Source: an optimization exercise on an open RTL-to-GDS flow (aim: small area). Production flows keep margins and buffers that such runs may drop.
RTL that was checked went through simulation tests only; none was proved equivalent to the original.
Some runs may be left out. An edit can pass the tests and still lose a function that they never use.
Only the layout flow was run in runs 2 and 3; the RTL was not checked for function there.

==> design.v <==
module D_ff(
    input D,
    input clk,
    input reset,
    output reg Q
    );
    always @ (posedge clk or posedge reset) begin
     if(reset==1'b1)begin
        Q <= 1'b0; 
     end
     else begin
       Q <= D; 
     end
    end 
endmodule
module T_FF(
    input T,
    input clk,
    input reset,
    input enable,
    output reg Q
    );
    always @ (posedge clk or posedge reset) begin
     if(reset==1'b1)begin
        Q <= 1'b0; 
     end
     else begin
        if (T == 1'b1 & enable == 1'b1) begin
            Q <= ~Q;
        end
        else begin
            Q <= Q;
        end 
     end
    end 
endmodule
module decoder(
    input [2:0] F,
    output [6:0] O
    );
    assign O[0] = ~F[2] & ~F[1] & ~F[0];
    assign O[1] = ~F[2] & ~F[1] & F[0];
    assign O[2] = ~F[2] & F[1] & ~F[0];
    assign O[3] = ~F[2] & F[1] & F[0];
    assign O[4] = F[2] & ~F[1] & ~F[0];
    assign O[5] = F[2] & ~F[1] & F[0];
    assign O[6] = F[2] & F[1] & ~F[0];
endmodule
module cell_selector(
    input F,
    input E,
    input D,
    input C,
    input B,
    input A,
    output [2:0] X
    );
    assign X[0] = ~F | (~D & E) | (~B & C);
    assign X[1] = (~D & F) | (~A &  B);
    assign X[2] = ~A & D;
endmodule
module cell_fsm(
    input column,
    input cell_,
    input change,
    input player_colour,
    input clk,
    input reset,
    input [1:0] win,
    output [1:0] cell_colour
    );
    wire col_cel_change;
    assign col_cel_change = column & cell_ & change;
    wire D2;
    wire D1;
    assign D2 = col_cel_change | cell_colour[1] | win[1];
    D_ff ff2(D2, clk, reset, cell_colour[1]);
    D_ff ff1(D1, clk, reset, cell_colour[0]);
    assign D1 = (win[1] & win[0]) | (cell_colour[0] & ~win[1]) | (~cell_colour[1] & player_colour & col_cel_change & ~win[1]);
endmodule
module column(
    input column_,
    input player_colour,
    input change,
    input [1:0] win,
    input clk,
    input reset,
    output [11:0] column_vector
    );
    wire [2:0] X;
    wire [6:0] O;
    wire [5:0] cell_occupied;
    assign cell_occupied[5] = column_vector[11];
    assign cell_occupied[4] = column_vector[9];
    assign cell_occupied[3] = column_vector[7];
    assign cell_occupied[2] = column_vector[5];
    assign cell_occupied[1] = column_vector[3];
    assign cell_occupied[0] = column_vector[1];
    cell_fsm c0(column_, O[1], change, player_colour, clk, reset, win, column_vector[1:0]);
    cell_fsm c1(column_, O[2], change, player_colour, clk, reset, win, column_vector[3:2]);
    cell_fsm c2(column_, O[3], change, player_colour, clk, reset, win, column_vector[5:4]);
    cell_fsm c3(column_, O[4], change, player_colour, clk, reset, win, column_vector[7:6]);
    cell_fsm c4(column_, O[5], change, player_colour, clk, reset, win, column_vector[9:8]);
    cell_fsm c5(column_, O[6], change, player_colour, clk, reset, win, column_vector[11:10]);
    cell_selector sel(cell_occupied[0], cell_occupied[1], cell_occupied[2], cell_occupied[3], cell_occupied[4], cell_occupied[5], X);
    decoder d1(X, O);
endmodule
module matrix(
    input [6:0] O,
    input player_colour,
    input change,
    input clk,
    input reset,
    input [1:0] win,
    output [11:0] col1,
    output [11:0] col2,
    output [11:0] col3,
    output [11:0] col4,
    output [11:0] col5,
    output [11:0] col6,
    output [11:0] col7
    );
    column c1(O[0], player_colour, change, win, clk, reset, col1);
    column c2(O[1], player_colour, change, win, clk, reset, col2);
    column c3(O[2], player_colour, change, win, clk, reset, col3);
    column c4(O[3], player_colour, change, win, clk, reset, col4);
    column c5(O[4], player_colour, change, win, clk, reset, col5);
    column c6(O[5], player_colour, change, win, clk, reset, col6);
    column c7(O[6], player_colour, change, win, clk, reset, col7);
endmodule
module column_choosing_FSM(
    input right,
    input left,
    input reset,
    input clk,
    input sel_column,
    output [2:0] A
    );
    wire t0;
    wire t1;
    wire t2;
    assign t0 = (~A[2] & right & ~left) | (~A[1] & right & ~left) | (A[0] & ~right & left) | (A[1] & ~right & left) | (A[2] & ~right & left);
    assign t1 = (~A[0] & ~right & left) | (A[0] & right & ~left) | (A[2] & A[1] & right & ~left);
    assign t2 = (~A[1] & ~A[0] & ~right & left) | (A[1] & A[0] & right & ~left) | (A[2] & A[1] & right & ~left);
    T_FF tff0(t0, clk, reset, sel_column, A[0]);
    T_FF tff1(t1, clk, reset, sel_column, A[1]);
    T_FF tff2(t2, clk, reset, sel_column, A[2]);
endmodule
module cell_check(
    input [1:0] c1,
    input [1:0] c2,
    input [1:0] c3,
    input [1:0] c4,
    output [1:0] win
    );
    wire blue_win;
    wire red_win;
    reg [1:0] win_;
    and g1(red_win, c1[1], c2[1], c3[1], c4[1], c1[0], c2[0], c3[0], c4[0]);
    and g2(blue_win, c1[1], c2[1], c3[1], c4[1], ~c1[0], ~c2[0], ~c3[0], ~c4[0]);
    always @ (*) begin
        if (blue_win) begin
            win_ = 2'b10;  
        end
        else if (red_win) begin
            win_ = 2'b11;
        end
        else begin
            win_ = 2'b00;
        end 
    end
    assign win = win_;
endmodule
module win_check(
    input [11:0] col1,
    input [11:0] col2,
    input [11:0] col3,
    input [11:0] col4,
    input [11:0] col5,
    input [11:0] col6,
    input [11:0] col7,
    input clk,
    output [1:0]win
    );
    wire [1:0] win_c [68:0];
    reg [1:0] m_ [41:0];
    always @ (*) begin
        m_[0] = col1[1:0];
        m_[1] = col1[3:2];
        m_[2] = col1[5:4];
        m_[3] = col1[7:6];
        m_[4] = col1[9:8];
        m_[5] = col1[11:10];
        m_[6] = col2[1:0];
        m_[7] = col2[3:2];
        m_[8] = col2[5:4];
        m_[9] = col2[7:6];
        m_[10] = col2[9:8];
        m_[11] = col2[11:10];
        m_[12] = col3[1:0];
        m_[13] = col3[3:2];
        m_[14] = col3[5:4];
        m_[15] = col3[7:6];
        m_[16] = col3[9:8];
        m_[17] = col3[11:10];
        m_[18] = col4[1:0];
        m_[19] = col4[3:2];
        m_[20] = col4[5:4];
        m_[21] = col4[7:6];
        m_[22] = col4[9:8];
        m_[23] = col4[11:10];
        m_[24] = col5[1:0];
        m_[25] = col5[3:2];
        m_[26] = col5[5:4];
        m_[27] = col5[7:6];
        m_[28] = col5[9:8];
        m_[29] = col5[11:10];
        m_[30] = col6[1:0];
        m_[31] = col6[3:2];
        m_[32] = col6[5:4];
        m_[33] = col6[7:6];
        m_[34] = col6[9:8];
        m_[35] = col6[11:10];
        m_[36] = col7[1:0];
        m_[37] = col7[3:2];
        m_[38] = col7[5:4];
        m_[39] = col7[7:6];
        m_[40] = col7[9:8];
        m_[41] = col7[11:10];
    end
    cell_check m0(m_[0], m_[1], m_[2], m_[3], win_c[0]);
    cell_check m1(m_[1], m_[2], m_[3], m_[4], win_c[1]);
    cell_check m2(m_[2], m_[3], m_[4], m_[5], win_c[2]);
    cell_check m3(m_[6], m_[7], m_[8], m_[9], win_c[3]);
    cell_check m4(m_[7], m_[8], m_[9], m_[10], win_c[4]);
    cell_check m5(m_[8], m_[9], m_[10], m_[11], win_c[5]);
    cell_check m6(m_[12], m_[13], m_[14], m_[15], win_c[6]);
    cell_check m7(m_[13], m_[14], m_[15], m_[16], win_c[7]);
    cell_check m8(m_[14], m_[15], m_[16], m_[17], win_c[8]);
    cell_check m9(m_[18], m_[19], m_[20], m_[21], win_c[9]);
    cell_check m10(m_[19], m_[20], m_[21], m_[22], win_c[10]);
    cell_check m11(m_[20], m_[21], m_[22], m_[23], win_c[11]);
    cell_check m12(m_[24], m_[25], m_[26], m_[27], win_c[12]);
    cell_check m13(m_[25], m_[26], m_[27], m_[28], win_c[13]);
    cell_check m14(m_[26], m_[27], m_[28], m_[29], win_c[14]);
    cell_check m15(m_[30], m_[31], m_[32], m_[33], win_c[15]);
    cell_check m16(m_[31], m_[32], m_[33], m_[34], win_c[16]);
    cell_check m17(m_[32], m_[33], m_[34], m_[35], win_c[17]);
    cell_check m18(m_[36], m_[37], m_[38], m_[39], win_c[18]);
    cell_check m19(m_[37], m_[38], m_[39], m_[40], win_c[19]);
    cell_check m20(m_[38], m_[39], m_[40], m_[41], win_c[20]);
    cell_check m21(m_[0], m_[6], m_[12], m_[18], win_c[21]);
    cell_check m22(m_[6], m_[12], m_[18], m_[24], win_c[22]);
    cell_check m23(m_[12], m_[18], m_[24], m_[30], win_c[23]);
    cell_check m24(m_[18], m_[24], m_[30], m_[36], win_c[24]);
    cell_check m25(m_[1], m_[7], m_[13], m_[19], win_c[25]);
    cell_check m26(m_[7], m_[13], m_[19], m_[25], win_c[26]);
    cell_check m27(m_[13], m_[19], m_[25], m_[31], win_c[27]);
    cell_check m28(m_[19], m_[25], m_[31], m_[37], win_c[28]);
    cell_check m29(m_[2], m_[8], m_[14], m_[20], win_c[29]);
    cell_check m30(m_[8], m_[14], m_[20], m_[26], win_c[30]);
    cell_check m31(m_[14], m_[20], m_[26], m_[32], win_c[31]);
    cell_check m32(m_[20], m_[26], m_[32], m_[38], win_c[32]);
    cell_check m33(m_[3], m_[9], m_[15], m_[21], win_c[33]);
    cell_check m34(m_[9], m_[15], m_[21], m_[27], win_c[34]);
    cell_check m35(m_[15], m_[21], m_[27], m_[33], win_c[35]);
    cell_check m36(m_[21], m_[27], m_[33], m_[39], win_c[36]);
    cell_check m37(m_[4], m_[10], m_[16], m_[22], win_c[37]);
    cell_check m38(m_[10], m_[16], m_[22], m_[28], win_c[38]);
    cell_check m39(m_[16], m_[22], m_[28], m_[34], win_c[39]);
    cell_check m40(m_[22], m_[28], m_[34], m_[40], win_c[40]);
    cell_check m41(m_[5], m_[11], m_[17], m_[23], win_c[41]);
    cell_check m42(m_[11], m_[17], m_[23], m_[29], win_c[42]);
    cell_check m43(m_[17], m_[23], m_[29], m_[35], win_c[43]);
    cell_check m44(m_[23], m_[29], m_[35], m_[41], win_c[44]);
    cell_check m45(m_[2], m_[9], m_[16], m_[23], win_c[45]);
    cell_check m46(m_[1], m_[8], m_[15], m_[22], win_c[46]);
    cell_check m47(m_[8], m_[15], m_[22], m_[29], win_c[47]);
    cell_check m48(m_[0], m_[7], m_[14], m_[21], win_c[48]);
    cell_check m49(m_[7], m_[14], m_[21], m_[28], win_c[49]);
    cell_check m50(m_[14], m_[21], m_[28], m_[35], win_c[50]);
    cell_check m51(m_[6], m_[13], m_[20], m_[27], win_c[51]);
    cell_check m52(m_[13], m_[20], m_[27], m_[34], win_c[52]);
    cell_check m53(m_[20], m_[27], m_[34], m_[41], win_c[53]);
    cell_check m54(m_[12], m_[19], m_[26], m_[33], win_c[54]);
    cell_check m55(m_[19], m_[26], m_[33], m_[40], win_c[55]);
    cell_check m56(m_[18], m_[25], m_[32], m_[39], win_c[56]);
    cell_check m57(m_[3], m_[8], m_[13], m_[18], win_c[57]);
    cell_check m58(m_[4], m_[9], m_[14], m_[19], win_c[58]);
    cell_check m59(m_[9], m_[14], m_[19], m_[24], win_c[59]);
    cell_check m60(m_[5], m_[10], m_[15], m_[20], win_c[60]);
    cell_check m61(m_[10], m_[15], m_[20], m_[25], win_c[61]);
    cell_check m62(m_[15], m_[20], m_[25], m_[30], win_c[62]);
    cell_check m63(m_[11], m_[16], m_[21], m_[26], win_c[63]);
    cell_check m64(m_[16], m_[21], m_[26], m_[31], win_c[64]);
    cell_check m65(m_[21], m_[26], m_[31], m_[36], win_c[65]);
    cell_check m66(m_[17], m_[22], m_[27], m_[32], win_c[66]);
    cell_check m67(m_[22], m_[27], m_[32], m_[37], win_c[67]);
    cell_check m68(m_[23], m_[28], m_[33], m_[38], win_c[68]);
    assign win[0] = win_c[0][0] || 
                    win_c[1][0] || 
                    win_c[2][0] || 
                    win_c[3][0] || 
                    win_c[4][0] || 
                    win_c[5][0] || 
                    win_c[6][0] || 
                    win_c[7][0] || 
                    win_c[8][0] || 
                    win_c[9][0] || 
                    win_c[10][0] || 
                    win_c[11][0] || 
                    win_c[12][0] || 
                    win_c[13][0] || 
                    win_c[14][0] || 
                    win_c[15][0] || 
                    win_c[16][0] || 
                    win_c[17][0] || 
                    win_c[18][0] || 
                    win_c[19][0] || 
                    win_c[20][0] || 
                    win_c[21][0] || 
                    win_c[22][0] || 
                    win_c[23][0] || 
                    win_c[24][0] || 
                    win_c[25][0] || 
                    win_c[26][0] || 
                    win_c[27][0] || 
                    win_c[28][0] || 
                    win_c[29][0] || 
                    win_c[30][0] || 
                    win_c[31][0] || 
                    win_c[32][0] || 
                    win_c[33][0] || 
                    win_c[34][0] || 
                    win_c[35][0] || 
                    win_c[36][0] || 
                    win_c[37][0] || 
                    win_c[38][0] || 
                    win_c[39][0] || 
                    win_c[40][0] || 
                    win_c[41][0] || 
                    win_c[42][0] || 
                    win_c[43][0] || 
                    win_c[44][0] || 
                    win_c[45][0] || 
                    win_c[46][0] || 
                    win_c[47][0] || 
                    win_c[48][0] || 
                    win_c[49][0] || 
                    win_c[50][0] || 
                    win_c[51][0] || 
                    win_c[52][0] || 
                    win_c[53][0] || 
                    win_c[54][0] || 
                    win_c[55][0] || 
                    win_c[56][0] || 
                    win_c[57][0] || 
                    win_c[58][0] || 
                    win_c[59][0] || 
                    win_c[60][0] || 
                    win_c[61][0] || 
                    win_c[62][0] || 
                    win_c[63][0] || 
                    win_c[64][0] || 
                    win_c[65][0] || 
                    win_c[66][0] || 
                    win_c[67][0] || 
                    win_c[68][0];
    assign win[1] = win_c[0][1] || 
                    win_c[1][1] || 
                    win_c[2][1] || 
                    win_c[3][1] || 
                    win_c[4][1] || 
                    win_c[5][1] || 
                    win_c[6][1] || 
                    win_c[7][1] || 
                    win_c[8][1] || 
                    win_c[9][1] || 
                    win_c[10][1] || 
                    win_c[11][1] || 
                    win_c[12][1] || 
                    win_c[13][1] || 
                    win_c[14][1] || 
                    win_c[15][1] || 
                    win_c[16][1] || 
                    win_c[17][1] || 
                    win_c[18][1] || 
                    win_c[19][1] || 
                    win_c[20][1] || 
                    win_c[21][1] || 
                    win_c[22][1] || 
                    win_c[23][1] || 
                    win_c[24][1] || 
                    win_c[25][1] || 
                    win_c[26][1] || 
                    win_c[27][1] || 
                    win_c[28][1] || 
                    win_c[29][1] || 
                    win_c[30][1] || 
                    win_c[31][1] || 
                    win_c[32][1] || 
                    win_c[33][1] || 
                    win_c[34][1] || 
                    win_c[35][1] || 
                    win_c[36][1] || 
                    win_c[37][1] || 
                    win_c[38][1] || 
                    win_c[39][1] || 
                    win_c[40][1] || 
                    win_c[41][1] || 
                    win_c[42][1] || 
                    win_c[43][1] || 
                    win_c[44][1] || 
                    win_c[45][1] || 
                    win_c[46][1] || 
                    win_c[47][1] || 
                    win_c[48][1] || 
                    win_c[49][1] || 
                    win_c[50][1] || 
                    win_c[51][1] || 
                    win_c[52][1] || 
                    win_c[53][1] || 
                    win_c[54][1] || 
                    win_c[55][1] || 
                    win_c[56][1] || 
                    win_c[57][1] || 
                    win_c[58][1] || 
                    win_c[59][1] || 
                    win_c[60][1] || 
                    win_c[61][1] || 
                    win_c[62][1] || 
                    win_c[63][1] || 
                    win_c[64][1] || 
                    win_c[65][1] || 
                    win_c[66][1] || 
                    win_c[67][1] || 
                    win_c[68][1];
endmodule
module update_and_check_win(
    input player_colour,
    input change,
    input sel_column,
    input right,
    input left,
    input clk,
    input reset,
    output [1:0] win,
    output [11:0] col1,
    output [11:0] col2,
    output [11:0] col3,
    output [11:0] col4,
    output [11:0] col5,
    output [11:0] col6,
    output [11:0] col7,
    output [2:0] A
    );
    wire [6:0] O;
    column_choosing_FSM FSM(right, left, reset, clk, sel_column, A);
    decoder d2(A, O);
    matrix m(O, player_colour, change, clk, reset, win, col1, col2, col3, col4, col5, col6, col7);
    win_check wc(col1, col2, col3, col4, col5, col6, col7, clk, win);
endmodule
module game_FSM(
    input clk,
    input reset,
    input enter,
    input [1:0] win,
    output change,
    output sel_column
    );
    wire q2;
    wire q1;
    wire d2;
    wire d1;
    wire won;
    assign won = win[1];
    assign d1 = (~q1 & enter) | (q1 & ~enter) | (q2 & ~q1);
    assign d2 = (~q2 & q1 & enter) | (q2 & ~q1 & won) | (q2 & q1 & ~enter);
    D_ff ff1(d1, clk, reset, q1);
    D_ff ff2(d2, clk, reset, q2);
    assign change = q2 & ~q1;
    assign sel_column = ~q2 & q1;
endmodule
module game(
    input clk,
    input reset,
    input right,
    input left,
    input enter,
    output [11:0] col1,
    output [11:0] col2,
    output [11:0] col3,
    output [11:0] col4,
    output [11:0] col5,
    output [11:0] col6,
    output [11:0] col7,
    output [2:0] A,
    output player_colour,
    output change,
    output sel_column,
    output [1:0] win
    );
    T_FF player(change, clk, reset, change, player_colour);
    game_FSM mainfsm(clk, reset, enter, win, change, sel_column);
    update_and_check_win checker_u(player_colour, change, sel_column, right, left, clk, reset, win, col1, col2, col3, col4, col5, col6, col7, A);
endmodule
module clk_div(clk,reset,pix_en);
  parameter div_value=1;
  input clk;
  input reset;
  output pix_en;
  reg clk_d;
  reg count;
  always @(posedge clk or posedge reset)
    begin
      if (reset)
        count<=0;
      else if (count==div_value)
        count<=0;
      else
        count<=count+1;
    end
  always @(posedge clk or posedge reset)
    begin
      if (reset)
        clk_d<=0;
      else if (count==div_value)
        clk_d<=~clk_d;
    end
  assign pix_en = (count==div_value) & ~clk_d;
endmodule
module Counter_10bit(clk,reset,en,h_count,trig_v);
  input clk;
  input reset;
  input en;
  output [9:0] h_count;
  output trig_v;
  reg [9:0] h_count;
  reg trig_v;
  always @ (posedge clk or posedge reset)
    begin 
      if (reset)
        begin
          h_count<=0;
          trig_v<=0;
        end
      else if (en)
        begin
          if (h_count <799)
            begin
              h_count<=h_count+1;
              trig_v<=0;
            end
          else
            begin
              h_count<=0;
              trig_v<=1;
            end
        end
    end
endmodule
module v_Counter(clk,reset,en,v_enable,v_count);
  input clk;
  input reset;
  input en;
  input v_enable;
  output [9:0] v_count;
  reg [9:0] v_count;
  always @ (posedge clk or posedge reset)
    begin 
      if (reset)
        v_count<=0;
      else if (en && v_enable == 1) 
        begin
          if (v_count<524)
            begin
              v_count<=v_count+1;
            end
          else
            begin
              v_count<=0;
            end
        end
    end
endmodule
module vga_sync(
  input [9:0] h_count,
  input [9:0] v_count,
  output h_sync,
  output v_sync,
  output video_on,
  output [9:0] x_loc,
  output [9:0] y_loc);
  localparam HD = 640;
  localparam HF = 16;
  localparam HB = 48;
  localparam HR = 96;
  localparam VD = 480;
  localparam VF = 10;
  localparam VB = 33;
  localparam VR = 2;
  assign video_on = (h_count<640 && v_count<480);
  assign h_sync = ~(h_count>=656 && h_count<752) ;
  assign v_sync = ~(v_count>=490 && v_count<492) ;
  assign x_loc = h_count;
  assign y_loc = v_count;
endmodule
module pixel_gen(
  input clk,
  input reset,
  input en,
  input [9:0] pixel_x,
  input [9:0] pixel_y,
  input video_on,
  input [11:0] col1,
  input [11:0] col2,
  input [11:0] col3,
  input [11:0] col4,
  input [11:0] col5,
  input [11:0] col6,
  input [11:0] col7,
  input [2:0] A,
  input player_colour,
  output reg [3:0] red,
  output reg [3:0] green,
  output reg [3:0] blue
);
    wire [11:0] col [6:0];
    assign col[6] = col7;
    assign col[5] = col6;
    assign col[4] = col5;
    assign col[3] = col4;
    assign col[2] = col3;
    assign col[1] = col2;
    assign col[0] = col1;
    integer col_num;
    integer row_num1;
    integer row_num2;
    reg occupied;
    reg colour;
    reg [3:0] red_n;
    reg [3:0] green_n;
    reg [3:0] blue_n;
  always @(posedge clk or posedge reset) begin
    if (reset) begin
      red <= 4'h0;
      green <= 4'h0;
      blue <= 4'h0;
    end
    else if (en) begin
      red <= red_n;
      green <= green_n;
      blue <= blue_n;
    end
  end
  always @(*) begin
    occupied = 1'b0;
    colour = 1'b0;
    if (pixel_x >=1 && pixel_x <=90)
        col_num = 0;
    else if (pixel_x >=93 && pixel_x <=181)
        col_num = 1;
    else if (pixel_x >=184 && pixel_x <=273)
        col_num = 2;
    else if (pixel_x >=276 && pixel_x <=364)
        col_num = 3;
    else if (pixel_x >=367 && pixel_x <=456)
        col_num = 4;
    else if (pixel_x >=459 && pixel_x <=547)
        col_num = 5;
    else if (pixel_x >=550 && pixel_x <=638)
        col_num = 6;
    else
        col_num = -1;
    if (pixel_y >=1 && pixel_y <= 67) begin
        row_num1 = 0;
        row_num2 = 1;
    end
    else if (pixel_y >=70 && pixel_y <= 136) begin
        row_num1 = 2;
        row_num2 = 3;
    end
    else if (pixel_y >=139 && pixel_y <= 204) begin
        row_num1 = 4;
        row_num2 = 5;
    end
    else if (pixel_y >=207 && pixel_y <= 273) begin
        row_num1 = 6;
        row_num2 = 7;
    end
    else if (pixel_y >=276 && pixel_y <= 341) begin
        row_num1 = 8;
        row_num2 = 9;
    end
    else if (pixel_y >=344 && pixel_y <= 410) begin
        row_num1 = 10;
        row_num2 = 11;
    end
    else begin
        row_num1 = -1;
        row_num2 = -1;
    end
    if (
    (pixel_x ==0) || (pixel_x ==639) ||
    (((pixel_x ==91) || (pixel_x ==92) ||
    (pixel_x ==182) || (pixel_x ==183) ||
    (pixel_x ==274) || (pixel_x ==275) ||
    (pixel_x ==365) || (pixel_x ==366) ||
    (pixel_x ==457) || (pixel_x ==458) ||
    (pixel_x ==548) || (pixel_x ==549)) && (pixel_y >=69)) ||
    (pixel_y ==0) || (pixel_y ==479) ||
    (pixel_y ==68) || (pixel_y ==69) ||
    (pixel_y ==137) || (pixel_y ==138) ||
    (pixel_y ==205) || (pixel_y ==206) ||
    (pixel_y ==274) || (pixel_y ==275) ||
    (pixel_y ==342) || (pixel_y ==343) ||
    (pixel_y ==411) || (pixel_y ==412)
    ) 
      begin
      	red_n = 4'hF;
      	green_n = 4'hF;
      	blue_n = 4'hF;
      end
    else if (video_on && (col_num >= 0 && row_num1 >= 0 && row_num2 >= 0))
      begin
        occupied = col[col_num][row_num2];
        colour = col[col_num][row_num1];
        if (occupied == 1'b0) begin
            red_n = (4'h0);
            green_n = (4'h0);
            blue_n = (4'h0);
        end
        else if (colour == 1'b0) begin
            red_n = (4'h0);
            green_n = (4'h0);
            blue_n = (4'hF);
        end
        else begin
            red_n = (4'hF);
            green_n = (4'h0);
            blue_n = (4'h0);
        end
      end
    else if ((col_num == 0 && A == 3'd0  || col_num == 1 && A == 3'd1 || col_num == 2 && A == 3'd2 || col_num == 3 && A == 3'd3 || col_num == 4 && A == 3'd4 || col_num == 5 && A == 3'd5 || col_num == 6 && A == 3'd6)&& video_on) begin
        if (player_colour) begin
            red_n = (4'hF);
            green_n = (4'h0);
            blue_n = (4'h0);
        end
        else begin
            red_n = (4'h0);
            green_n = (4'h0);
            blue_n = (4'hF);
        end
    end
    else
      begin
        red_n = (4'h0);
        green_n = (4'h0);
        blue_n = (4'h0);
      end
  end
endmodule
module vga_controller(clk, reset, A, player_colour, col1, col2, col3, col4, col5, col6, col7, h_sync,v_sync,red,green,blue);
  input clk;
  input reset;
  input [2:0] A;
  input player_colour;
  input [11:0] col1;
  input [11:0] col2;
  input [11:0] col3;
  input [11:0] col4;
  input [11:0] col5;
  input [11:0] col6;
  input [11:0] col7;
  output h_sync;
  output v_sync;
  output [3:0] red;
  output [3:0] green;
  output [3:0] blue;
  wire [9:0] h_counts;
  wire [9:0] v_counts;
  wire pix_en;
  wire trig_V;
  wire video_ON;
  wire [9:0] X_loc;
  wire [9:0] Y_loc;
  clk_div clock(.clk(clk),.reset(reset),.pix_en(pix_en));
  Counter_10bit h_ct(.clk(clk),.reset(reset),.en(pix_en),.h_count(h_counts),.trig_v(trig_V));
  v_Counter v1(.clk(clk),.reset(reset),.en(pix_en),.v_enable(trig_V),.v_count(v_counts));
  vga_sync vg(.h_count(h_counts),.v_count(v_counts),.h_sync(h_sync),.v_sync(v_sync),.video_on(video_ON),.x_loc(X_loc),.y_loc(Y_loc));
  pixel_gen p1(.clk(clk),.reset(reset),.en(pix_en),.pixel_x(X_loc),.pixel_y(Y_loc),.video_on(video_ON),.red(red),.green(green),.blue(blue), .col1(col1), .col2(col2), .col3(col3), .col4(col4), .col5(col5), .col6(col6), .col7(col7), .A(A), .player_colour(player_colour));
endmodule
module connect4(
    input clk,
    input reset,
    input right,
    input left,
    input enter,
    output h_sync,
    output v_sync,
    output [3:0] red,
    output [3:0] green,
    output [3:0] blue,
    output [1:0] win
    );
    wire [11:0] col1, col2, col3, col4, col5, col6, col7;
    wire [2:0] A;
    wire player_colour;
    wire change;
    wire sel_column;
    game g(clk, reset, right, left, enter, col1, col2, col3, col4, col5, col6, col7, A, player_colour, change, sel_column, win);
    vga_controller vga(clk, reset, A, player_colour, col1, col2, col3, col4, col5, col6, col7, h_sync, v_sync, red, green, blue);
endmodule
==> run.sh <==
#!/bin/bash
# synth_recipe.tcl (not shown) runs the flow's synth.tcl, then flattens the netlist and writes it again
# the make line also repeats each setting of config.mk as NAME=value (left out here)
make -C /OpenROAD-flow-scripts/flow DESIGN_CONFIG=/design/flow/config.mk WORK_HOME=/design/flow/orfs CLKGATE_MAP_FILE= SYNTH_SCRIPT=/design/flow/synth_recipe.tcl finish
==> config.mk <==
export PLATFORM = sky130hd
export DESIGN_NAME = connect4
export DESIGN_NICKNAME = connect4
export VERILOG_FILES = /design/flow/design.v
export SDC_FILE = /design/flow/constraint.sdc
export NUM_CORES = 4
export LEC_CHECK = 0
export CAP_MARGIN = 20
export CORE_MARGIN = 2
export CORE_UTILIZATION = 40
export SLEW_MARGIN = 20
==> constraint.sdc <==
create_clock -name core_clock -period 10.0 [get_ports {clk}]
set_input_delay 2.0000 -clock core_clock [delete_from_list [all_inputs] [get_ports {clk}]]
set_output_delay 2.0000 -clock core_clock [all_outputs]
set_load 0.01 [all_outputs]
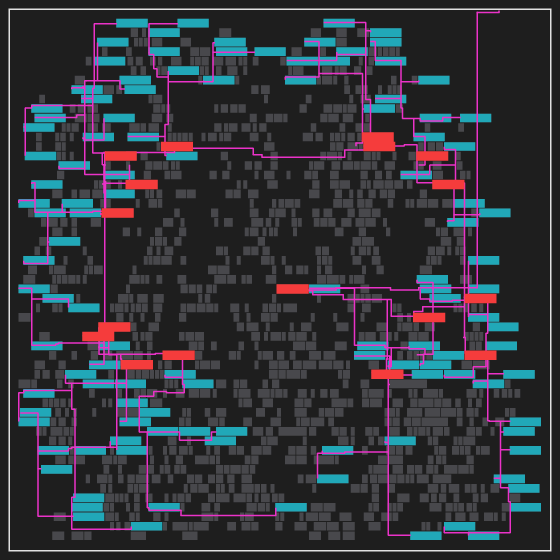
Fig. 1. Clock wires, drivers and flops (run 1).
[red] cells driving clock nets | count: 17
[magenta] clock wires | length: 2010 microns
[cyan] flip-flops | count: 116
routed clock nets: 18
flops lie: all over the die

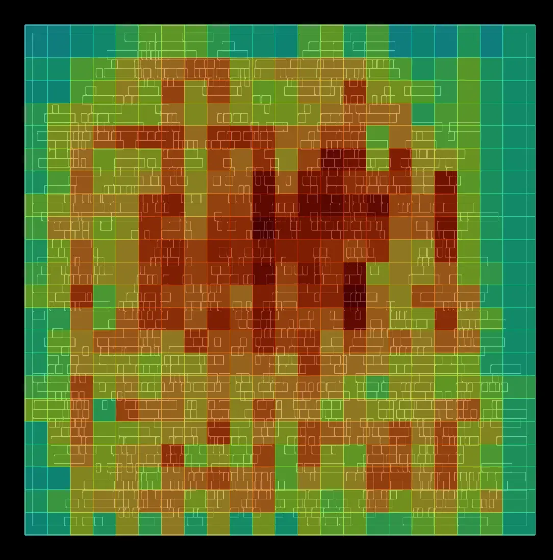
Fig. 2. Track usage over the die (run 1).
M1 GR Usage: 44.3%
Total GRT Usage: 31.4%
final core occ: 43.4%

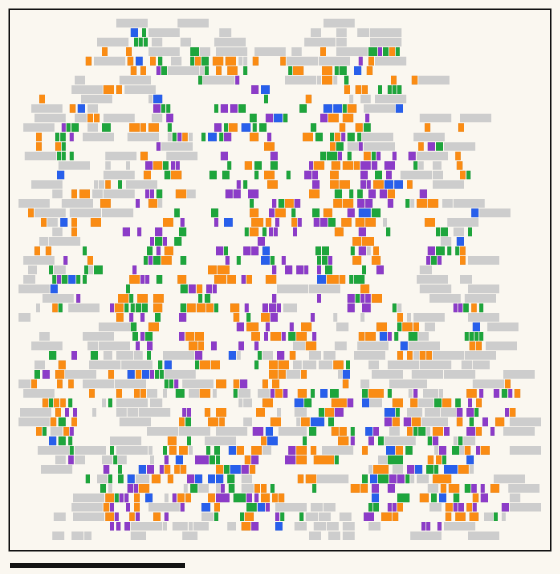
Fig. 3. Gate families picked out (run 1).
The bar under the picture is 50 microns long.
| color | family | cells |
|---|---|---|
| green | NOR gates | 242 |
| purple | NAND gates | 223 |
| orange | inverting AOI/OAI gates | 296 |
| blue | AND and OR gates | 61 |

==> key figures, run 1 <==
Run status
  • Outcome: complete, no violations

Logic synthesis
  • Number of synthesized flops with an enable pin: 0
  • Synth Instances: approximately 1200
  • Most common flop cell mapped by yosys: dfrtp_1
  • Number of synthesized register bits: 116
  • Post-Synth Adder-Cell Area: 1.24%
  • Post-synthesis mux area share: less than 1%

Finish
  • Sequential cell area: 2900 sq um
  • Filler instances: about 2300
  • Most frequent cells in the layout: 137 x nor2_1, 116 x dfrtp_1, 115 x nand2_1, 75 x o21ai_0, 58 x a21oi_1

Worst setup path
  • Reg-to-reg endpoint: vga.p1.red[2]
  • Crit path from: g.checker_u.m.c5.c2.ff2.Q
  • Worst Path Required: 8.00 ns
  • Crit path depth: 8

Timing
  • Min Hold Slack: 0.490 ns
  • Max Slew Vio Count: 0

Clock tree
  • CTS sink count: roughly 120
  • Worst-path clk slew: roughly 0.050 ns
  • Post-CTS Setup Inserts: 0

Global route
  • Met3 usage: a little under a tenth
  • Met2 Use GR: 45.0%

Hold path
  • HP Class: register to register

Detailed routing
  • Vias/cell: approximately 6.9
  • Antenna-violating nets left: 0

Place
  • Final HPWL from detailed placement: 26500 microns

Floorplan
  • Initial Utilization: about 40%
[run 1: per-layer routing]
| metal | part of all wire, % | wire length [microns] | vias to the layer above |
|---|---|---|---|
| li1 | - | - | 4315 |
| met1 | 44 | 16200 | 4732 |
| met4 | 4.4 | 1620 | 0 |
| met3 | 11 | 3990 | 138 |
| met2 | 41 | 15400 | 621 |
| met5 | 0 | 0 | - |
[run 1: area by class of cell]
cell class / count / area share (%)
sequential: 116 / 29.8
clock inverter: 9 / 0.848
tap: 285 / 3.66
inverter: 48 / 1.88
clock buffer: 21 / 4.73
timing repair buffer: 27 / 2.60
multi-input combinational: 907 / 56.5
[run 1: worst min-delay path by stage]
stage / startpoint / to / cells after the start
global placement: vga.clock.count / vga.clock.count / 1
global route: vga.clock.count / vga.clock.count / 1
detailed placement: vga.clock.clk_d / vga.clock.clk_d / 1
CTS: vga.clock.clk_d / vga.clock.clk_d / 1
floorplan: vga.clock.count / vga.clock.count / 1
finish: vga.clock.clk_d / vga.clock.clk_d / 1
[run 1: through the flow]
step           cell area [sq um]  utilization (%)
2_1_floorplan               9080                -
3_3_place_gp                9190             41.0
3_5_place_dp                9190             41.0
4_1_cts                     9730             43.4
5_1_grt                     9730             43.4
6_report                    9730             43.4
--- run 2 (changed files replaced; the others as in run 1) ---
removed: run.sh
==> design.v <==
module connect4(
    input clk,
    input reset,
    input right,
    input left,
    input enter,
    output h_sync,
    output v_sync,
    output [3:0] red,
    output [3:0] green,
    output [3:0] blue,
    output [1:0] win
    );
    integer c, r;
    reg q1, q2;
    wire change = q2 & ~q1;
    wire sel = ~q2 & q1;
    wire won;
    always @(posedge clk or posedge reset)
        if (reset) begin
            q1 <= 1'b0; q2 <= 1'b0;
        end else begin
            q1 <= (~q1 & enter) | (q1 & ~enter) | (q2 & ~q1);
            q2 <= (~q2 & q1 & enter) | (q2 & ~q1 & won) | (q2 & q1 & ~enter);
        end
    reg player;
    always @(posedge clk or posedge reset)
        if (reset) player <= 1'b0;
        else if (change) player <= ~player;
    reg [2:0] A;
    always @(posedge clk or posedge reset)
        if (reset) A <= 3'd0;
        else if (sel) begin
            if (right & ~left) A <= (A == 3'd6) ? 3'd0 : A + 3'd1;
            else if (left & ~right) A <= (A == 3'd0) ? 3'd6 : A - 3'd1;
        end
    reg [6:0] bd [0:6];
    reg F, W;
    reg [5:0] occ [0:6];
    reg [5:0] M [0:6];
    always @(*)
        for (c = 0; c < 7; c = c + 1)
            for (r = 0; r < 6; r = r + 1) begin
                occ[c][r] = |(bd[c] >> (r + 1));
                M[c][r] = occ[c][r] & (bd[c][r] ^ player);
            end
    wire drop = change & ~F;
    always @(posedge clk or posedge reset)
        if (reset) begin
            for (c = 0; c < 7; c = c + 1) bd[c] <= 7'b0000001;
        end else begin
            for (c = 0; c < 7; c = c + 1)
                if (drop && A == c) begin
                    if (~occ[c][0]) bd[c][0] <= player;
                    for (r = 1; r < 6; r = r + 1)
                        if (~occ[c][r]) bd[c][r] <= bd[c][r] ? player : bd[c][r-1];
                    bd[c][6] <= bd[c][6] | bd[c][5];
                end
        end
    reg wm;
    always @(*) begin
        wm = 1'b0;
        for (c = 0; c < 7; c = c + 1)
            for (r = 0; r < 3; r = r + 1)
                wm = wm | (M[c][r] & M[c][r+1] & M[c][r+2] & M[c][r+3]);
        for (c = 0; c < 4; c = c + 1)
            for (r = 0; r < 6; r = r + 1)
                wm = wm | (M[c][r] & M[c+1][r] & M[c+2][r] & M[c+3][r]);
        for (c = 0; c < 4; c = c + 1)
            for (r = 0; r < 3; r = r + 1) begin
                wm = wm | (M[c][r] & M[c+1][r+1] & M[c+2][r+2] & M[c+3][r+3]);
                wm = wm | (M[c][r+3] & M[c+1][r+2] & M[c+2][r+1] & M[c+3][r]);
            end
    end
    assign won = F | wm;
    assign win = {won, F ? W : (wm & ~player)};
    always @(posedge clk or posedge reset)
        if (reset) begin
            F <= 1'b0; W <= 1'b0;
        end else if (~F) begin
            F <= wm; W <= ~player;
        end
    reg [1:0] s;
    wire pe = ~s[1] & s[0];
    reg [2:0] k;
    reg [6:0] o;
    reg [2:0] j;
    reg [6:0] u;
    wire oz = (o == 7'd0);
    wire uz = (u == 7'd0);
    wire hwrap = (k == 3'd7) & oz;
    reg [6:0] ol, ul;
    always @(*) begin
        case (k)
            3'd7, 3'd1, 3'd3: ol = 7'd91;
            3'd0, 3'd2, 3'd4: ol = 7'd90;
            3'd5: ol = 7'd127;
            default: ol = 7'd122;
        endcase
        case (j)
            3'd7, 3'd0, 3'd2, 3'd4: ul = 7'd68;
            3'd1, 3'd3: ul = 7'd67;
            3'd5: ul = 7'd66;
            default: ul = 7'd45;
        endcase
    end
    always @(posedge clk or posedge reset)
        if (reset) begin
            s <= 2'b00; k <= 3'd7; o <= 7'd0; j <= 3'd7; u <= 7'd1;
        end else begin
            s <= {s[0], ~s[1]};
            if (pe) begin
                if (oz) begin
                    k <= k + 3'd1; o <= ol;
                end else
                    o <= o - 7'd1;
                if (hwrap) begin
                    if (uz) begin
                        j <= j + 3'd1; u <= ul;
                    end else
                        u <= u - 7'd1;
                end
            end
        end
    assign h_sync = ~(((k == 3'd6) & (o <= 7'd21)) | ((k == 3'd7) & (o >= 7'd49)));
    assign v_sync = ~((j == 3'd7) & ((u == 7'd34) | (u == 7'd35)));
    wire cellx = ((k <= 3'd5) & (o >= 7'd2)) | ((k == 3'd6) & (o >= 7'd39));
    wire vl = (k <= 3'd5) & (o <= 7'd1);
    wire xb = ((k == 3'd6) & (o == 7'd38)) | hwrap;
    wire hl = ((j <= 3'd5) & (u <= 7'd1)) | ((j >= 3'd6) & uz);
    wire rowon = (j <= 3'd5) & (u >= 7'd2);
    wire cur = (j == 3'd6) & ~uz;
    wire yg = (j != 3'd0);
    reg selb, selo;
    always @(*) begin
        selb = 1'b0; selo = 1'b0;
        for (c = 0; c < 7; c = c + 1)
            for (r = 0; r < 6; r = r + 1)
                if (k == c && j == r) begin
                    selb = bd[c][r];
                    selo = occ[c][r];
                end
    end
    wire curs = cur & cellx & (k == A);
    wire white = xb | (vl & yg) | hl;
    wire cellon = cellx & rowon;
    wire cred = F ? W : (selo & selb);
    wire cblue = F ? ~W : (selo & ~selb);
    wire nR = white | (cellon & cred) | (curs & player);
    wire nB = white | (cellon & cblue) | (curs & ~player);
    reg cR, cB;
    always @(posedge clk or posedge reset)
        if (reset) begin
            cR <= 1'b0; cB <= 1'b0;
        end else if (pe) begin
            cR <= nR; cB <= nB;
        end
    assign red = {4{cR}};
    assign blue = {4{cB}};
    assign green = {4{cR & cB}};
endmodule
==> flow/run.sh <==
#!/bin/bash
# Own layout flow: the standard ORFS flow (standard.sh) with a different
# logic synthesis step:
#  - Yosys's half/full adder extraction is off (ha/fa cells marked don't-use),
#    so all logic is mapped by ABC;
#  - ABC runs the area-oriented script flow/abc_area.script.
# Everything else (floorplan, power grid, placement, CTS, routing) is the
# standard flow unchanged. Each tool's output goes to a log in this folder.
set -euo pipefail
HERE=$(pwd)
FLOWDIR=$HERE/flow

# synthesis script: ORFS's synth.tcl with the ABC script swapped
sed "s|log_cmd abc {\*}\$abc_args|set abc_args [lreplace \$abc_args 1 1 $FLOWDIR/abc_area.script]\n  log_cmd abc {*}\$abc_args|" \
    "$FLOW_HOME/scripts/synth.tcl" > "$HERE/synth_custom.tcl"
grep -q "abc_area.script" "$HERE/synth_custom.tcl"
# wrapper, as synth_recipe.tcl does it (synth -nofsm -noshare, flatten, rename)
sed "s|source \$::env(SCRIPTS_DIR)/synth.tcl|source $HERE/synth_custom.tcl|" synth_recipe.tcl > "$HERE/my_synth.tcl"
grep -q "synth_custom.tcl" "$HERE/my_synth.tcl"

cp config.mk "$HERE/my_config.mk"
echo "export DONT_USE_CELLS = sky130_fd_sc_hd__ha_1 sky130_fd_sc_hd__ha_2 sky130_fd_sc_hd__ha_4 sky130_fd_sc_hd__fa_1 sky130_fd_sc_hd__fa_2 sky130_fd_sc_hd__fa_4" >> "$HERE/my_config.mk"

sed -e "s|DESIGN_CONFIG=[^ ]*|DESIGN_CONFIG=$HERE/my_config.mk|" \
    -e "s|SYNTH_SCRIPT=[^ ]*|SYNTH_SCRIPT=$HERE/my_synth.tcl|" standard.sh > "$HERE/my_standard.sh"
grep -q "my_synth.tcl" "$HERE/my_standard.sh"

bash "$HERE/my_standard.sh" > "$HERE/orfs_flow.log" 2>&1
==> flow/abc_area.script <==
&get -n
&st
&deepsyn -T 30
&dch -f
&nf -a
&put
topo
stime -c
upsize -c
dnsize -c
==> standard.sh <==
#!/bin/bash
# synth_recipe.tcl (not shown) runs the flow's synth.tcl, then flattens the netlist and writes it again
# the make line also repeats each setting of config.mk as NAME=value (left out here)
make -C /OpenROAD-flow-scripts/flow DESIGN_CONFIG=/design/flow/config.mk WORK_HOME=/design/flow/orfs CLKGATE_MAP_FILE= SYNTH_SCRIPT=/design/flow/synth_recipe.tcl "${@:-finish}"
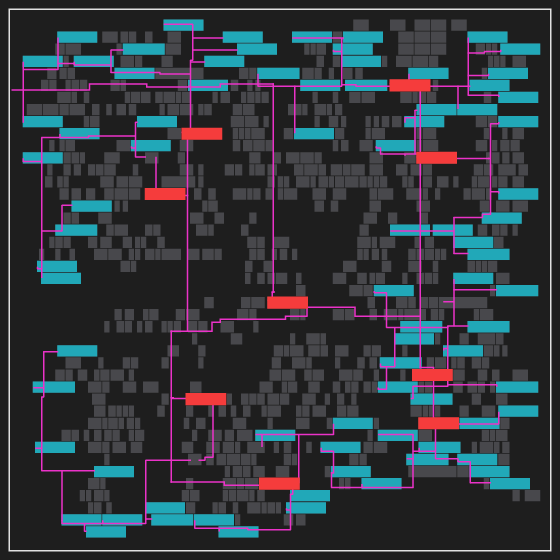
Fig. 4. Clock wires, drivers and flops (run 2).
[magenta] clock wires | length: 1240 microns
[cyan] flip-flops | count: 81
[red] cells driving clock nets | count: 9
flops lie: all over the die
worst skew pair latency: 0.36 ns
Fin Clk Skew: 0.00622 ns

==> run 2 against run 1 <==
  * Via count is 43% lower
  * Clock skew is 0.021 ns lower
  * Worst hold slack worse by 0.097 ns
  * Non-clock buffer count is 2 lower
==> key figures, run 2 <==
Run status
  • Outcome: complete, no violations

Logic synthesis
  • Number of synthesized flops with an enable pin: 0 (unchanged)
  • Most common flop cell mapped by yosys: dfrtp_1
  • Share of the synthesized area in the top cell type: between 30% and 40%
  • Number of synthesized register bits: 81 (-30%)
  • Register area share after synthesis: approximately 37%
  • Synth Instances: 691 (-42%)
  • Synth unique cells: between 50 and 60

Global route
  • Met2 Use GR: 42.0% (-3.0 points)
  • Met3 usage: 6.04% (-3.2 points)
  • Total GRT Usage: 26.1% (-5.3 points)
  • Total gr overflow: 0
  • M1 GR Usage: 34.2% (-10 points)

Finish
  • Post-Layout Cell Count: 900
  • Filler instances: 1380 (-40%)
  • Final core occ: 45.7% (+2.3 points)
  • Area Growth Syn to Fin: 13.1%
  • Non-Filler Cell Area, Final: 6270 sq um (-36%)
  • Most frequent cells in the layout: 93 x nand2_1, 90 x nor2_1, 66 x dfrtp_1, 55 x a21oi_1, 40 x o21ai_0

Detailed routing
  • Metal-1 WL: 8210 microns (-49%)
  • Detail Route met2 WL: 8820 microns (-43%)
  • Antenna-violating nets left: 0 (unchanged)
  • Vias/cell: 6.26 (-9.8%)
  • Met3 wire len: 1410 microns (-65%)

Worst setup path
  • Crit path depth: 11 (+3)
  • Worst Path Required: 8.00 ns (about the same)
  • Worst Path Max Fanout: roughly 60
  • Delay-heaviest family, CP: buffers and inverters
  • Crit path from: player

Hold path
  • Worst Hold End: s[1]
  • HP Class: register to register
  • Cell count of the worst hold path: 0 (-1)
  • HP Start: s[0]

Timing
  • Tmin final: slightly below 6 ns
  • Min Hold Slack: 0.394 ns (-0.0968 ns)
  • Max Slew Vio Count: 0 (unchanged)

Place
  • Placed cell areas: 5920 sq um (-36%)

Clock tree
  • Worst-path clk slew: 0.06 ns (about the same)
  • CTS sink count: 81 (-30%)

Floorplan
  • Initial Utilization: 40.4% (-0.095 points)
  • Die W: 122 microns
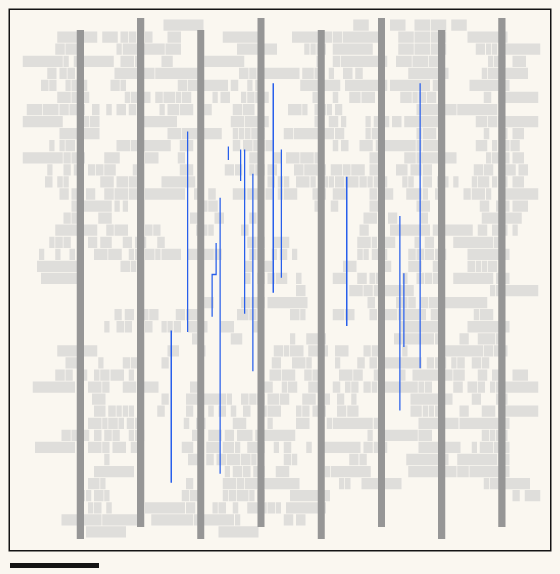
Fig. 5. Signal wires on met4 (run 2).
The bar under the picture is 20 microns long. Supply wires on this layer in gray.
main direction: vertical
nets with wire on the layer: 12
longest straight run: 63.9 microns
wire length on this layer: 481 microns
share of all routed wire: 2.5%

## run 2: changes by cell type in the layout (fill, tap and decap cells not counted), moves of 15 or more
cell      delta
a211o_1     -28
a31oi_1     +19
a41oi_1     -17
dfrtp_1     -50
inv_1       -46
nand2_1     -22
nand4_1     -43
nor2_1      -47
nor3_1      -15
o211ai_1    -17
o21ai_0     -35
xnor2_1     +16
xor2_1      +28
## run 2: cell type report
cell class	instances	area, sq um	area share (%)
timing repair buffer	25	238	3.79
sequential	81	2050	32.6
tap	180	225	3.59
inverter	11	42.5	0.679
clock inverter	7	126	2.02
multi-input combinational	587	3370	53.7
clock buffer	9	225	3.59
## run 2: cell families (layout without fill, tap and decap cells)
family	Yosys count	in the layout	synth area share [%]
simple gates	312	312	26.5
mux	2	2	0.361
flops	81	81	36.9
xor+xnor	52	52	8.35
buf+inv	23	52	2.37
compound gates	221	221	25.6
==> inputs of run 3 (changes only) <==
--- a/config.mk
+++ b/config.mk
@@ -7,5 +7,8 @@
 export LEC_CHECK = 0
 export CAP_MARGIN = 20
 export CORE_MARGIN = 2
-export CORE_UTILIZATION = 40
+export CORE_UTILIZATION = 60
+export CTS_BUF_LIST = sky130_fd_sc_hd__clkbuf_8
+export CTS_CLUSTER_DIAMETER = 100
+export CTS_CLUSTER_SIZE = 20
 export SLEW_MARGIN = 20
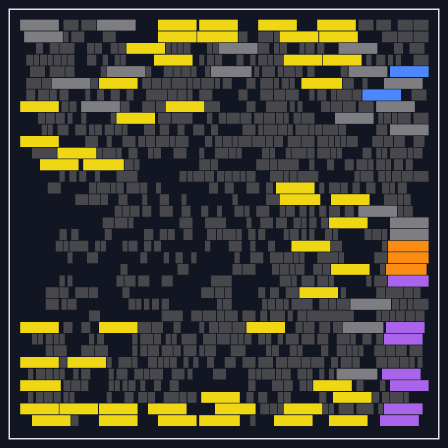
Fig. 6. Sequential cells colored by netlist name (run 3).
Other sequential cells in the stronger gray, the rest of the logic in the fainter gray.
| color | netlist name | flops |
|---|---|---|
| purple | `u` | 7 |
| yellow | `bd` | 49 |
| orange | `k` | 3 |
| blue | `s` | 2 |
not colored: 20

==> run 3 against run 2 <==
  * Clock-buffer cell count grew 2
  * Synthesized cell count stayed put
  * Global-route usage increased by 9.2 points
  * Sequential cell count unchanged
  * Routed wire length down 8.5%
  * Critical path type unchanged
  * Critical endpoint unchanged
==> key figures, run 3 <==
Global route
  • Total gr overflow: 0 (unchanged)
  • M1 GR Usage: 49.5% (+15 points)
  • Met2 Use GR: 54.9% (+13 points)
  • Total GRT Usage: 35.3% (+9.2 points)

Logic synthesis
  • Synth unique cells: 57 (unchanged)
  • Share of the synthesized area in the top cell type: 30.2% (unchanged)
  • Number of synthesized register bits: 81 (unchanged)
  • Most common flop cell mapped by yosys: dfrtp_1

Floorplan
  • Initial Utilization: 60.9% (+20 points)

Finish
  • Area Growth Syn to Fin: 8.98%
  • Most frequent cells in the layout: 93 x nand2_1, 90 x nor2_1, 66 x dfrtp_1, 55 x a21oi_1, 40 x o21ai_0

Worst setup path
  • Crit path depth: 11 (unchanged)
  • Crit path from: player

Clock tree
  • Worst skew pair latency: 0.36 ns (about the same)

Run status
  • Outcome: complete, no violations

Timing
  • Max Slew Vio Count: 0 (unchanged)
  • Fin Clk Skew: 0.0113 ns (+0.00510 ns)
  • Tmin final: 5.90 ns (-0.0380 ns)

Detailed routing
  • Vias/cell: 6.92 (+11%)
  • Metal-1 WL: 7130 microns (-13%)
  • Met3 wire len: 1570 microns (+11%)

Hold path
  • Cell count of the worst hold path: 0 (unchanged)
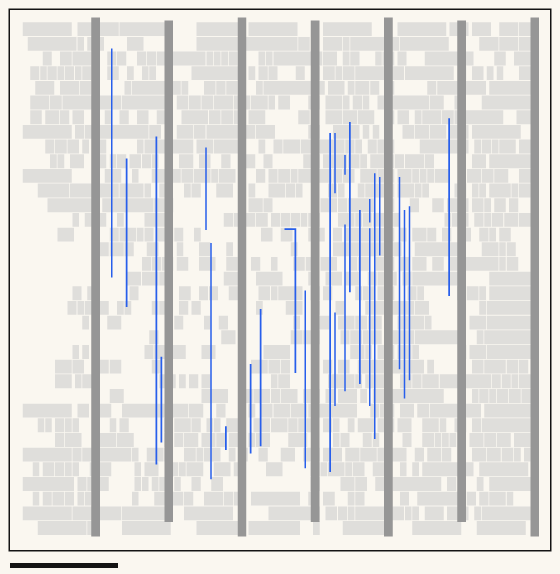
Fig. 7. Signal wires on met4 (run 3).
The bar under the picture is 20 microns long. Supply wires on this layer in gray.
share of all routed wire: 4.2%
main direction: vertical
wire length on this layer: 733 microns
nets with wire on the layer: 23
longest straight run: 62.6 microns

[run 3: cells by family (layout without fill, tap and decap cells)]
group                  count (synthesis)  count (layout)  synth area share [%]
buffers and inverters                 23              51                  2.37
multiplexers                           2               2                 0.361
AO/OA/AOI/OAI                        221             221                  25.6
flip-flops                            81              81                  36.9
XOR/XNOR                              52              52                  8.35
AND/OR/NAND/NOR                      312             312                  26.5
[run 3: layout make-up]
class	count	area [sq um]
Clock buffer	11	151
Fill cell	760	3070
Sequential cell	81	2050
Inverter	11	42.5
Tap cell	111	139
Multi-Input combinational cell	587	3370
Timing Repair Buffer	24	234
Clock inverter	5	61.3
[run 3: per-stage QoR]
step | cell area [sq um] | hold slack, ns | setup slack (ns) | cells
floorplan | 5540 | 0.367 | 4.75 | 691
global placement | 5820 | 0.379 | 4.65 | 814
detailed placement | 5820 | 0.402 | 4.58 | 814
CTS | 6040 | 0.433 | 4.17 | 830
global route | 6040 | 0.443 | 3.92 | 830
finish | 6040 | 0.421 | 4.10 | 830
==> inputs of run 4 (changes only) <==
--- a/design.v
+++ b/design.v
@@ -131,15 +131,18 @@
     wire rowon = (j <= 3'd5) & (u >= 7'd2);
     wire cur = (j == 3'd6) & ~uz;
     wire yg = (j != 3'd0);
+    reg [6:0] kc;
     reg selb, selo;
     always @(*) begin
+        kc = 7'd0;
+        for (c = 0; c < 7; c = c + 1)
+            kc = kc | ({7{k == c}} & bd[c]);
         selb = 1'b0; selo = 1'b0;
-        for (c = 0; c < 7; c = c + 1)
-            for (r = 0; r < 6; r = r + 1)
-                if (k == c && j == r) begin
-                    selb = bd[c][r];
-                    selo = occ[c][r];
-                end
+        for (r = 0; r < 6; r = r + 1)
+            if (j == r) begin
+                selb = kc[r];
+                selo = |(kc >> (r + 1));
+            end
     end
     wire curs = cur & cellx & (k == A);
     wire white = xb | (vl & yg) | hl;
--- a/flow/run.sh
+++ b/flow/run.sh
@@ -3,7 +3,9 @@
 # logic synthesis step:
 #  - Yosys's half/full adder extraction is off (ha/fa cells marked don't-use),
 #    so all logic is mapped by ABC;
-#  - ABC runs the area-oriented script flow/abc_area.script.
+#  - ABC runs the area-oriented script flow/abc_area.script;
+#  - no insbuf buffers between output ports; clock tree of clkbuf_8 without
+#    dummy loads.
 # Everything else (floorplan, power grid, placement, CTS, routing) is the
 # standard flow unchanged. Each tool's output goes to a log in this folder.
 set -euo pipefail
@@ -20,6 +22,11 @@
 
 cp config.mk "$HERE/my_config.mk"
 echo "export DONT_USE_CELLS = sky130_fd_sc_hd__ha_1 sky130_fd_sc_hd__ha_2 sky130_fd_sc_hd__ha_4 sky130_fd_sc_hd__fa_1 sky130_fd_sc_hd__fa_2 sky130_fd_sc_hd__fa_4" >> "$HERE/my_config.mk"
+# no buffers between output ports that carry the same signal (each port still
+# gets its own port buffer at placement)
+echo "export SYNTH_INSBUF = 0" >> "$HERE/my_config.mk"
+# clock tree: clkbuf_8 buffers, no dummy loads
+echo "export CTS_ARGS = -sink_clustering_enable -repair_clock_nets -buf_list sky130_fd_sc_hd__clkbuf_8 -root_buf sky130_fd_sc_hd__clkbuf_8 -dont_use_dummy_load" >> "$HERE/my_config.mk"
 
 sed -e "s|DESIGN_CONFIG=[^ ]*|DESIGN_CONFIG=$HERE/my_config.mk|" \
     -e "s|SYNTH_SCRIPT=[^ ]*|SYNTH_SCRIPT=$HERE/my_synth.tcl|" standard.sh > "$HERE/my_standard.sh"
--- a/config.mk
+++ b/config.mk
@@ -7,8 +7,6 @@
 export LEC_CHECK = 0
 export CAP_MARGIN = 20
 export CORE_MARGIN = 2
-export CORE_UTILIZATION = 60
-export CTS_BUF_LIST = sky130_fd_sc_hd__clkbuf_8
-export CTS_CLUSTER_DIAMETER = 100
-export CTS_CLUSTER_SIZE = 20
+export CORE_UTILIZATION = 65
+export PLACE_DENSITY = 0.75
 export SLEW_MARGIN = 20
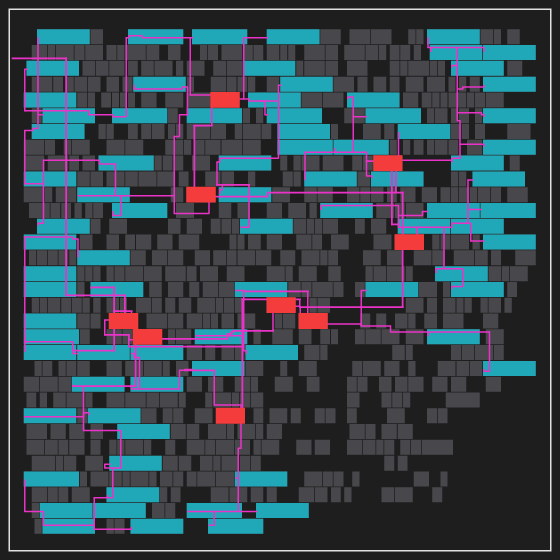
Fig. 8. Clock wires, drivers and flops (run 4).
[cyan] flip-flops | count: 81
[magenta] clock wires | length: 1060 microns
[red] cells driving clock nets | count: 9
flops lie: all over the die

==> run 4 against run 3 <==
  * Utilization increased by 6.9 points
  * Synthesized cell count shrank 13%
  * Non-clock buffer count down 1
  * Design area decreased by 6.8%
  * Global-route usage is 2.2 points higher
  * Worst hold slack got worse by 0.0077 ns
  * Clock skew up 0.019 ns
  * Critical endpoint unchanged
  * Highest routed layer unchanged
==> key figures, run 4 <==
Run status
  • Outcome: complete, no violations

Detailed routing
  • Vias/cell: 7.22 (+4.4%)
  • Pre-antenna DRT Iters: 9

Global route
  • Total gr overflow: 0 (unchanged)
  • Met2 Use GR: 55.7% (+0.74 points)
  • Total GRT Usage: 37.5% (+2.2 points)
  • Met3 usage: a little under a tenth

Clock tree
  • Worst skew pair latency: 0.37 ns (about the same)
  • Clock root buffer: clkbuf_8

Finish
  • Non-Filler Cell Area, Final: 5630 sq um (-6.8%)
  • Area Growth Syn to Fin: 9.33%
  • Most frequent cells in the layout: 74 x nand2_1, 66 x dfrtp_1, 47 x nor2_1, 41 x a21oi_1
  • Max reg flops: 49

Logic synthesis
  • Largest family of logic cells by synthesized area: compound AO/OA/AOI/OAI gates
  • Number of synthesized register bits: 81 (unchanged)
  • Most common flop cell mapped by yosys: dfrtp_1
  • Post-Syn Area: a little over 5000 sq um
  • Post-Synth XOR/XNOR Area: 10.0% (+1.7 points)
  • Post-synth top cells: 74 x nand2_1, 67 x dfrtp_1, 47 x nor2_1
  • Post-Synth Adder-Cell Area: 0% (unchanged)
  • Compound-gate portion of the synthesized area: 24.9% (-0.65 points)
  • Post-synthesis mux area share: 0.632% (+0.27 points)
  • Post-synthesis simple-gate area fraction: 23.9% (-2.6 points)
  • Synth unique cells: 51 (-11%)

Timing
  • Fin Clk Skew: 0.0308 ns (+0.0194 ns)
  • Final WS setup: 3.99 ns (-0.103 ns)
  • Min Hold Slack: 0.413 ns (-0.00766 ns)
  • Tmin final: 6.01 ns (+0.103 ns)
  • Unrepaired setup endpoints after global routing: no
  • Max Slew Vio Count: 0 (unchanged)

Worst setup path
  • CP Data Arrival Time: 4.01 ns
  • Setup CP Type: register to output port
  • Worst setup SP type: register
  • Crit-path cells: buf_4 -> xor2_1 -> o21ai_1 -> a2111oi_2 -> o21ai_1 -> o21ai_0 -> nor4_1 -> nand4_1 -> and2_0 -> clkdlybuf4s50_1

Floorplan
  • I/O pins: 21
  • Initial Utilization: 67.0% (+6.1 points)

Place
  • Placed cell areas: 5500 sq um (-5.5%)
  • Pre-CTS WS: 4.54 ns (-0.0428 ns)
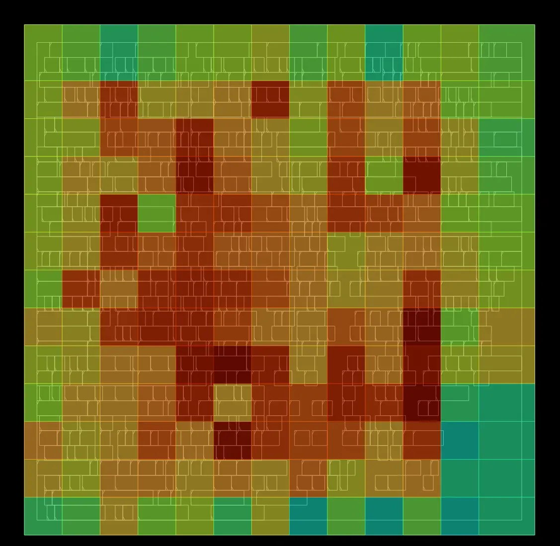
Fig. 9. Track usage over the die (run 4).
M1 GR Usage: 52.8%
global route hottest layer: met2
final core occ: 73.2%

run 4: cell types whose count changed after synthesis, moves of 9 or more:
cell     delta
nor2_1     -43
nand2_1    -19
a21oi_1    -14
a31oi_1    -13
buf_4      -12
and3_1     +11
nand3_1     -9
run 4: through the flow:
step                util (%)  instances
floorplan                  -        598
global placement        71.6        723
detailed placement      71.6        723
CTS                     73.2        732
global route            73.2        732
finish                  73.2        732
run 4: layout make-up:
type / count / area (sq um)
clock buffer: 9 / 124
fill: 575 / 2060
inverter: 12 / 46.3
multi-input combinational: 505 / 3060
sequential: 81 / 2050
tap: 102 / 128
timing repair buffer: 23 / 226
run 4: path summary, 6_finish.rpt:
kind	depth (start not counted)	endpoint	from	slack (ns)
max	10	win[0]	player	3.99
min	0	s[1]	s[0]	0.41
max reg2reg	8	u[3]	o[3]	6.72
min reg2reg	0	s[1]	s[0]	0.41
max in group asynchronous	3	bd[4][1]	reset	7.31
min in group asynchronous	3	o[4]	reset	2.15
run 4: metal layers:
layer	routed length, microns	vias up
met5	0	-
met4	720	0
met3	1760	79
met2	6970	362
met1	6210	2503
li1	-	2344
==> inputs of run 5 (changes only) <==
--- a/config.mk
+++ b/config.mk
@@ -7,6 +7,5 @@
 export LEC_CHECK = 0
 export CAP_MARGIN = 20
 export CORE_MARGIN = 2
-export CORE_UTILIZATION = 65
-export PLACE_DENSITY = 0.75
+export CORE_UTILIZATION = 60
 export SLEW_MARGIN = 20
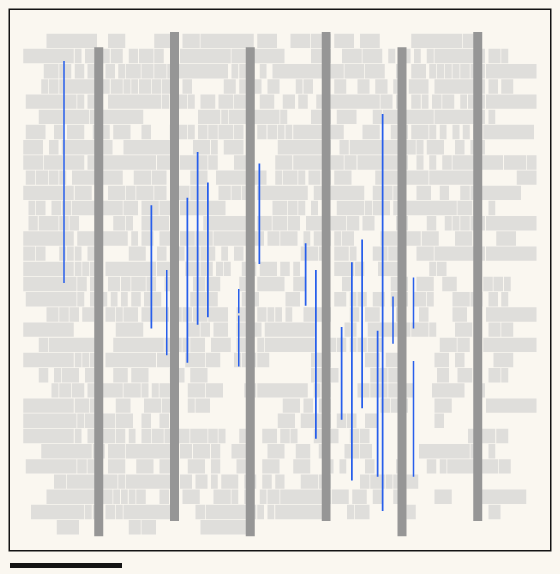
Fig. 10. Signal wires on met4 (run 5).
The bar under the picture is 20 microns long. Supply wires on this layer in gray.
longest straight run: 70.7 microns
share of all routed wire: 2.9%

==> run 5 against run 4 <==
  * Still clean on timing, DRC and antenna
  * Clock skew shrank 0.0081 ns
  * Utilization shrank 5.1 points
  * Worst hold slack lost 0.0070 ns
  * Global-route usage shrank 4.8 points
  * Critical path depth shrank 1
  * Register-to-register slack lost 0.04 ns
  * Clock-buffer cell count is the same
  * Via count shrank 2.7%
  * Final cell count grew 0.27%
  * Routed wire length shrank 2.4%
  * Critical endpoint unchanged
  * Largest cell class unchanged
==> key figures, run 5 <==
Logic synthesis
  • Post-synthesis simple-gate area fraction: 23.9% (unchanged)
  • Post-synth top cells: 74 x nand2_1, 67 x dfrtp_1, 47 x nor2_1
  • Largest family of logic cells by synthesized area: compound AO/OA/AOI/OAI gates
  • Post-Synth Adder-Cell Area: 0% (unchanged)
  • Synth unique cells: 51 (unchanged)
  • Compound-gate portion of the synthesized area: 24.9% (unchanged)
  • Post-synthesis mux area share: 0.632% (unchanged)
  • Post-Syn Area: 5150 sq um (unchanged)
  • Register area share after synthesis: approximately two fifths
  • Number of synthesized register bits: 81 (unchanged)
  • Post-Synth XOR/XNOR Area: 10.0% (unchanged)
  • Mapped Avg Cell Area: 8.61 sq um
  • Most common flop cell mapped by yosys: dfrtp_1

Global route
  • Total gr overflow: 0 (unchanged)
  • Total GRT Usage: 32.6% (-4.8 points)
  • Global route hottest layer: met2
  • Met2 Use GR: 49.0% (-6.6 points)
  • First-pass GRT wire length: between 20000 and 25000 microns
  • Met3 usage: 5.49% (-3.5 points)

Finish
  • Max reg flops: 49 (unchanged)
  • Area Growth Syn to Fin: 9.26% (about the same)
  • Most frequent cells in the layout: 74 x nand2_1, 66 x dfrtp_1, 47 x nor2_1, 41 x a21oi_1
  • Antenna diodes: 0
  • Non-Filler Cell Area, Final: 5630 sq um (about the same)

Detailed routing
  • Metal-1 WL: 6580 microns (+5.8%)
  • Max layer used: met4
  • Met3 wire len: 1340 microns (-24%)
  • Vias/cell: 7.01 (-3.0%)
  • Pre-antenna DRT Iters: 9 (unchanged)
  • Detail Route met2 WL: 6920 microns (-0.69%)

Timing
  • Unrepaired setup endpoints after global routing: no
  • Final setup fails: 0
  • Max Slew Vio Count: 0 (unchanged)
  • Fin Clk Skew: 0.0226 ns (-0.00812 ns)
  • Tmin final: 6.00 ns (-0.00308 ns)

Worst setup path
  • Worst reg-to-reg setup slack: 6.68 ns (-0.04 ns)
  • Crit path to: win[0]
  • CP Data Arrival Time: 4.00 ns (about the same)
  • Crit path from: bd[4][4]
  • R2R Path Start: bd[4][4]
  • Reg2Reg Depth: 8 (unchanged)
  • Setup CP Type: register to output port
  • Reg-to-reg endpoint: q2
  • Worst setup SP type: register

Floorplan
  • Chip height: between 90 and 100 microns
  • I/O pins: 21 (unchanged)
  • Initial Utilization: 62.4% (-4.6 points)

Hold path
  • Worst Hold End: s[1]
  • HP Start: s[0]
  • Cell count of the worst hold path: 0 (unchanged)

Clock tree
  • H-tree levels: 3
  • Clock root buffer: clkbuf_8
  • Worst skew pair latency: 0.34 ns (-0.03 ns)

Place
  • Placed cell areas: 5500 sq um (about the same)
  • Gpl congestion: 1.02

Run status
  • Outcome: complete, no violations
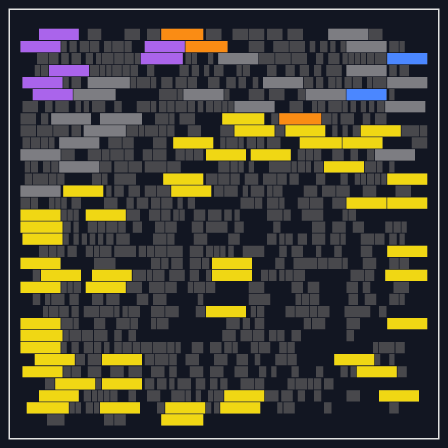
Fig. 11. Sequential cells colored by netlist name (run 5).
Other sequential cells in the stronger gray, the rest of the logic in the fainter gray.
| color | netlist name | flops |
|---|---|---|
| yellow | `bd` | 49 |
| blue | `s` | 2 |
| orange | `k` | 3 |
| purple | `u` | 7 |
not colored: 20
sequential cell area: 2050 sq um
Seq area share: 36.4%
final core occ: 68.1%

## run 5: cell type report
| class | count | area [sq um] | area share (%) |
|---|---|---|---|
| Multi-Input combinational cell | 505 | 3060 | 54.4 |
| Timing Repair Buffer | 22 | 219 | 3.89 |
| Tap cell | 105 | 131 | 2.33 |
| Inverter | 12 | 46.3 | 0.823 |
| Sequential cell | 81 | 2050 | 36.4 |
| Clock buffer | 9 | 124 | 2.20 |
## run 5: critical path, stage by stage, from the launching register on
cell and delay, ns:
dfrtp_1 0.46, or4_1 0.64, o21ai_0 0.60, nor3_1 0.19, nor4_1 0.30, o21ai_0 0.13
nor4_1 0.27, nand4_1 0.32, and2_0 0.28, clkdlybuf4s50_1 0.47
## run 5: per-stage QoR
stage	std cells	hold slack (ns)	setup WS (ns)
after detailed placement	725	0.388	4.48
final	734	0.406	4.00
after global routing	734	0.417	3.97
after floorplan	598	0.368	4.67
after CTS	734	0.408	4.12
after global placement	725	0.382	4.49
==> inputs of run 6 (changes only) <==
==> flow/abc_area.script (replaced) <==
&get -n
&st
&deepsyn -T 60
&dch -f
&nf -a -R 1000
&put
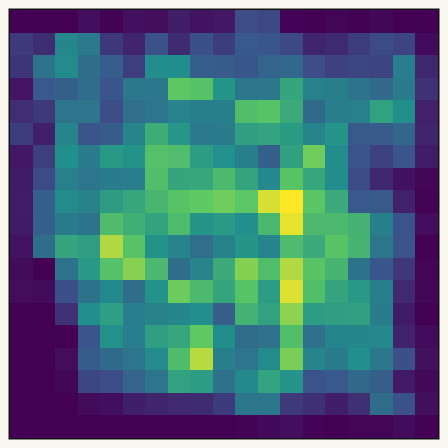
Fig. 12. Wire density map (run 6).
19 x 19 tiles, from dark purple (low) to yellow (high), scaled to the fullest tile. Values are wire area over tile area, all layers added.
mean over tiles: 0.30
tiles over half the peak: 27%
densest ninth of the die: middle
Total GRT Usage: 35.1%
final wirelength: 16000 microns

==> run 6 against run 5 <==
  * Critical path depth increased by 3
  * Highest routed layer unchanged
  * Synthesized cell count increased by 1.5%
  * Design area decreased by 0.27%
  * Final cell count increased by 1.6%
  * Largest cell class unchanged
  * Critical endpoint unchanged
  * Worst hold slack improved by 0.0043 ns
  * Clock skew increased by 0.012 ns
==> key figures, run 6 <==
Floorplan
  • Chip height: 96.3 microns (-0.35%)
  • I/O pins: 21 (unchanged)

Global route
  • Total gr overflow: 0 (unchanged)
  • First-pass GRT wire length: 24500 microns (-0.92%)
  • Met2 Use GR: 53.6% (+4.6 points)

Finish
  • Sequential cell area: 2050 sq um (unchanged)

Detailed routing
  • Max layer used: met4
  • Vias/cell: 7.06 (+0.78%)
  • Metal-1 WL: 6510 microns (-1.0%)

Worst setup path
  • Reg2Reg Depth: 12 (+4)
  • Crit-path cells: buf_4 -> clkinv_1 -> nand4_1 -> o311ai_0 -> nand3_1 -> a22oi_1 -> nor3_1 -> nand3_1 -> nor4_1 -> nand4_1 -> and2_0 -> clkdlybuf4s50_1
  • Worst reg-to-reg setup slack: 6.15 ns (-0.53 ns)
  • CP Data Arrival Time: 4.61 ns (+0.61 ns)

Place
  • Gpl congestion: 0.977 (-4.1%)
  • Dpl cells: 737 (+1.7%)

Logic synthesis
  • Most common flop cell mapped by yosys: dfrtp_1
  • Synth unique cells: 51 (unchanged)
  • Post-Synth Adder-Cell Area: 0% (unchanged)
  • Number of synthesized register bits: 81 (unchanged)
  • Post-Syn Area: 5110 sq um (-0.73%)
  • Post-synthesis simple-gate area fraction: 25.2% (+1.3 points)

Timing
  • Final WS setup: 3.39 ns (-0.610 ns)
  • Min Hold Slack: 0.411 ns (+0.00430 ns)
  • Max Slew Vio Count: 0 (unchanged)

Hold path
  • Cell count of the worst hold path: 0 (unchanged)
  • Worst Hold End: s[1]

Run status
  • Outcome: complete, no violations
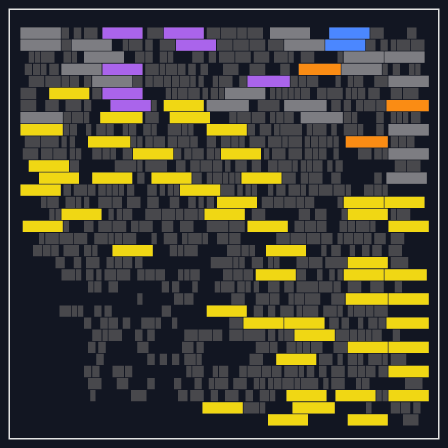
Fig. 13. Sequential cells colored by netlist name (run 6).
Other sequential cells in the stronger gray, the rest of the logic in the fainter gray.
| color | netlist name | flops |
|---|---|---|
| orange | `k` | 3 |
| purple | `u` | 7 |
| yellow | `bd` | 49 |
| blue | `s` | 2 |
not colored: 20

-- run 6: cell count changes after synthesis, moves of 5 or more --
cell,delta
or4_1,-6
o31ai_1,-8
nand2b_1,+7
a211oi_1,-8
nor2_1,+22
or3_1,+9
nor3b_1,-5
nand2_1,+8
nand3_1,+7
-- run 6: critical path: cells and delay by family (launching register included) --
| kind | cells | cell delay (ns) |
|---|---|---|
| buffers and inverters | 3 | 1.67 |
| AOI/OAI and AO/OA | 2 | 0.24 |
| DFF | 1 | 0.87 |
| and+or+nand+nor | 7 | 1.45 |
-- run 6: worst max-delay path by stage --
| stage | endpoint | slack, ns | startpoint | depth (start not counted) |
|---|---|---|---|---|
| final | win[0] | 3.39 | player | 12 |
| after global routing | win[0] | 3.11 | player | 12 |
| after CTS | win[0] | 3.42 | player | 12 |
| after detailed placement | win[0] | 3.83 | player | 12 |
| after global placement | win[0] | 3.90 | player | 12 |
| after floorplan | win[0] | 3.89 | player | 10 |
-- run 6: final cells by class --
class | count | area share (%)
well taps | 105 | 2.34
clock buffers | 9 | 2.21
flip-flops and latches | 81 | 36.5
repair buffers | 25 | 4.30
inverters | 11 | 0.758
multi-input cells | 515 | 53.9
==> inputs of run 7 (changes only) <==
--- a/flow/run.sh
+++ b/flow/run.sh
@@ -5,7 +5,7 @@
 #    so all logic is mapped by ABC;
 #  - ABC runs the area-oriented script flow/abc_area.script;
 #  - no insbuf buffers between output ports; clock tree of clkbuf_8 without
-#    dummy loads.
+#    dummy loads; port buffers are buf_1.
 # Everything else (floorplan, power grid, placement, CTS, routing) is the
 # standard flow unchanged. Each tool's output goes to a log in this folder.
 set -euo pipefail
@@ -25,6 +25,8 @@
 # no buffers between output ports that carry the same signal (each port still
 # gets its own port buffer at placement)
 echo "export SYNTH_INSBUF = 0" >> "$HERE/my_config.mk"
+# port buffers: one buf_1 on every input and output port
+echo "export BUFFER_PORTS_ARGS = -inputs -outputs -buffer_cell sky130_fd_sc_hd__buf_1" >> "$HERE/my_config.mk"
 # clock tree: clkbuf_8 buffers, no dummy loads
 echo "export CTS_ARGS = -sink_clustering_enable -repair_clock_nets -buf_list sky130_fd_sc_hd__clkbuf_8 -root_buf sky130_fd_sc_hd__clkbuf_8 -dont_use_dummy_load" >> "$HERE/my_config.mk"
 
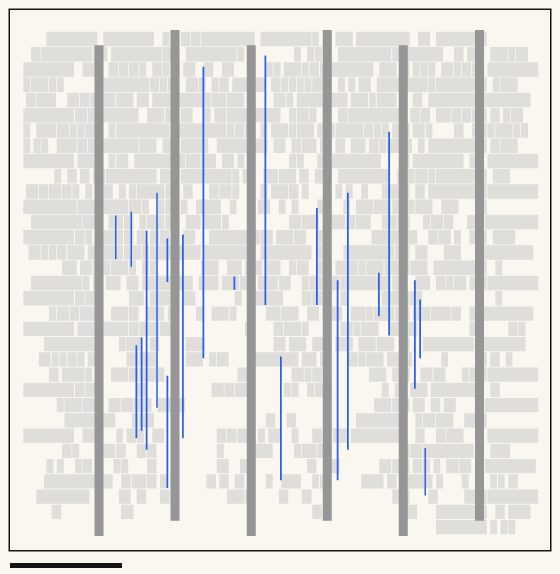
Fig. 14. Signal wires on met4 (run 7).
The bar under the picture is 20 microns long. Supply wires on this layer in gray.
longest straight run: 51.7 microns
wire length on this layer: 488 microns
share of all routed wire: 3.0%
Vias: 5213
final wirelength: 16200 microns

==> run 7 against run 6 <==
  * Fmax is 6.7% higher
  * Final cell count down 0.27%
  * Design area down 2.5%
  * Worst hold slack improved by 0.016 ns
  * First-iteration DRC count increased by 7.2%
  * Clock skew is 0.0079 ns lower
  * Area after synthesis unchanged
  * Routed wire length is 1.5% higher
  * Global-route usage is 1.1 points higher
  * Sequential share of layout area is 0.93 points higher
  * Die area did not move
  * Highest routed layer unchanged
==> key figures, run 7 <==
Run status
  • Outcome: complete, no violations

Logic synthesis
  • Post-synth top cells: 82 x nand2_1, 69 x nor2_1, 67 x dfrtp_1
  • Yosys Warn Count: 4
  • Post-Syn Area: 5110 sq um (unchanged)
  • Synth unique cells: 51 (unchanged)
  • Mapped Avg Cell Area: 8.42 sq um
  • Post-synth ARST share: 100%
  • Number of synthesized register bits: 81 (unchanged)
  • Synth Instances: about 610
  • Most common flop cell mapped by yosys: dfrtp_1

Worst setup path
  • R2R Path Start: player
  • Delay-heaviest family, CP: buffers and inverters
  • Worst reg-to-reg setup slack: 6.22 ns (+0.07 ns)
  • Reg2Reg Depth: 12 (unchanged)
  • Crit-path cells: buf_4 -> clkinv_1 -> nand4_1 -> o311ai_0 -> nand3_1 -> a22oi_1 -> nor3_1 -> nand3_1 -> nor4_1 -> nand4_1 -> and2_0 -> buf_1
  • Worst Path Buf+Inv: 3 (unchanged)
  • CP Data Arrival Time: 4.20 ns (-0.41 ns)
  • Slowest stage cell, crit path: clkinv_1

Global route
  • First-pass GRT wire length: 25100 microns (+2.5%)
  • Vias in the first global route: approximately 4600
  • Largest net degree at the start of global routing: 82
  • Total GRT Usage: 36.2% (+1.1 points)
  • Total gr overflow: 0 (unchanged)

Timing
  • Fin Clk Skew: approximately 0.027 ns
  • Final WS setup: 3.80 ns (+0.415 ns)
  • Tcrit/Tclk final: 62.0%
  • Slew Limit Headroom: between 20 and 30%
  • Max Slew Vio Count: 0 (unchanged)
  • Min Hold Slack: 0.427 ns (+0.0164 ns)
  • Tmin final: between 6 and 7 ns

Finish
  • Largest cell class: multi-input gates
  • Top flop regs: bd (49), o (7), u (7)
  • Post-Layout Cell Count: about 740
  • Non-clk invs: 11 (unchanged)
  • Seq cells: 81 (unchanged)
  • Sequential cell area: 2050 sq um (unchanged)
  • ClkCell Share: 2.26% (+0.057 points)
  • Multi-input combinational area share: 55.3% (+1.4 points)
  • Layout buffering overhead excluding clock cells: 1.85% (-2.5 points)
  • Multi-input gates: 515 (unchanged)
  • Antenna diodes: 0
  • Seq area share: 37.4% (+0.93 points)
  • CLK BUF: 9 (unchanged)
  • Number of non-clock buffers: 23 (-8.0%)

Clock tree
  • Hold_buf cts: 0
  • Max Root-Sink Buffers: 2
  • CTS tree: yes

Hold path
  • Cell count of the worst hold path: 0 (unchanged)
  • Worst Hold End: s[1]

Place
  • Gpl congestion: 0.965 (-1.2%)
  • Final HPWL from detailed placement: about 12000 microns
  • Dpl cells: 735 (-0.27%)

Floorplan
  • Chip height: 96.3 microns (unchanged)
  • FP Rows: 33
  • Core Area: 8260 sq um
  • Tap cells: 105 (unchanged)
  • I/O pins: 21 (unchanged)

Detailed routing
  • Vias/cell: 7.01 (-0.78%)
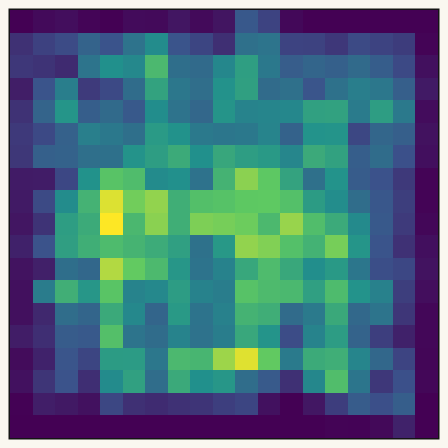
Fig. 15. Wire density map (run 7).
19 x 19 tiles, from dark purple (low) to yellow (high), scaled to the fullest tile. Values are wire area over tile area, all layers added.
tiles over half the peak: 30%
mean over tiles: 0.30
nearly empty tiles: 10%
densest ninth of the die: middle
fullest tile: 0.84

run 7: cell counts after synthesis:
Identical to the previous run, type by type.
run 7: worst max-delay path by stage:
stage,start,to,slack (ns),cells after the start
3_3_place_gp,player,win[0],4.32,12
6_report,player,win[0],3.80,12
4_1_cts,player,win[0],3.90,12
3_5_place_dp,player,win[0],4.31,12
2_1_floorplan,player,win[0],3.89,10
5_1_grt,player,win[0],3.56,12
run 7: logic make-up after synthesis:
kind of cell	after synthesis	share of synthesized area, %
simple gates	274	25.2
xor+xnor	59	10.1
compound gates	178	23.1
flops	81	40.0
buf+inv	11	0.808
mux	4	0.857
run 7: per-layer routing:
layer	wire length, microns	up-vias	global-route usage [%]
met5	0	-	0
met2	7270	359	55.1
met3	1700	48	5.72
met1	6750	2480	52.6
li1	-	2326	-
met4	488	0	11.9
==> inputs of run 8 (changes only) <==
==> flow/abc_area.script (replaced) <==
&get -n
&st
&deepsyn -J 100 -T 600
&dch -f
&nf -a -R 1000 -F 16 -A 16 -C 32
&put
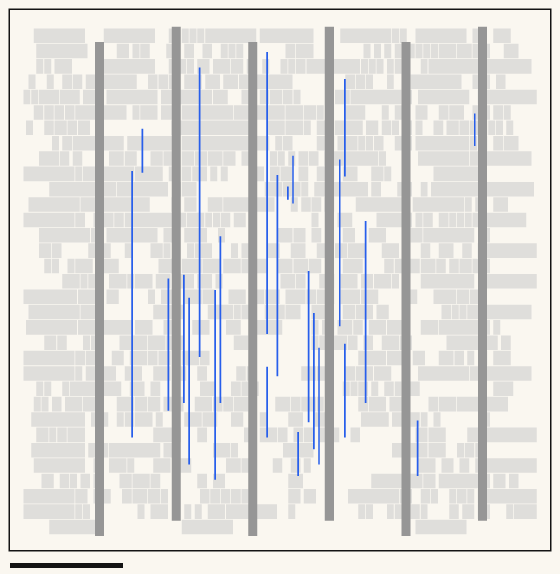
Fig. 16. Signal wires on met4 (run 8).
The bar under the picture is 20 microns long. Supply wires on this layer in gray.
nets with wire on the layer: 19
longest straight run: 51.0 microns
final wirelength: 14900 microns
Vias: 4942

==> run 8 against run 7 <==
  * Worst setup slack gained 0.14 ns
  * Utilization fell by 0.096 points
  * Sequential cell count did not move
  * Register-to-register slack better by 0.14 ns
  * Routed wire length down 8.4%
  * Area after synthesis fell by 1.4%
  * Die area is 1.3% lower
  * Via count decreased by 5.2%
  * Non-clock buffer count grew 1
  * Worst hold slack got worse by 0.036 ns
  * Design area down 1.1%
  * Highest routed layer unchanged
==> key figures, run 8 <==
Logic synthesis
  • Synth Instances: 586 (-3.5%)
  • Synth unique cells: 53 (+3.9%)
  • Number of synthesized register bits: 81 (unchanged)
  • Mapped Avg Cell Area: 8.60 sq um (+2.2%)
  • Post-synth top cells: 75 x nand2_1, 67 x dfrtp_1, 53 x nor2_1
  • Post-Syn Area: 5040 sq um (-1.4%)

Floorplan
  • I/O pins: 21 (unchanged)
  • Core Area: 8180 sq um (-1.0%)
  • FP Rows: 33 (unchanged)

Place
  • Gpl congestion: 0.992 (+2.8%)
  • Final HPWL from detailed placement: 11000 microns (-10%)

Detailed routing
  • Met3 wire len: 1190 microns (-30%)
  • Vias/cell: 6.83 (-2.6%)

Global route
  • Global route hottest layer: met2
  • Largest net degree at the start of global routing: 82 (unchanged)
  • Total gr overflow: 0 (unchanged)
  • Met3 usage: 6.88% (+1.2 points)
  • Vias in the first global route: 4530 (-0.51%)

Worst setup path
  • R2R Path Start: player
  • Reg2Reg Depth: 13 (+1)
  • Crit path depth: 13 (+1)
  • CP Data Arrival Time: 4.06 ns (-0.14 ns)
  • Slowest stage cell, crit path: dfrtp_2

Run status
  • Outcome: complete, no violations

Timing
  • Slew Limit Headroom: 35.3% (+9.7 points)
  • Min Hold Slack: 0.391 ns (-0.0355 ns)
  • Tcrit/Tclk final: 60.6% (-1.4 points)
  • Fin Clk Skew: 0.0214 ns (-0.00544 ns)
  • Max Slew Vio Count: 0 (unchanged)

Hold path
  • Worst Hold End: s[1]

Clock tree
  • CTS tree: yes
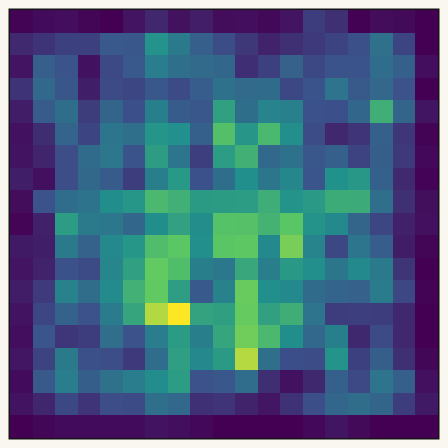
Fig. 17. Wire density map (run 8).
19 x 19 tiles, from dark purple (low) to yellow (high), scaled to the fullest tile. Values are wire area over tile area, all layers added.
densest ninth of the die: middle
fullest tile: 0.91
tiles over half the peak: 17%
nearly empty tiles: 6.9%
mean over tiles: 0.27
Total GRT Usage: 34.1%
drt wl/cell: 20.5 microns

[run 8: changes by cell type after synthesis, sizes merged, moves of 4 or more]
cell and change:
nor2 -16, xnor2 -10, a211oi +8, xor2 +8, nand2 -7, nand3 -7
o21ai +6, nand2b -5, a31oi -4, clkinv +4
[run 8: cell type report]
| class | count | area, sq um | area share, % |
|---|---|---|---|
| multi-input combinational | 490 | 2940 | 54.4 |
| sequential | 81 | 2050 | 37.8 |
| timing repair buffer | 24 | 109 | 2.01 |
| tap | 105 | 131 | 2.43 |
| clock buffer | 9 | 124 | 2.29 |
| inverter | 15 | 57.6 | 1.06 |
[run 8: kinds of logic after synthesis]
logic type / after synthesis / share of synthesized area (%)
muxes: 4 / 0.868
xor gates and xnor gates: 57 / 9.90
AOI/OAI and AO/OA: 191 / 25.1
DFF: 81 / 40.5
and+or+nand+nor: 238 / 22.5
buffers and inverters: 15 / 1.12
[run 8: stage by stage]
step	std cells	instance area (sq um)	setup slack, ns
after floorplan	586	5040	3.54
after global placement	715	5280	4.44
after detailed placement	715	5280	4.29
after CTS	724	5410	3.92
after global routing	724	5410	3.59
final	724	5410	3.94
==> inputs of run 9 (changes only) <==
--- a/config.mk
+++ b/config.mk
@@ -5,7 +5,7 @@
 export SDC_FILE = /design/flow/constraint.sdc
 export NUM_CORES = 4
 export LEC_CHECK = 0
-export CAP_MARGIN = 20
+export CAP_MARGIN = 0
 export CORE_MARGIN = 2
 export CORE_UTILIZATION = 60
-export SLEW_MARGIN = 20
+export SLEW_MARGIN = 0
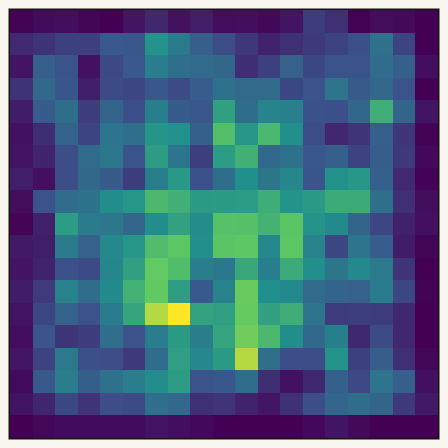
Fig. 18. Wire density map (run 9).
19 x 19 tiles, from dark purple (low) to yellow (high), scaled to the fullest tile. Values are wire area over tile area, all layers added.
tiles over half the peak: 17%
fullest tile: 0.91
nearly empty tiles: 6.9%
densest ninth of the die: middle
mean over tiles: 0.27
final wirelength: 14900 microns
drt wl/cell: 20.5 microns

==> run 9 against run 8 <==
  * Largest cell class unchanged
  * First-iteration DRC count did not move
  * Critical path type unchanged
  * Worst hold slack did not move
  * Routed wire length barely moved
  * Critical path depth did not move
  * Fmax barely moved
  * Clock skew did not move
  * Via count did not move
  * Highest routed layer unchanged
  * Die area did not move
  * Non-clock buffer count did not move
==> key figures, run 9 <==
Run status
  • Outcome: complete, no violations

Logic synthesis
  • Post-synth top cells: 75 x nand2_1, 67 x dfrtp_1, 53 x nor2_1
  • Synth unique cells: 53 (unchanged)
  • Largest family of logic cells by synthesized area: compound AO/OA/AOI/OAI gates
  • Post-Synth XOR/XNOR Area: 9.90% (unchanged)
  • Post-Syn Area: 5040 sq um (unchanged)
  • Synth Instances: 586 (unchanged)
  • Compound-gate portion of the synthesized area: 25.1% (unchanged)
  • Mapped Avg Cell Area: 8.60 sq um (unchanged)
  • Number of synthesized register bits: 81 (unchanged)

Timing
  • Max Slew Vio Count: 0 (unchanged)
  • Tcrit/Tclk final: 60.6% (about the same)
  • Slew Limit Headroom: 32.9% (-2.3 points)
  • Final WS setup: 3.94 ns (-0.000120 ns)
  • Fin Clk Skew: 0.0214 ns (unchanged)

Floorplan
  • I/O pins: 21 (unchanged)
  • FP Rows: 33 (unchanged)

Global route
  • Total GRT Usage: 34.1% (unchanged)
  • Vias in the first global route: 4530 (unchanged)
  • Global route hottest layer: met2
  • Largest net degree at the start of global routing: 82 (unchanged)
  • Total gr overflow: 0 (unchanged)
  • Met3 usage: 6.88% (unchanged)

Finish
  • Area of the multi-input gates: 2940 sq um (unchanged)
  • Sequential cell area: 2050 sq um (unchanged)

Clock tree
  • Post-CTS sizing: 0
  • CTS tree: yes

Detailed routing
  • Detail Route met2 WL: between 6000 and 7000 microns
  • Vias: 4942 (unchanged)
  • Met3 wire len: 1190 microns (about the same)

Worst setup path
  • R2R Path Start: player
  • Reg2Reg Depth: 13 (unchanged)
  • Slowest stage cell, crit path: dfrtp_2
  • CP Data Arrival Time: 4.06 ns (about the same)

Place
  • Gpl congestion: 0.992 (unchanged)
  • Pre-CTS WS: 4.29 ns (unchanged)
  • Final HPWL from detailed placement: 11000 microns (unchanged)

Hold path
  • Worst Hold End: s[1]
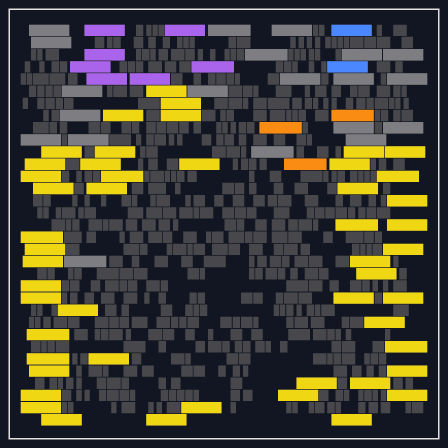
Fig. 19. Sequential cells colored by netlist name (run 9).
Other sequential cells in the stronger gray, the rest of the logic in the fainter gray.
| color | netlist name | flops |
|---|---|---|
| yellow | `bd` | 49 |
| purple | `u` | 7 |
| orange | `k` | 3 |
| blue | `s` | 2 |
not colored: 20
final core occ: 66.1%
Seq area share: 37.8%

-- run 9: through the flow --
step / cell area, sq um / cells / utilization, %
finish: 5410 / 724 / 66.1
global route: 5410 / 724 / 66.1
CTS: 5410 / 724 / 66.1
detailed placement: 5280 / 715 / 64.6
floorplan: 5040 / 586 / -
global placement: 5280 / 715 / 64.6
-- run 9: final cells by class --
type | instances | share of cell area [%]
multi-input combinational | 490 | 54.4
clock buffer | 9 | 2.29
inverter | 15 | 1.06
tap | 105 | 2.43
sequential | 81 | 37.8
timing repair buffer | 24 | 1.94
-- run 9: worst max path at each step --
stage | startpoint | end | slack [ns] | cells past startpoint
2_1_floorplan | player | win[0] | 3.54 | 9
3_3_place_gp | player | win[0] | 4.44 | 13
3_5_place_dp | player | win[0] | 4.29 | 13
4_1_cts | player | win[0] | 3.92 | 13
5_1_grt | bd[3][6] | win[0] | 3.59 | 11
6_report | player | win[0] | 3.94 | 13
==> inputs of run 10 (changes only) <==
--- a/config.mk
+++ b/config.mk
@@ -8,4 +8,5 @@
 export CAP_MARGIN = 0
 export CORE_MARGIN = 2
 export CORE_UTILIZATION = 60
+export GPL_TIMING_DRIVEN = 0
 export SLEW_MARGIN = 0
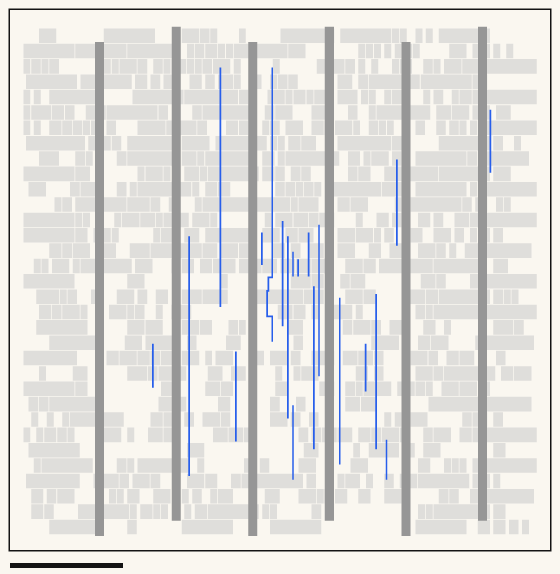
Fig. 20. Signal wires on met4 (run 10).
The bar under the picture is 20 microns long. Supply wires on this layer in gray.
main direction: vertical
nets with wire on the layer: 18
wire length on this layer: 393 microns
share of all routed wire: 2.7%

==> run 10 against run 9 <==
  * Clock skew grew 0.0063 ns
  * Still clean
  * Synthesized cell count did not move
  * Die area did not move
  * Fmax shrank 11%
  * Clock-buffer cell count unchanged
  * Via count is 0.81% higher
  * Final cell count down 0.41%
  * Worst hold slack gained 0.0088 ns
  * Routed wire length decreased by 0.33%
  * Sequential share of layout area about the same
  * Register-to-register slack worse by 0.75 ns
==> key figures, run 10 <==
Detailed routing
  • Drt wl/cell: 20.5 microns (about the same)
  • Final wirelength: 14800 microns (-0.33%)
  • Vias: 4982 (+0.81%)
  • Detail Route met2 WL: 6730 microns (+1.3%)
  • Met3 wire len: 1150 microns (-2.8%)

Global route
  • Total GRT Usage: 33.4% (-0.64 points)
  • Met3 usage: 6.72% (-0.16 points)
  • Global route hottest layer: met2
  • Vias in the first global route: 4341 (-4.2%)
  • Antenna violations before repair: 0
  • Total gr overflow: 0 (unchanged)
  • Largest net degree at the start of global routing: 65 (-21%)

Finish
  • Post-Layout Cell Count: 721 (-0.41%)
  • Final core occ: 66.1% (unchanged)
  • Non-Filler Cell Area, Final: 5410 sq um (unchanged)

Worst setup path
  • Worst Path Required: ~8 ns
  • Delay-heaviest family, CP: simple AND/OR/NAND/NOR gates
  • CP Data Arrival Time: 4.82 ns (+0.76 ns)
  • Max stage delay on crit path: roughly 1.0 ns
  • R2R Path Start: player
  • Crit-path cells: clkinv_1 -> nand4_1 -> o311ai_0 -> a41oi_1 -> a21oi_1 -> or4_1 -> nor4_1 -> nand3_1 -> and2_0 -> buf_1
  • Slowest stage cell, crit path: dfrtp_4

Run status
  • Outcome: complete, no violations

Place
  • Dpl cells: 712 (-0.42%)
  • Gpl congestion: 0.970 (-2.2%)
  • Placed cell areas: 5280 sq um (unchanged)
  • Final HPWL from detailed placement: 10900 microns (-0.91%)
  • Pre-CTS WS: 3.69 ns (-0.600 ns)

Timing
  • Tcrit/Tclk final: 68.2% (+7.6 points)
  • Fin Clk Skew: 0.0277 ns (+0.00628 ns)
  • Achievable Freq: 0.147 GHz
  • Max Slew Vio Count: 0 (unchanged)
  • Slew Limit Headroom: 31.8% (-1.2 points)
  • Final WS setup: 3.18 ns (-0.764 ns)

Logic synthesis
  • Synth unique cells: 53 (unchanged)
  • Synth Instances: 586 (unchanged)
  • Post-Syn Area: 5040 sq um (unchanged)
  • Number of synthesized register bits: 81 (unchanged)
  • Post-synth top cells: 75 x nand2_1, 67 x dfrtp_1, 53 x nor2_1
  • Mapped Avg Cell Area: 8.60 sq um (unchanged)
  • Syn_nets: 591
  • Post-synth ARST share: 100%

Hold path
  • Worst Hold End: s[1]

Floorplan
  • FP Rows: 33 (unchanged)

Clock tree
  • Post-CTS sizing: 0 (unchanged)
  • CTS tree: yes
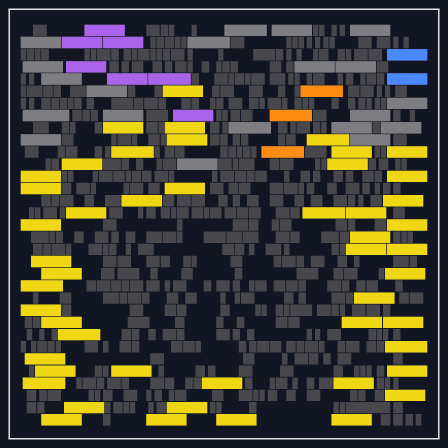
Fig. 21. Sequential cells colored by netlist name (run 10).
Other sequential cells in the stronger gray, the rest of the logic in the fainter gray.
| color | netlist name | flops |
|---|---|---|
| purple | `u` | 7 |
| yellow | `bd` | 49 |
| blue | `s` | 2 |
| orange | `k` | 3 |
Seq area share: 37.9%
sequential cell area: 2050 sq um

run 10: worst max path at each step:
stage / endpoint / startpoint / depth (start not counted)
floorplan: win[0] / player / 9
global placement: win[0] / player / 10
detailed placement: win[0] / player / 10
CTS: win[0] / player / 10
global route: win[0] / player / 10
finish: win[0] / player / 10
run 10: layout make-up:
type	instances	area, sq um	area share (%)
Multi-Input combinational cell	490	2940	54.4
Timing Repair Buffer	21	103	1.90
Tap cell	105	131	2.43
Sequential cell	81	2050	37.9
Clock buffer	9	124	2.29
Inverter	15	57.6	1.06
run 10: logic make-up after synthesis:
family | after synthesis | share of synthesized area (%)
AO/OA/AOI/OAI | 191 | 25.1
AND/OR/NAND/NOR | 238 | 22.5
multiplexers | 4 | 0.868
buffers and inverters | 15 | 1.12
XOR/XNOR | 57 | 9.90
flip-flops | 81 | 40.5
==> inputs of run 11 (changes only) <==
==> config.mk (replaced) <==
export PLATFORM = sky130hd
export DESIGN_NAME = connect4
export DESIGN_NICKNAME = connect4
export VERILOG_FILES = /design/flow/design.v
export SDC_FILE = /design/flow/constraint.sdc
export NUM_CORES = 4
export LEC_CHECK = 0
export CAP_MARGIN = 20
export CORE_MARGIN = 2
export CORE_UTILIZATION = 70
export SLEW_MARGIN = 20
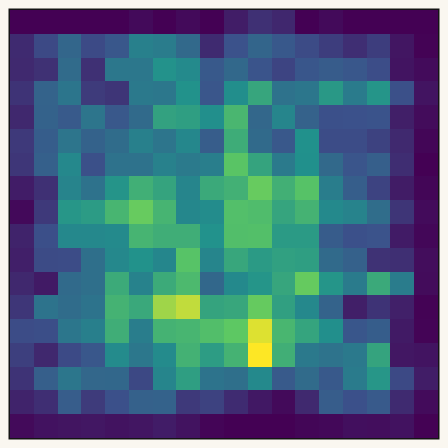
Fig. 22. Wire density map (run 11).
18 x 18 tiles, from dark purple (low) to yellow (high), scaled to the fullest tile. Values are wire area over tile area, all layers added.
tiles over half the peak: 23%
fullest tile: 0.95
densest ninth of the die: middle
Total GRT Usage: 38.4%
final wirelength: 14200 microns

==> run 11 against run 10 <==
  * Routed wire length fell by 3.9%
  * Still clean on timing, DRC and antenna
  * Largest cell class unchanged
  * Die area is 14% lower
  * Critical endpoint unchanged
  * Worst hold slack worse by 0.011 ns
  * Critical path type unchanged
  * Area after synthesis did not move
  * Final cell count shrank 1.1%
  * Clock skew up 0.0082 ns
  * Highest routed layer unchanged
  * Non-clock buffer count up 1
==> key figures, run 11 <==
Run status
  • Outcome: complete, no violations

Detailed routing
  • Detail Route met2 WL: 6400 microns (-4.9%)
  • Drt wl/cell: 20.0 microns (-2.8%)
  • Met3 wire len: 1500 microns (+30%)
  • Vias: 5056 (+1.5%)

Finish
  • Post-Layout Cell Count: 713 (-1.1%)

Logic synthesis
  • Syn_nets: 591 (unchanged)
  • Post-Synth XOR/XNOR Area: 9.90% (unchanged)
  • Synth Instances: 586 (unchanged)
  • Post-synthesis mux area share: 0.868% (unchanged)
  • Mapped Avg Cell Area: 8.60 sq um (unchanged)
  • Post-synth ARST share: 100% (unchanged)

Timing
  • Max Slew Vio Count: 0 (unchanged)
  • Final WS setup: 3.56 ns (+0.379 ns)
  • Achievable Freq: 0.155 GHz (+5.9%)
  • Tcrit/Tclk final: 64.4% (-3.8 points)

Global route
  • Antenna violations before repair: 0 (unchanged)
  • Global route hottest layer: met2

Place
  • Pre-CTS WS: 4.06 ns (+0.368 ns)
  • Final HPWL from detailed placement: 10400 microns (-4.6%)
  • Placed cell areas: 5260 sq um (-0.50%)
  • Gpl congestion: 1.08 (+11%)

Clock tree
  • CTS tree: yes

Worst setup path
  • Crit path from: player
  • Crit path to: win[0]
  • CP Data Arrival Time: 4.44 ns (-0.38 ns)
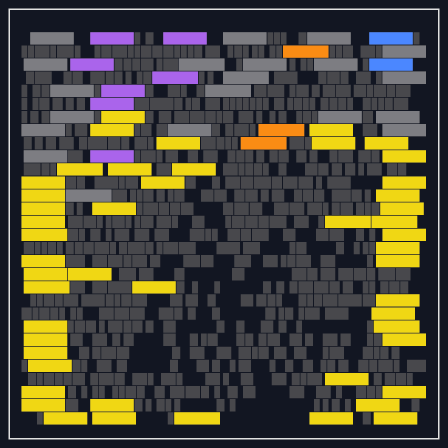
Fig. 23. Sequential cells colored by netlist name (run 11).
Other sequential cells in the stronger gray, the rest of the logic in the fainter gray.
| color | netlist name | flops |
|---|---|---|
| orange | `k` | 3 |
| purple | `u` | 7 |
| yellow | `bd` | 49 |
| blue | `s` | 2 |
sequential cell area: 2050 sq um
Seq area share: 38.0%

run 11: how the worst min path moves through the flow:
stage / from / end / depth (start not counted)
final: s[0] / s[1] / 0
after global routing: s[0] / s[1] / 0
after CTS: s[0] / s[1] / 0
after detailed placement: s[0] / s[1] / 0
after global placement: s[0] / s[1] / 0
after floorplan: s[0] / s[1] / 0
run 11: critical path: stages, from the launching register on:
cell,delay [ns]
dfrtp_2,0.36
buf_4,0.66
clkinv_1,0.88
nand4_1,0.25
o311ai_0,0.15
a41oi_1,0.25
a21oi_1,0.07
or4_1,0.51
nor4_1,0.26
nand3_1,0.30
and2_0,0.24
buf_1,0.12
run 11: cell type report:
class                           instances  area [sq um]
Inverter                               15          57.6
Clock buffer                            9           124
Timing Repair Buffer                   22          93.8
Sequential cell                        81          2050
Multi-Input combinational cell        490          2940
Fill cell                             479          1490
Tap cell                               96           120
==> inputs of run 12 (changes only) <==
--- a/config.mk
+++ b/config.mk
@@ -7,5 +7,5 @@
 export LEC_CHECK = 0
 export CAP_MARGIN = 20
 export CORE_MARGIN = 2
-export CORE_UTILIZATION = 70
+export CORE_UTILIZATION = 45
 export SLEW_MARGIN = 20
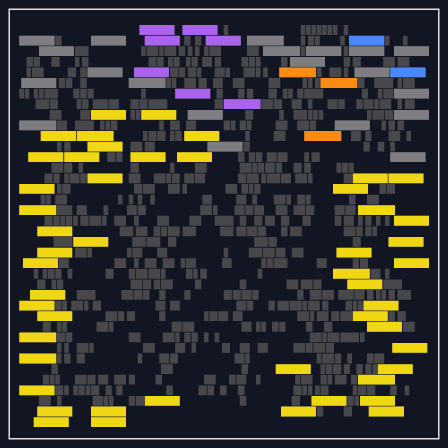
Fig. 24. Sequential cells colored by netlist name (run 12).
Other sequential cells in the stronger gray, the rest of the logic in the fainter gray.
| color | netlist name | flops |
|---|---|---|
| yellow | `bd` | 49 |
| purple | `u` | 7 |
| orange | `k` | 3 |
| blue | `s` | 2 |
not colored: 20
Seq area share: 37.5%
final core occ: 50.1%

==> run 12 against run 11 <==
  * Still clean
  * Sequential share of layout area shrank 0.51 points
  * Sequential cell count is the same
  * Worst setup slack gained 0.25 ns
  * Via count shrank 4.2%
  * Design area grew 1.4%
  * Utilization shrank 28 points
  * Critical endpoint unchanged
==> key figures, run 12 <==
Run status
  • Outcome: complete, no violations

Finish
  • Post-Layout Cell Count: 760 (+6.6%)
  • Filler instances: 1045 (+120%)

Timing
  • Achievable Freq: 0.161 GHz (+4.0%)
  • Final WS setup: 3.80 ns (+0.248 ns)
  • Max Slew Vio Count: 0 (unchanged)

Place
  • Final HPWL from detailed placement: 11700 microns (+13%)
  • Gpl congestion: 0.983 (-8.7%)
  • Placed cell areas: 5330 sq um (+1.5%)

Hold path
  • Cell count of the worst hold path: 0 (unchanged)
  • HP Start: s[0]

Worst setup path
  • CP Data Arrival Time: 4.20 ns (-0.24 ns)
  • Max stage delay on crit path: 0.79 ns (-0.09 ns)
  • Slowest stage cell, crit path: o21ai_0
  • Crit-path cells: nor4_1 -> nand2b_1 -> o21ai_0 -> a211oi_1 -> nand4_1 -> o21ai_0 -> or4_1 -> nor4_1 -> nand3_1 -> and2_0 -> buf_1

Global route
  • Global route hottest layer: met1
  • Total GRT Usage: 27.4% (-11 points)

Clock tree
  • CTS tree: yes

Logic synthesis
  • Mapped Avg Cell Area: 8.60 sq um (unchanged)
  • Syn_nets: 591 (unchanged)
  • Synth Instances: 586 (unchanged)
  • Post-synth ARST share: 100% (unchanged)

Detailed routing
  • Drt wl/cell: 20.4 microns (+2.3%)
  • Detail Route met2 WL: 6660 microns (+4.1%)
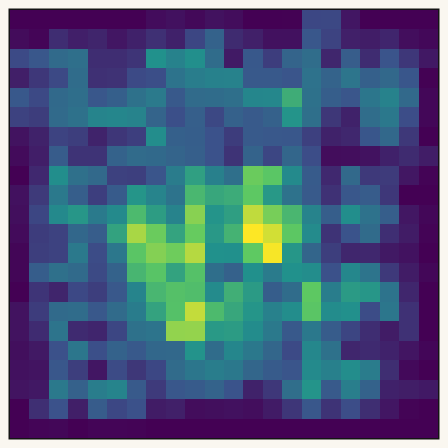
Fig. 25. Wire density map (run 12).
22 x 22 tiles, from dark purple (low) to yellow (high), scaled to the fullest tile. Values are wire area over tile area, all layers added.
mean over tiles: 0.21
tiles over half the peak: 13%
densest ninth of the die: middle
nearly empty tiles: 12%
fullest tile: 0.76

[run 12: cell type report]
type	instances	area, sq um	share of cell area (%)
Inverter	15	57.6	1.05
Clock buffer	9	124	2.27
Tap cell	140	175	3.21
Multi-Input combinational cell	490	2940	53.9
Timing Repair Buffer	25	113	2.06
Sequential cell	81	2050	37.5
[run 12: kinds of logic (layout without fill, tap and decap cells)]
logic type | after synthesis | in the layout
DFF | 81 | 81
muxes | 4 | 4
and+or+nand+nor | 238 | 238
AOI/OAI and AO/OA | 191 | 191
buffers and inverters | 15 | 49
xor gates and xnor gates | 57 | 57
[run 12: critical path: cells and delay by family, from the launching register on]
family / cells / cell delay [ns]
buffers and inverters: 1 / 0.13
AO/OA/AOI/OAI: 3 / 1.11
AND/OR/NAND/NOR: 7 / 2.11
flip-flops: 1 / 0.48
[run 12: worst max-delay path by stage]
stage	startpoint	endpoint	slack, ns	depth (start not counted)
2_1_floorplan	player	win[0]	3.54	9
3_3_place_gp	bd[3][6]	win[0]	4.59	11
3_5_place_dp	bd[3][6]	win[0]	4.47	11
4_1_cts	bd[3][6]	win[0]	4.06	11
5_1_grt	bd[3][5]	win[0]	3.69	11
6_report	bd[3][6]	win[0]	3.80	11
==> inputs of run 13 (changes only) <==
--- a/config.mk
+++ b/config.mk
@@ -7,5 +7,5 @@
 export LEC_CHECK = 0
 export CAP_MARGIN = 20
 export CORE_MARGIN = 2
-export CORE_UTILIZATION = 45
+export CORE_UTILIZATION = 75
 export SLEW_MARGIN = 20
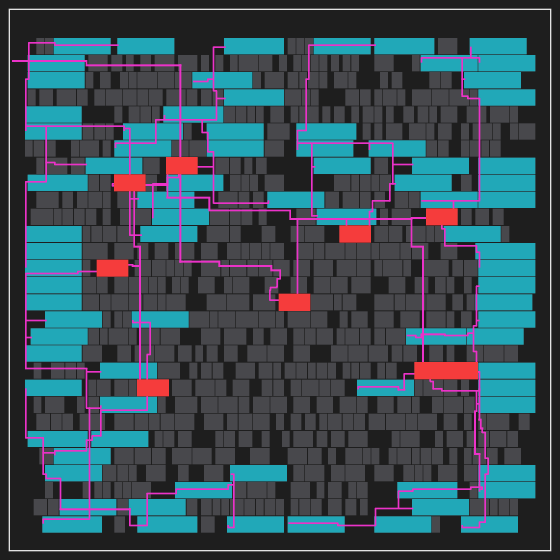
Fig. 26. Clock wires, drivers and flops (run 13).
[red] cells driving clock nets | count: 9
[magenta] clock wires | length: 901 microns
[cyan] flip-flops | count: 81
routed clock nets: 10
flops lie: all over the die

==> run 13 against run 12 <==
  * Still clean
  * Synthesized cell count unchanged
  * Routed wire length down 11%
  * Die area down 39%
  * Register-to-register slack better by 0.15 ns
  * Clock-buffer cell count unchanged
  * Worst hold slack better by 0.0037 ns
  * Clock skew down 0.0041 ns
  * Largest cell class unchanged
==> key figures, run 13 <==
Run status
  • Outcome: complete, no violations

Detailed routing
  • Initial drt markers: around 960
  • Vias/cell: 7.35
  • Detail Route met2 WL: 5970 microns (-10%)
  • Drt wl/cell: 19.9 microns (-2.5%)

Timing
  • Achievable Freq: 0.165 GHz (+2.2%)
  • Max Slew Vio Count: 0 (unchanged)
  • Setup TNS: 0 ns
  • Tcrit/Tclk final: between 60% and 70%
  • Min Hold Slack: 0.393 ns
  • Final WS setup: 3.94 ns (+0.133 ns)

Logic synthesis
  • Syn_nets: 591 (unchanged)
  • Synth Instances: 586 (unchanged)
  • Post-synth ARST share: 100% (unchanged)
  • Mapped Avg Cell Area: 8.60 sq um (unchanged)
  • Number of synthesized register bits: 81
  • Yosys Warn Count: 4

Finish
  • Share of post-route cells with drive strength above 1: approximately 4.4%
  • Filler instances: 402 (-62%)
  • Final core occ: 83.4% (+33 points)
  • Nets: 624
  • Post-Layout Cell Count: 694 (-8.7%)
  • Max reg flops: 49

Global route
  • Global route hottest layer: met2
  • Met3 usage: between 10 and 15%
  • Total GRT Usage: 39.5% (+12 points)
  • M1 GR Usage: a little under three fifths

Place
  • Placed cell areas: 5230 sq um (-1.9%)
  • Port bufs: 20
  • Dpl cells: between 600 and 700
  • Gpl congestion: 1.26 (+28%)
  • Final HPWL from detailed placement: 9980 microns (-14%)

Worst setup path
  • Crit path to: win[0]
  • Slowest stage cell, crit path: o21ai_0
  • Reg-to-reg endpoint: q2
  • Worst Path Required: around 8.0 ns
  • Max stage delay on crit path: 0.69 ns (-0.10 ns)
  • Crit path from: bd[3][6]
  • Worst Path Buf+Inv: 1 (unchanged)
  • Delay-heaviest family, CP: simple AND/OR/NAND/NOR gates
  • Crit-path cells: nor4_1 -> nand2b_1 -> o21ai_0 -> a211oi_1 -> nand4_1 -> o21ai_0 -> or4_1 -> nor4_1 -> nand3_1 -> and2_0 -> buf_1
  • Crit path depth: 11 (unchanged)
  • CP Data Arrival Time: 4.06 ns (-0.14 ns)

Clock tree
  • CTS sink count: between 80 and 90
  • CTS tree: yes
  • Post-CTS Setup Inserts: 0
  • Cts bufs inserted: 9

Hold path
  • Worst Hold End: s[1]
  • HP Start: s[0]
  • Cell count of the worst hold path: 0 (unchanged)

Floorplan
  • Die area: 7400 sq um
  • Initial Utilization: between 70 and 80%
  • FP Rows: 29
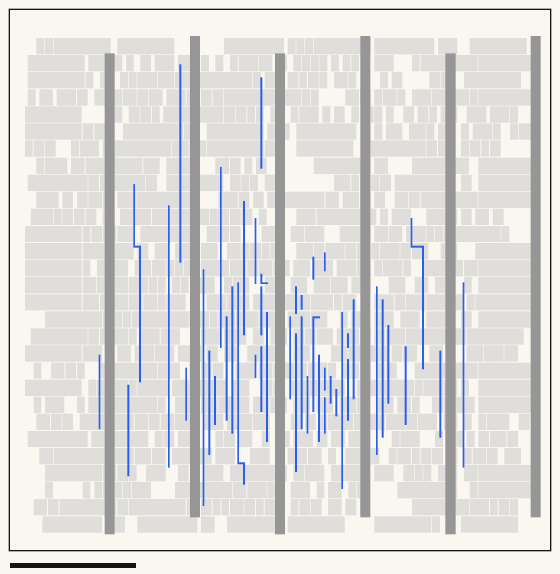
Fig. 27. Signal wires on met4 (run 13).
The bar under the picture is 20 microns long. Supply wires on this layer in gray.
longest straight run: 41.5 microns
share of all routed wire: 5.1%
wire length on this layer: 707 microns
final wirelength: 13800 microns
Vias: 5100

==> run 13: logic make-up (layout without fill, tap and decap cells) <==
| logic type | after synthesis | in the layout | synth area share (%) |
|---|---|---|---|
| buffers and inverters | 15 | 46 | 1.12 |
| flip-flops | 81 | 81 | 40.5 |
| XOR/XNOR | 57 | 57 | 9.90 |
| AO/OA/AOI/OAI | 191 | 191 | 25.1 |
| multiplexers | 4 | 4 | 0.868 |
| AND/OR/NAND/NOR | 238 | 238 | 22.5 |
==> run 13: layout make-up <==
| class | count | area [sq um] | share of cell area, % |
|---|---|---|---|
| multi-input cells | 490 | 2940 | 54.9 |
| flip-flops and latches | 81 | 2050 | 38.2 |
| clock buffers | 9 | 124 | 2.31 |
| well taps | 77 | 96.3 | 1.80 |
| repair buffers | 22 | 90.1 | 1.68 |
| inverters | 15 | 57.6 | 1.07 |
==> inputs of run 14 (changes only) <==
--- a/flow/run.sh
+++ b/flow/run.sh
@@ -28,7 +28,7 @@
 # port buffers: one buf_1 on every input and output port
 echo "export BUFFER_PORTS_ARGS = -inputs -outputs -buffer_cell sky130_fd_sc_hd__buf_1" >> "$HERE/my_config.mk"
 # clock tree: clkbuf_8 buffers, no dummy loads
-echo "export CTS_ARGS = -sink_clustering_enable -repair_clock_nets -buf_list sky130_fd_sc_hd__clkbuf_8 -root_buf sky130_fd_sc_hd__clkbuf_8 -dont_use_dummy_load" >> "$HERE/my_config.mk"
+echo "export CTS_ARGS = -repair_clock_nets -buf_list sky130_fd_sc_hd__clkbuf_8 -root_buf sky130_fd_sc_hd__clkbuf_8 -dont_use_dummy_load" >> "$HERE/my_config.mk"
 
 sed -e "s|DESIGN_CONFIG=[^ ]*|DESIGN_CONFIG=$HERE/my_config.mk|" \
     -e "s|SYNTH_SCRIPT=[^ ]*|SYNTH_SCRIPT=$HERE/my_synth.tcl|" standard.sh > "$HERE/my_standard.sh"
==> flow/abc_area.script (replaced) <==
&get -n
&st
&deepsyn -T 60
&dch -f
&nf -a -R 1000
&put
--- a/config.mk
+++ b/config.mk
@@ -7,5 +7,5 @@
 export LEC_CHECK = 0
 export CAP_MARGIN = 20
 export CORE_MARGIN = 2
-export CORE_UTILIZATION = 75
+export CORE_UTILIZATION = 60
 export SLEW_MARGIN = 20
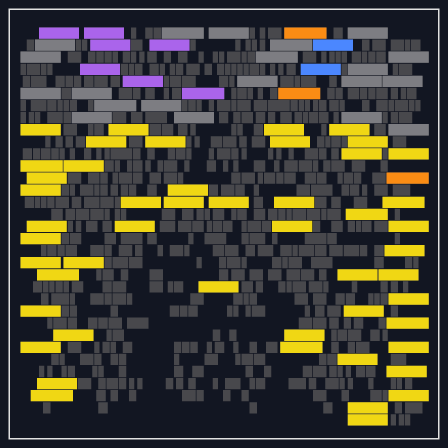
Fig. 28. Sequential cells colored by netlist name (run 14).
Other sequential cells in the stronger gray, the rest of the logic in the fainter gray.
| color | netlist name | flops |
|---|---|---|
| yellow | `bd` | 49 |
| purple | `u` | 7 |
| blue | `s` | 2 |
| orange | `k` | 3 |

==> run 14 against run 13 <==
  * Worst hold slack improved by 0.034 ns
  * Utilization fell by 17 points
  * Non-clock buffer count rose by 1
  * Clock skew rose by 0.0043 ns
  * Highest routed layer unchanged
  * Critical path type unchanged
  * Clock-buffer cell count did not move
==> key figures, run 14 <==
Timing
  • Tcrit/Tclk final: 62.0% (+1.4 points)
  • Max Slew Vio Count: 0 (unchanged)
  • Min Hold Slack: 0.427 ns (+0.0341 ns)
  • Achievable Freq: 0.161 GHz (-2.2%)
  • Setup TNS: 0 ns (unchanged)
  • Final WS setup: 3.80 ns (-0.136 ns)

Finish
  • Seq area share: 37.4% (-0.81 points)
  • Multi-input combinational area share: 55.3% (+0.39 points)
  • ClkCell Share: 2.26% (-0.049 points)
  • Multi-input gates: 515 (+5.1%)
  • CLK BUF: 9 (unchanged)
  • Nets: 646 (+3.5%)
  • Max reg flops: 49 (unchanged)
  • Filler instances: 690 (+72%)
  • Layout buffering overhead excluding clock cells: 1.85% (+0.17 points)
  • Non-clk invs: 11 (-4)
  • Final core occ: 66.3% (-17 points)
  • Share of post-route cells with drive strength above 1: 4.38% (+0.0058 points)
  • Post-Layout Cell Count: 744 (+7.2%)
  • Area of the multi-input gates: 3030 sq um (+2.9%)
  • Largest cell class: multi-input gates

Place
  • Final HPWL from detailed placement: 12200 microns (+22%)
  • Placed cell areas: 5340 sq um (+2.2%)
  • Dpl cells: 735 (+7.3%)
  • Port bufs: 20 (unchanged)
  • Gpl congestion: 0.965 (-24%)

Worst setup path
  • Crit path from: player
  • R2R Path Start: player
  • Setup CP Type: register to output port
  • Worst Path Required: 8.00 ns (about the same)
  • CP Data Arrival Time: 4.20 ns (+0.14 ns)

Logic synthesis
  • Post-synth ARST share: 100% (unchanged)
  • Syn_nets: 612 (+3.6%)
  • Number of synthesized register bits: 81 (unchanged)
  • Yosys Warn Count: 4 (unchanged)
  • Mapped Avg Cell Area: 8.42 sq um (-2.1%)
  • Synth Instances: 607 (+3.6%)
  • Synth unique cells: 51

Clock tree
  • CTS tree: yes
  • Cts bufs inserted: 9 (unchanged)

Global route
  • Largest net degree at the start of global routing: about 80
  • Global route hottest layer: met2
  • M1 GR Usage: 52.6% (-2.7 points)
  • Met3 usage: 5.72% (-5.1 points)
  • Total GRT Usage: 36.2% (-3.3 points)

Detailed routing
  • Vias/cell: 7.01 (-4.7%)
  • Initial drt markers: 829 (-13%)
  • Vias: 5213 (+2.2%)
  • Detail Route met2 WL: 7270 microns (+22%)
  • Drt wl/cell: 21.8 microns (+9.4%)
  • Final wirelength: 16200 microns (+17%)

Hold path
  • HP Start: s[0]

Run status
  • Outcome: complete, no violations

Floorplan
  • FP Rows: 33 (+14%)
  • Die area: 9270 sq um (+25%)
  • Initial Utilization: 61.9% (-17 points)
  • Tap cells: 105 (+36%)
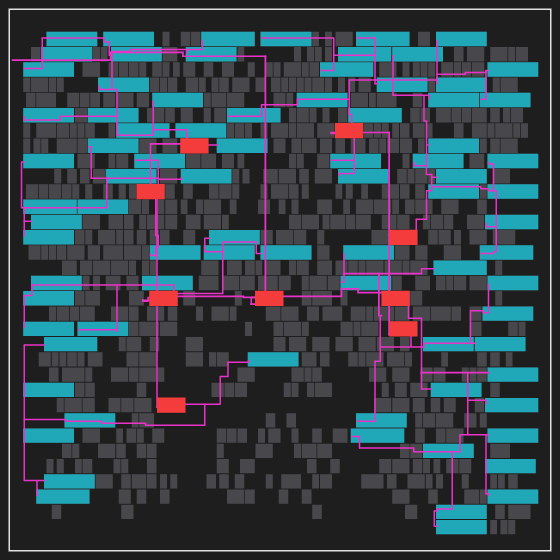
Fig. 29. Clock wires, drivers and flops (run 14).
[magenta] clock wires | length: 1040 microns
[red] cells driving clock nets | count: 9
[cyan] flip-flops | count: 81
routed clock nets: 10

run 14: path summary, 6_finish.rpt:
kind / to / slack (ns) / depth (start not counted)
max: win[0] / 3.80 / 12
min: s[1] / 0.43 / 0
max reg2reg: q2 / 6.22 / 12
min reg2reg: s[1] / 0.43 / 0
max in group asynchronous: player / 7.64 / 3
min in group asynchronous: bd[5][3] / 1.80 / 3
run 14: logic make-up after synthesis:
group / count (synthesis) / share of synthesized area (%)
AND/OR/NAND/NOR: 274 / 25.2
AO/OA/AOI/OAI: 178 / 23.1
flip-flops: 81 / 40.0
XOR/XNOR: 59 / 10.1
buffers and inverters: 11 / 0.808
multiplexers: 4 / 0.857
run 14: critical path, stage by stage (launching register included):
cell and delay [ns]:
dfrtp_2 0.35, buf_4 0.70, clkinv_1 0.83, nand4_1 0.23, o311ai_0 0.16, nand3_1 0.13, a22oi_1 0.09, nor3_1 0.27
nand3_1 0.10, nor4_1 0.19, nand4_1 0.35, and2_0 0.28, buf_1 0.12

==> layout pictures side by side <==
Clock wires, drivers and flops.
panel A
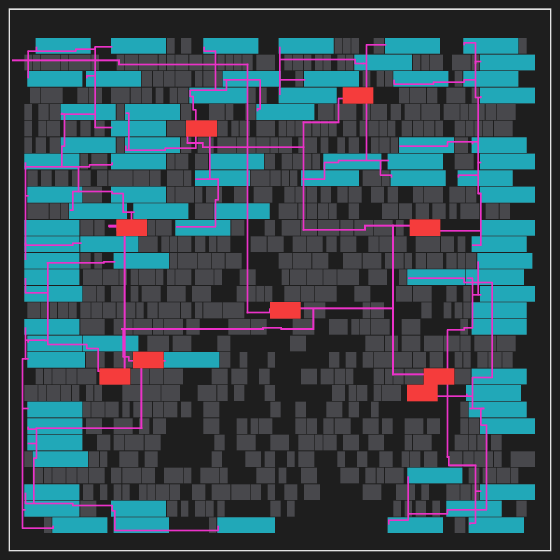
panel B
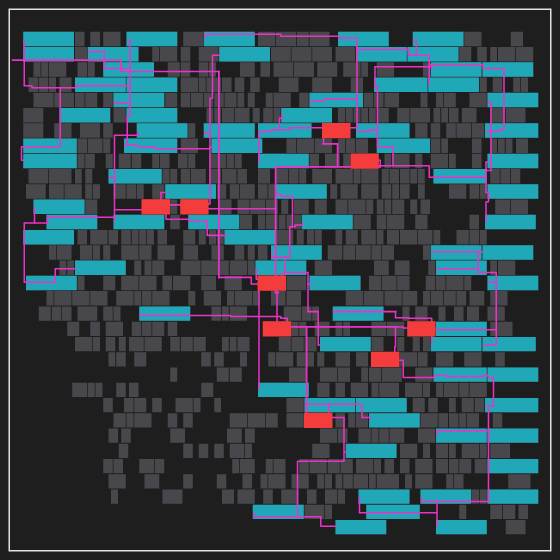
panel C
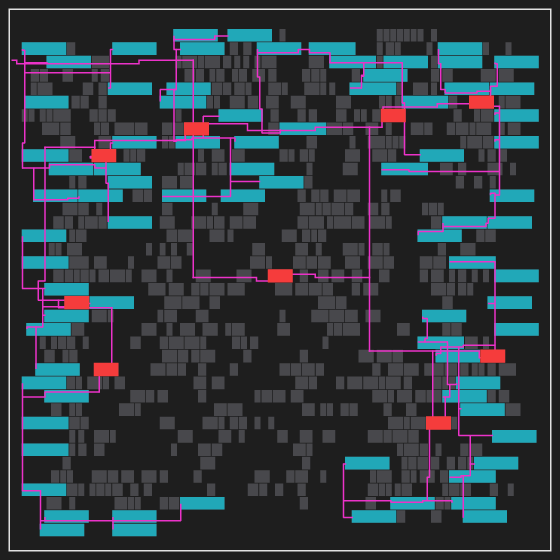
panel D
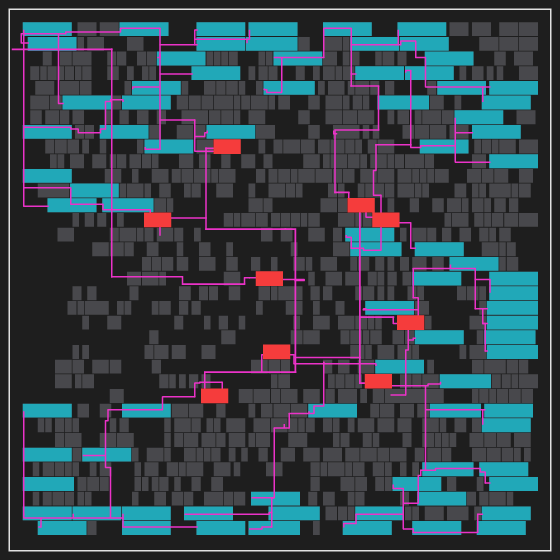
panel E
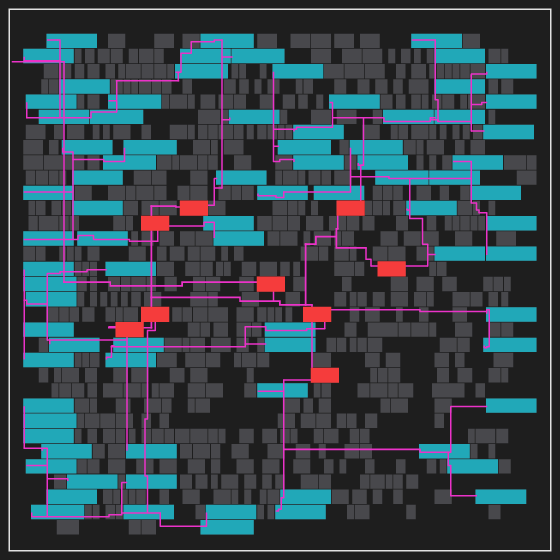
panel F
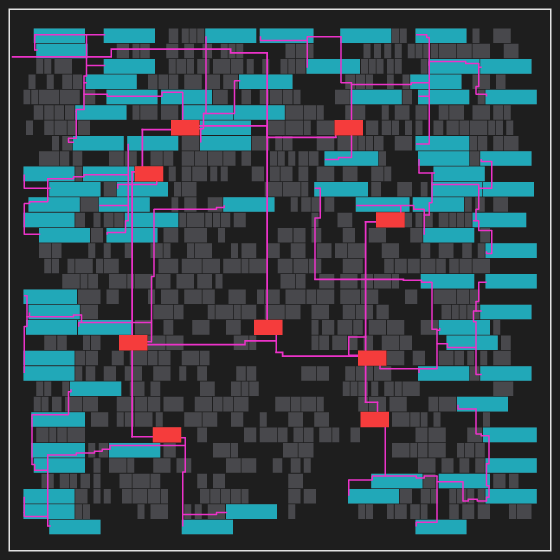
panel A: run 11
panel F: run 9
panel E: run 5
panel D: run 3
panel B: run 6
panel C: run 12


## Gallery

Signal wires on met4.
picture 1
The bar under the picture is 50 microns long. Supply wires on this layer in gray.
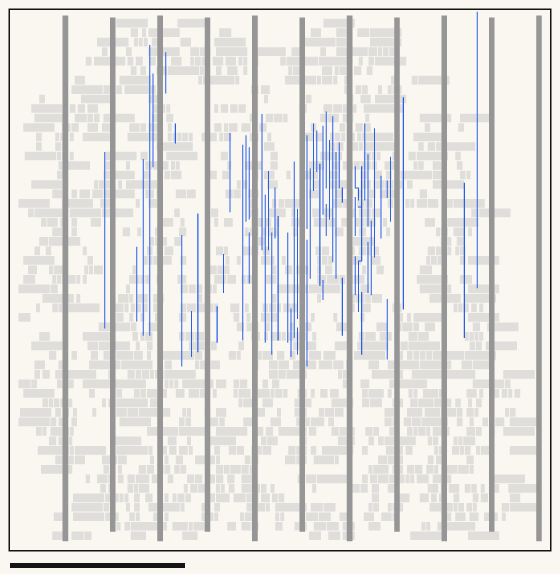
picture 2
The bar under the picture is 20 microns long. Supply wires on this layer in gray.
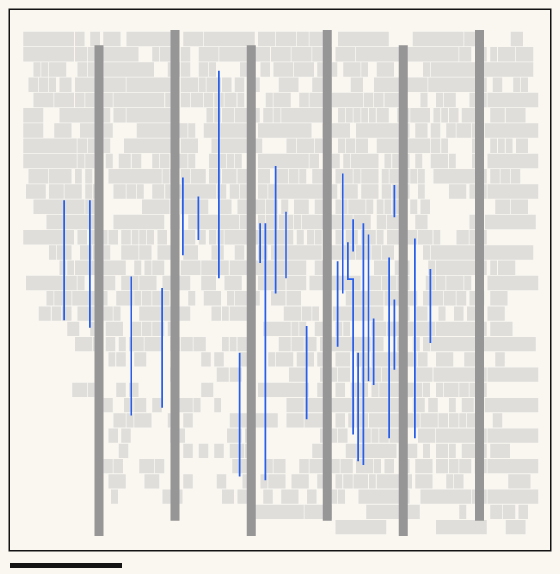
picture 3
The bar under the picture is 20 microns long. Supply wires on this layer in gray.
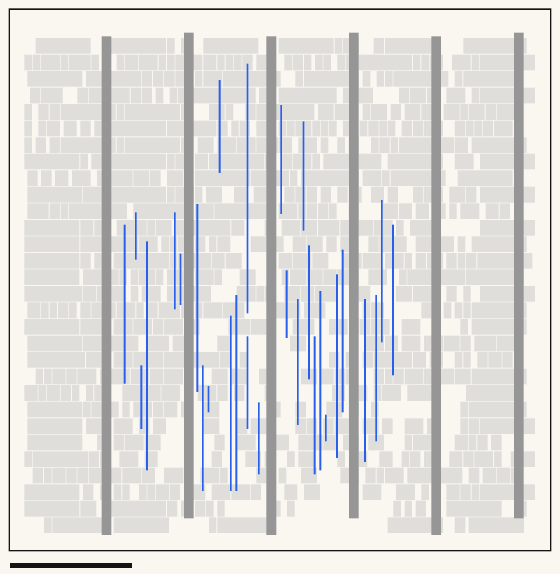
picture 4
The bar under the picture is 20 microns long. Supply wires on this layer in gray.
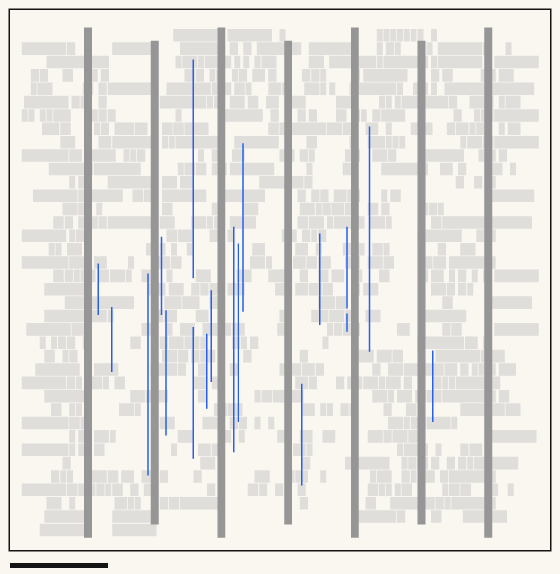
For run 12, see picture 4.
For run 11, see picture 3.
For run 1, see picture 1.
For run 6, see picture 2.
- largest die: picture 1
- smallest die: picture 3

## re-timing with driven ports
How much do the figures lean on ideal ports? The routed layouts below were timed once more, with nothing changed but the port constraints. Step 1 (the two cells are an assumption about what drives the block):
set clk [get_ports {clk}]
set_driving_cell -lib_cell sky130_fd_sc_hd__clkbuf_16 $clk
set_driving_cell -lib_cell sky130_fd_sc_hd__buf_2 [delete_from_list [all_inputs] $clk]
Step 2 moves the port delays by t, midway between the first and last clock arrival at a register: inputs arrive t later, outputs are due t later. That takes back most of the time a late clock gives input paths. Three values: ideal ports, drivers, drivers and shift; two values: the first two.
run	shift t [ns]	slack for setup (ns)	hold slack, ns	worst data-port slew with drivers (ns)
run 1	0.472	4.475 / 4.428 / 4.900	0.490 / 0.490 / 0.490	0.06
run 2	0.397	4.058 / 4.016 / 4.413	0.394 / 0.394 / 0.394	0.03
run 3	0.392	4.096 / 4.061 / 4.453	0.421 / 0.421 / 0.421	0.03
run 4	0.394	3.992 / 3.954 / 4.348	0.413 / 0.413 / 0.413	0.03
run 5	0.368	3.995 / 3.960 / 4.328	0.406 / 0.406 / 0.406	0.03
run 6	0.372	3.386 / 3.352 / 3.725	0.411 / 0.411 / 0.411	0.03
run 7	0.387	3.801 / 3.764 / 4.151	0.427 / 0.427 / 0.427	0.03
run 8	0.394	3.942 / 3.905 / 4.298	0.391 / 0.391 / 0.391	0.03
run 9	0.394	3.941 / 3.904 / 4.298	0.391 / 0.391 / 0.391	0.03
run 10	0.388	3.177 / 3.142 / 3.529	0.400 / 0.400 / 0.400	0.03
run 11	0.395	3.556 / 3.523 / 3.918	0.389 / 0.389 / 0.389	0.03
run 12	0.402	3.805 / 3.770 / 4.172	0.389 / 0.389 / 0.389	0.03
run 13	0.370	3.937 / 3.904 / 4.274	0.393 / 0.393 / 0.393	0.03
run 14	0.387	3.801 / 3.764 / 4.151	0.427 / 0.427 / 0.427	0.03
After both steps setup and hold are still met in every run listed.
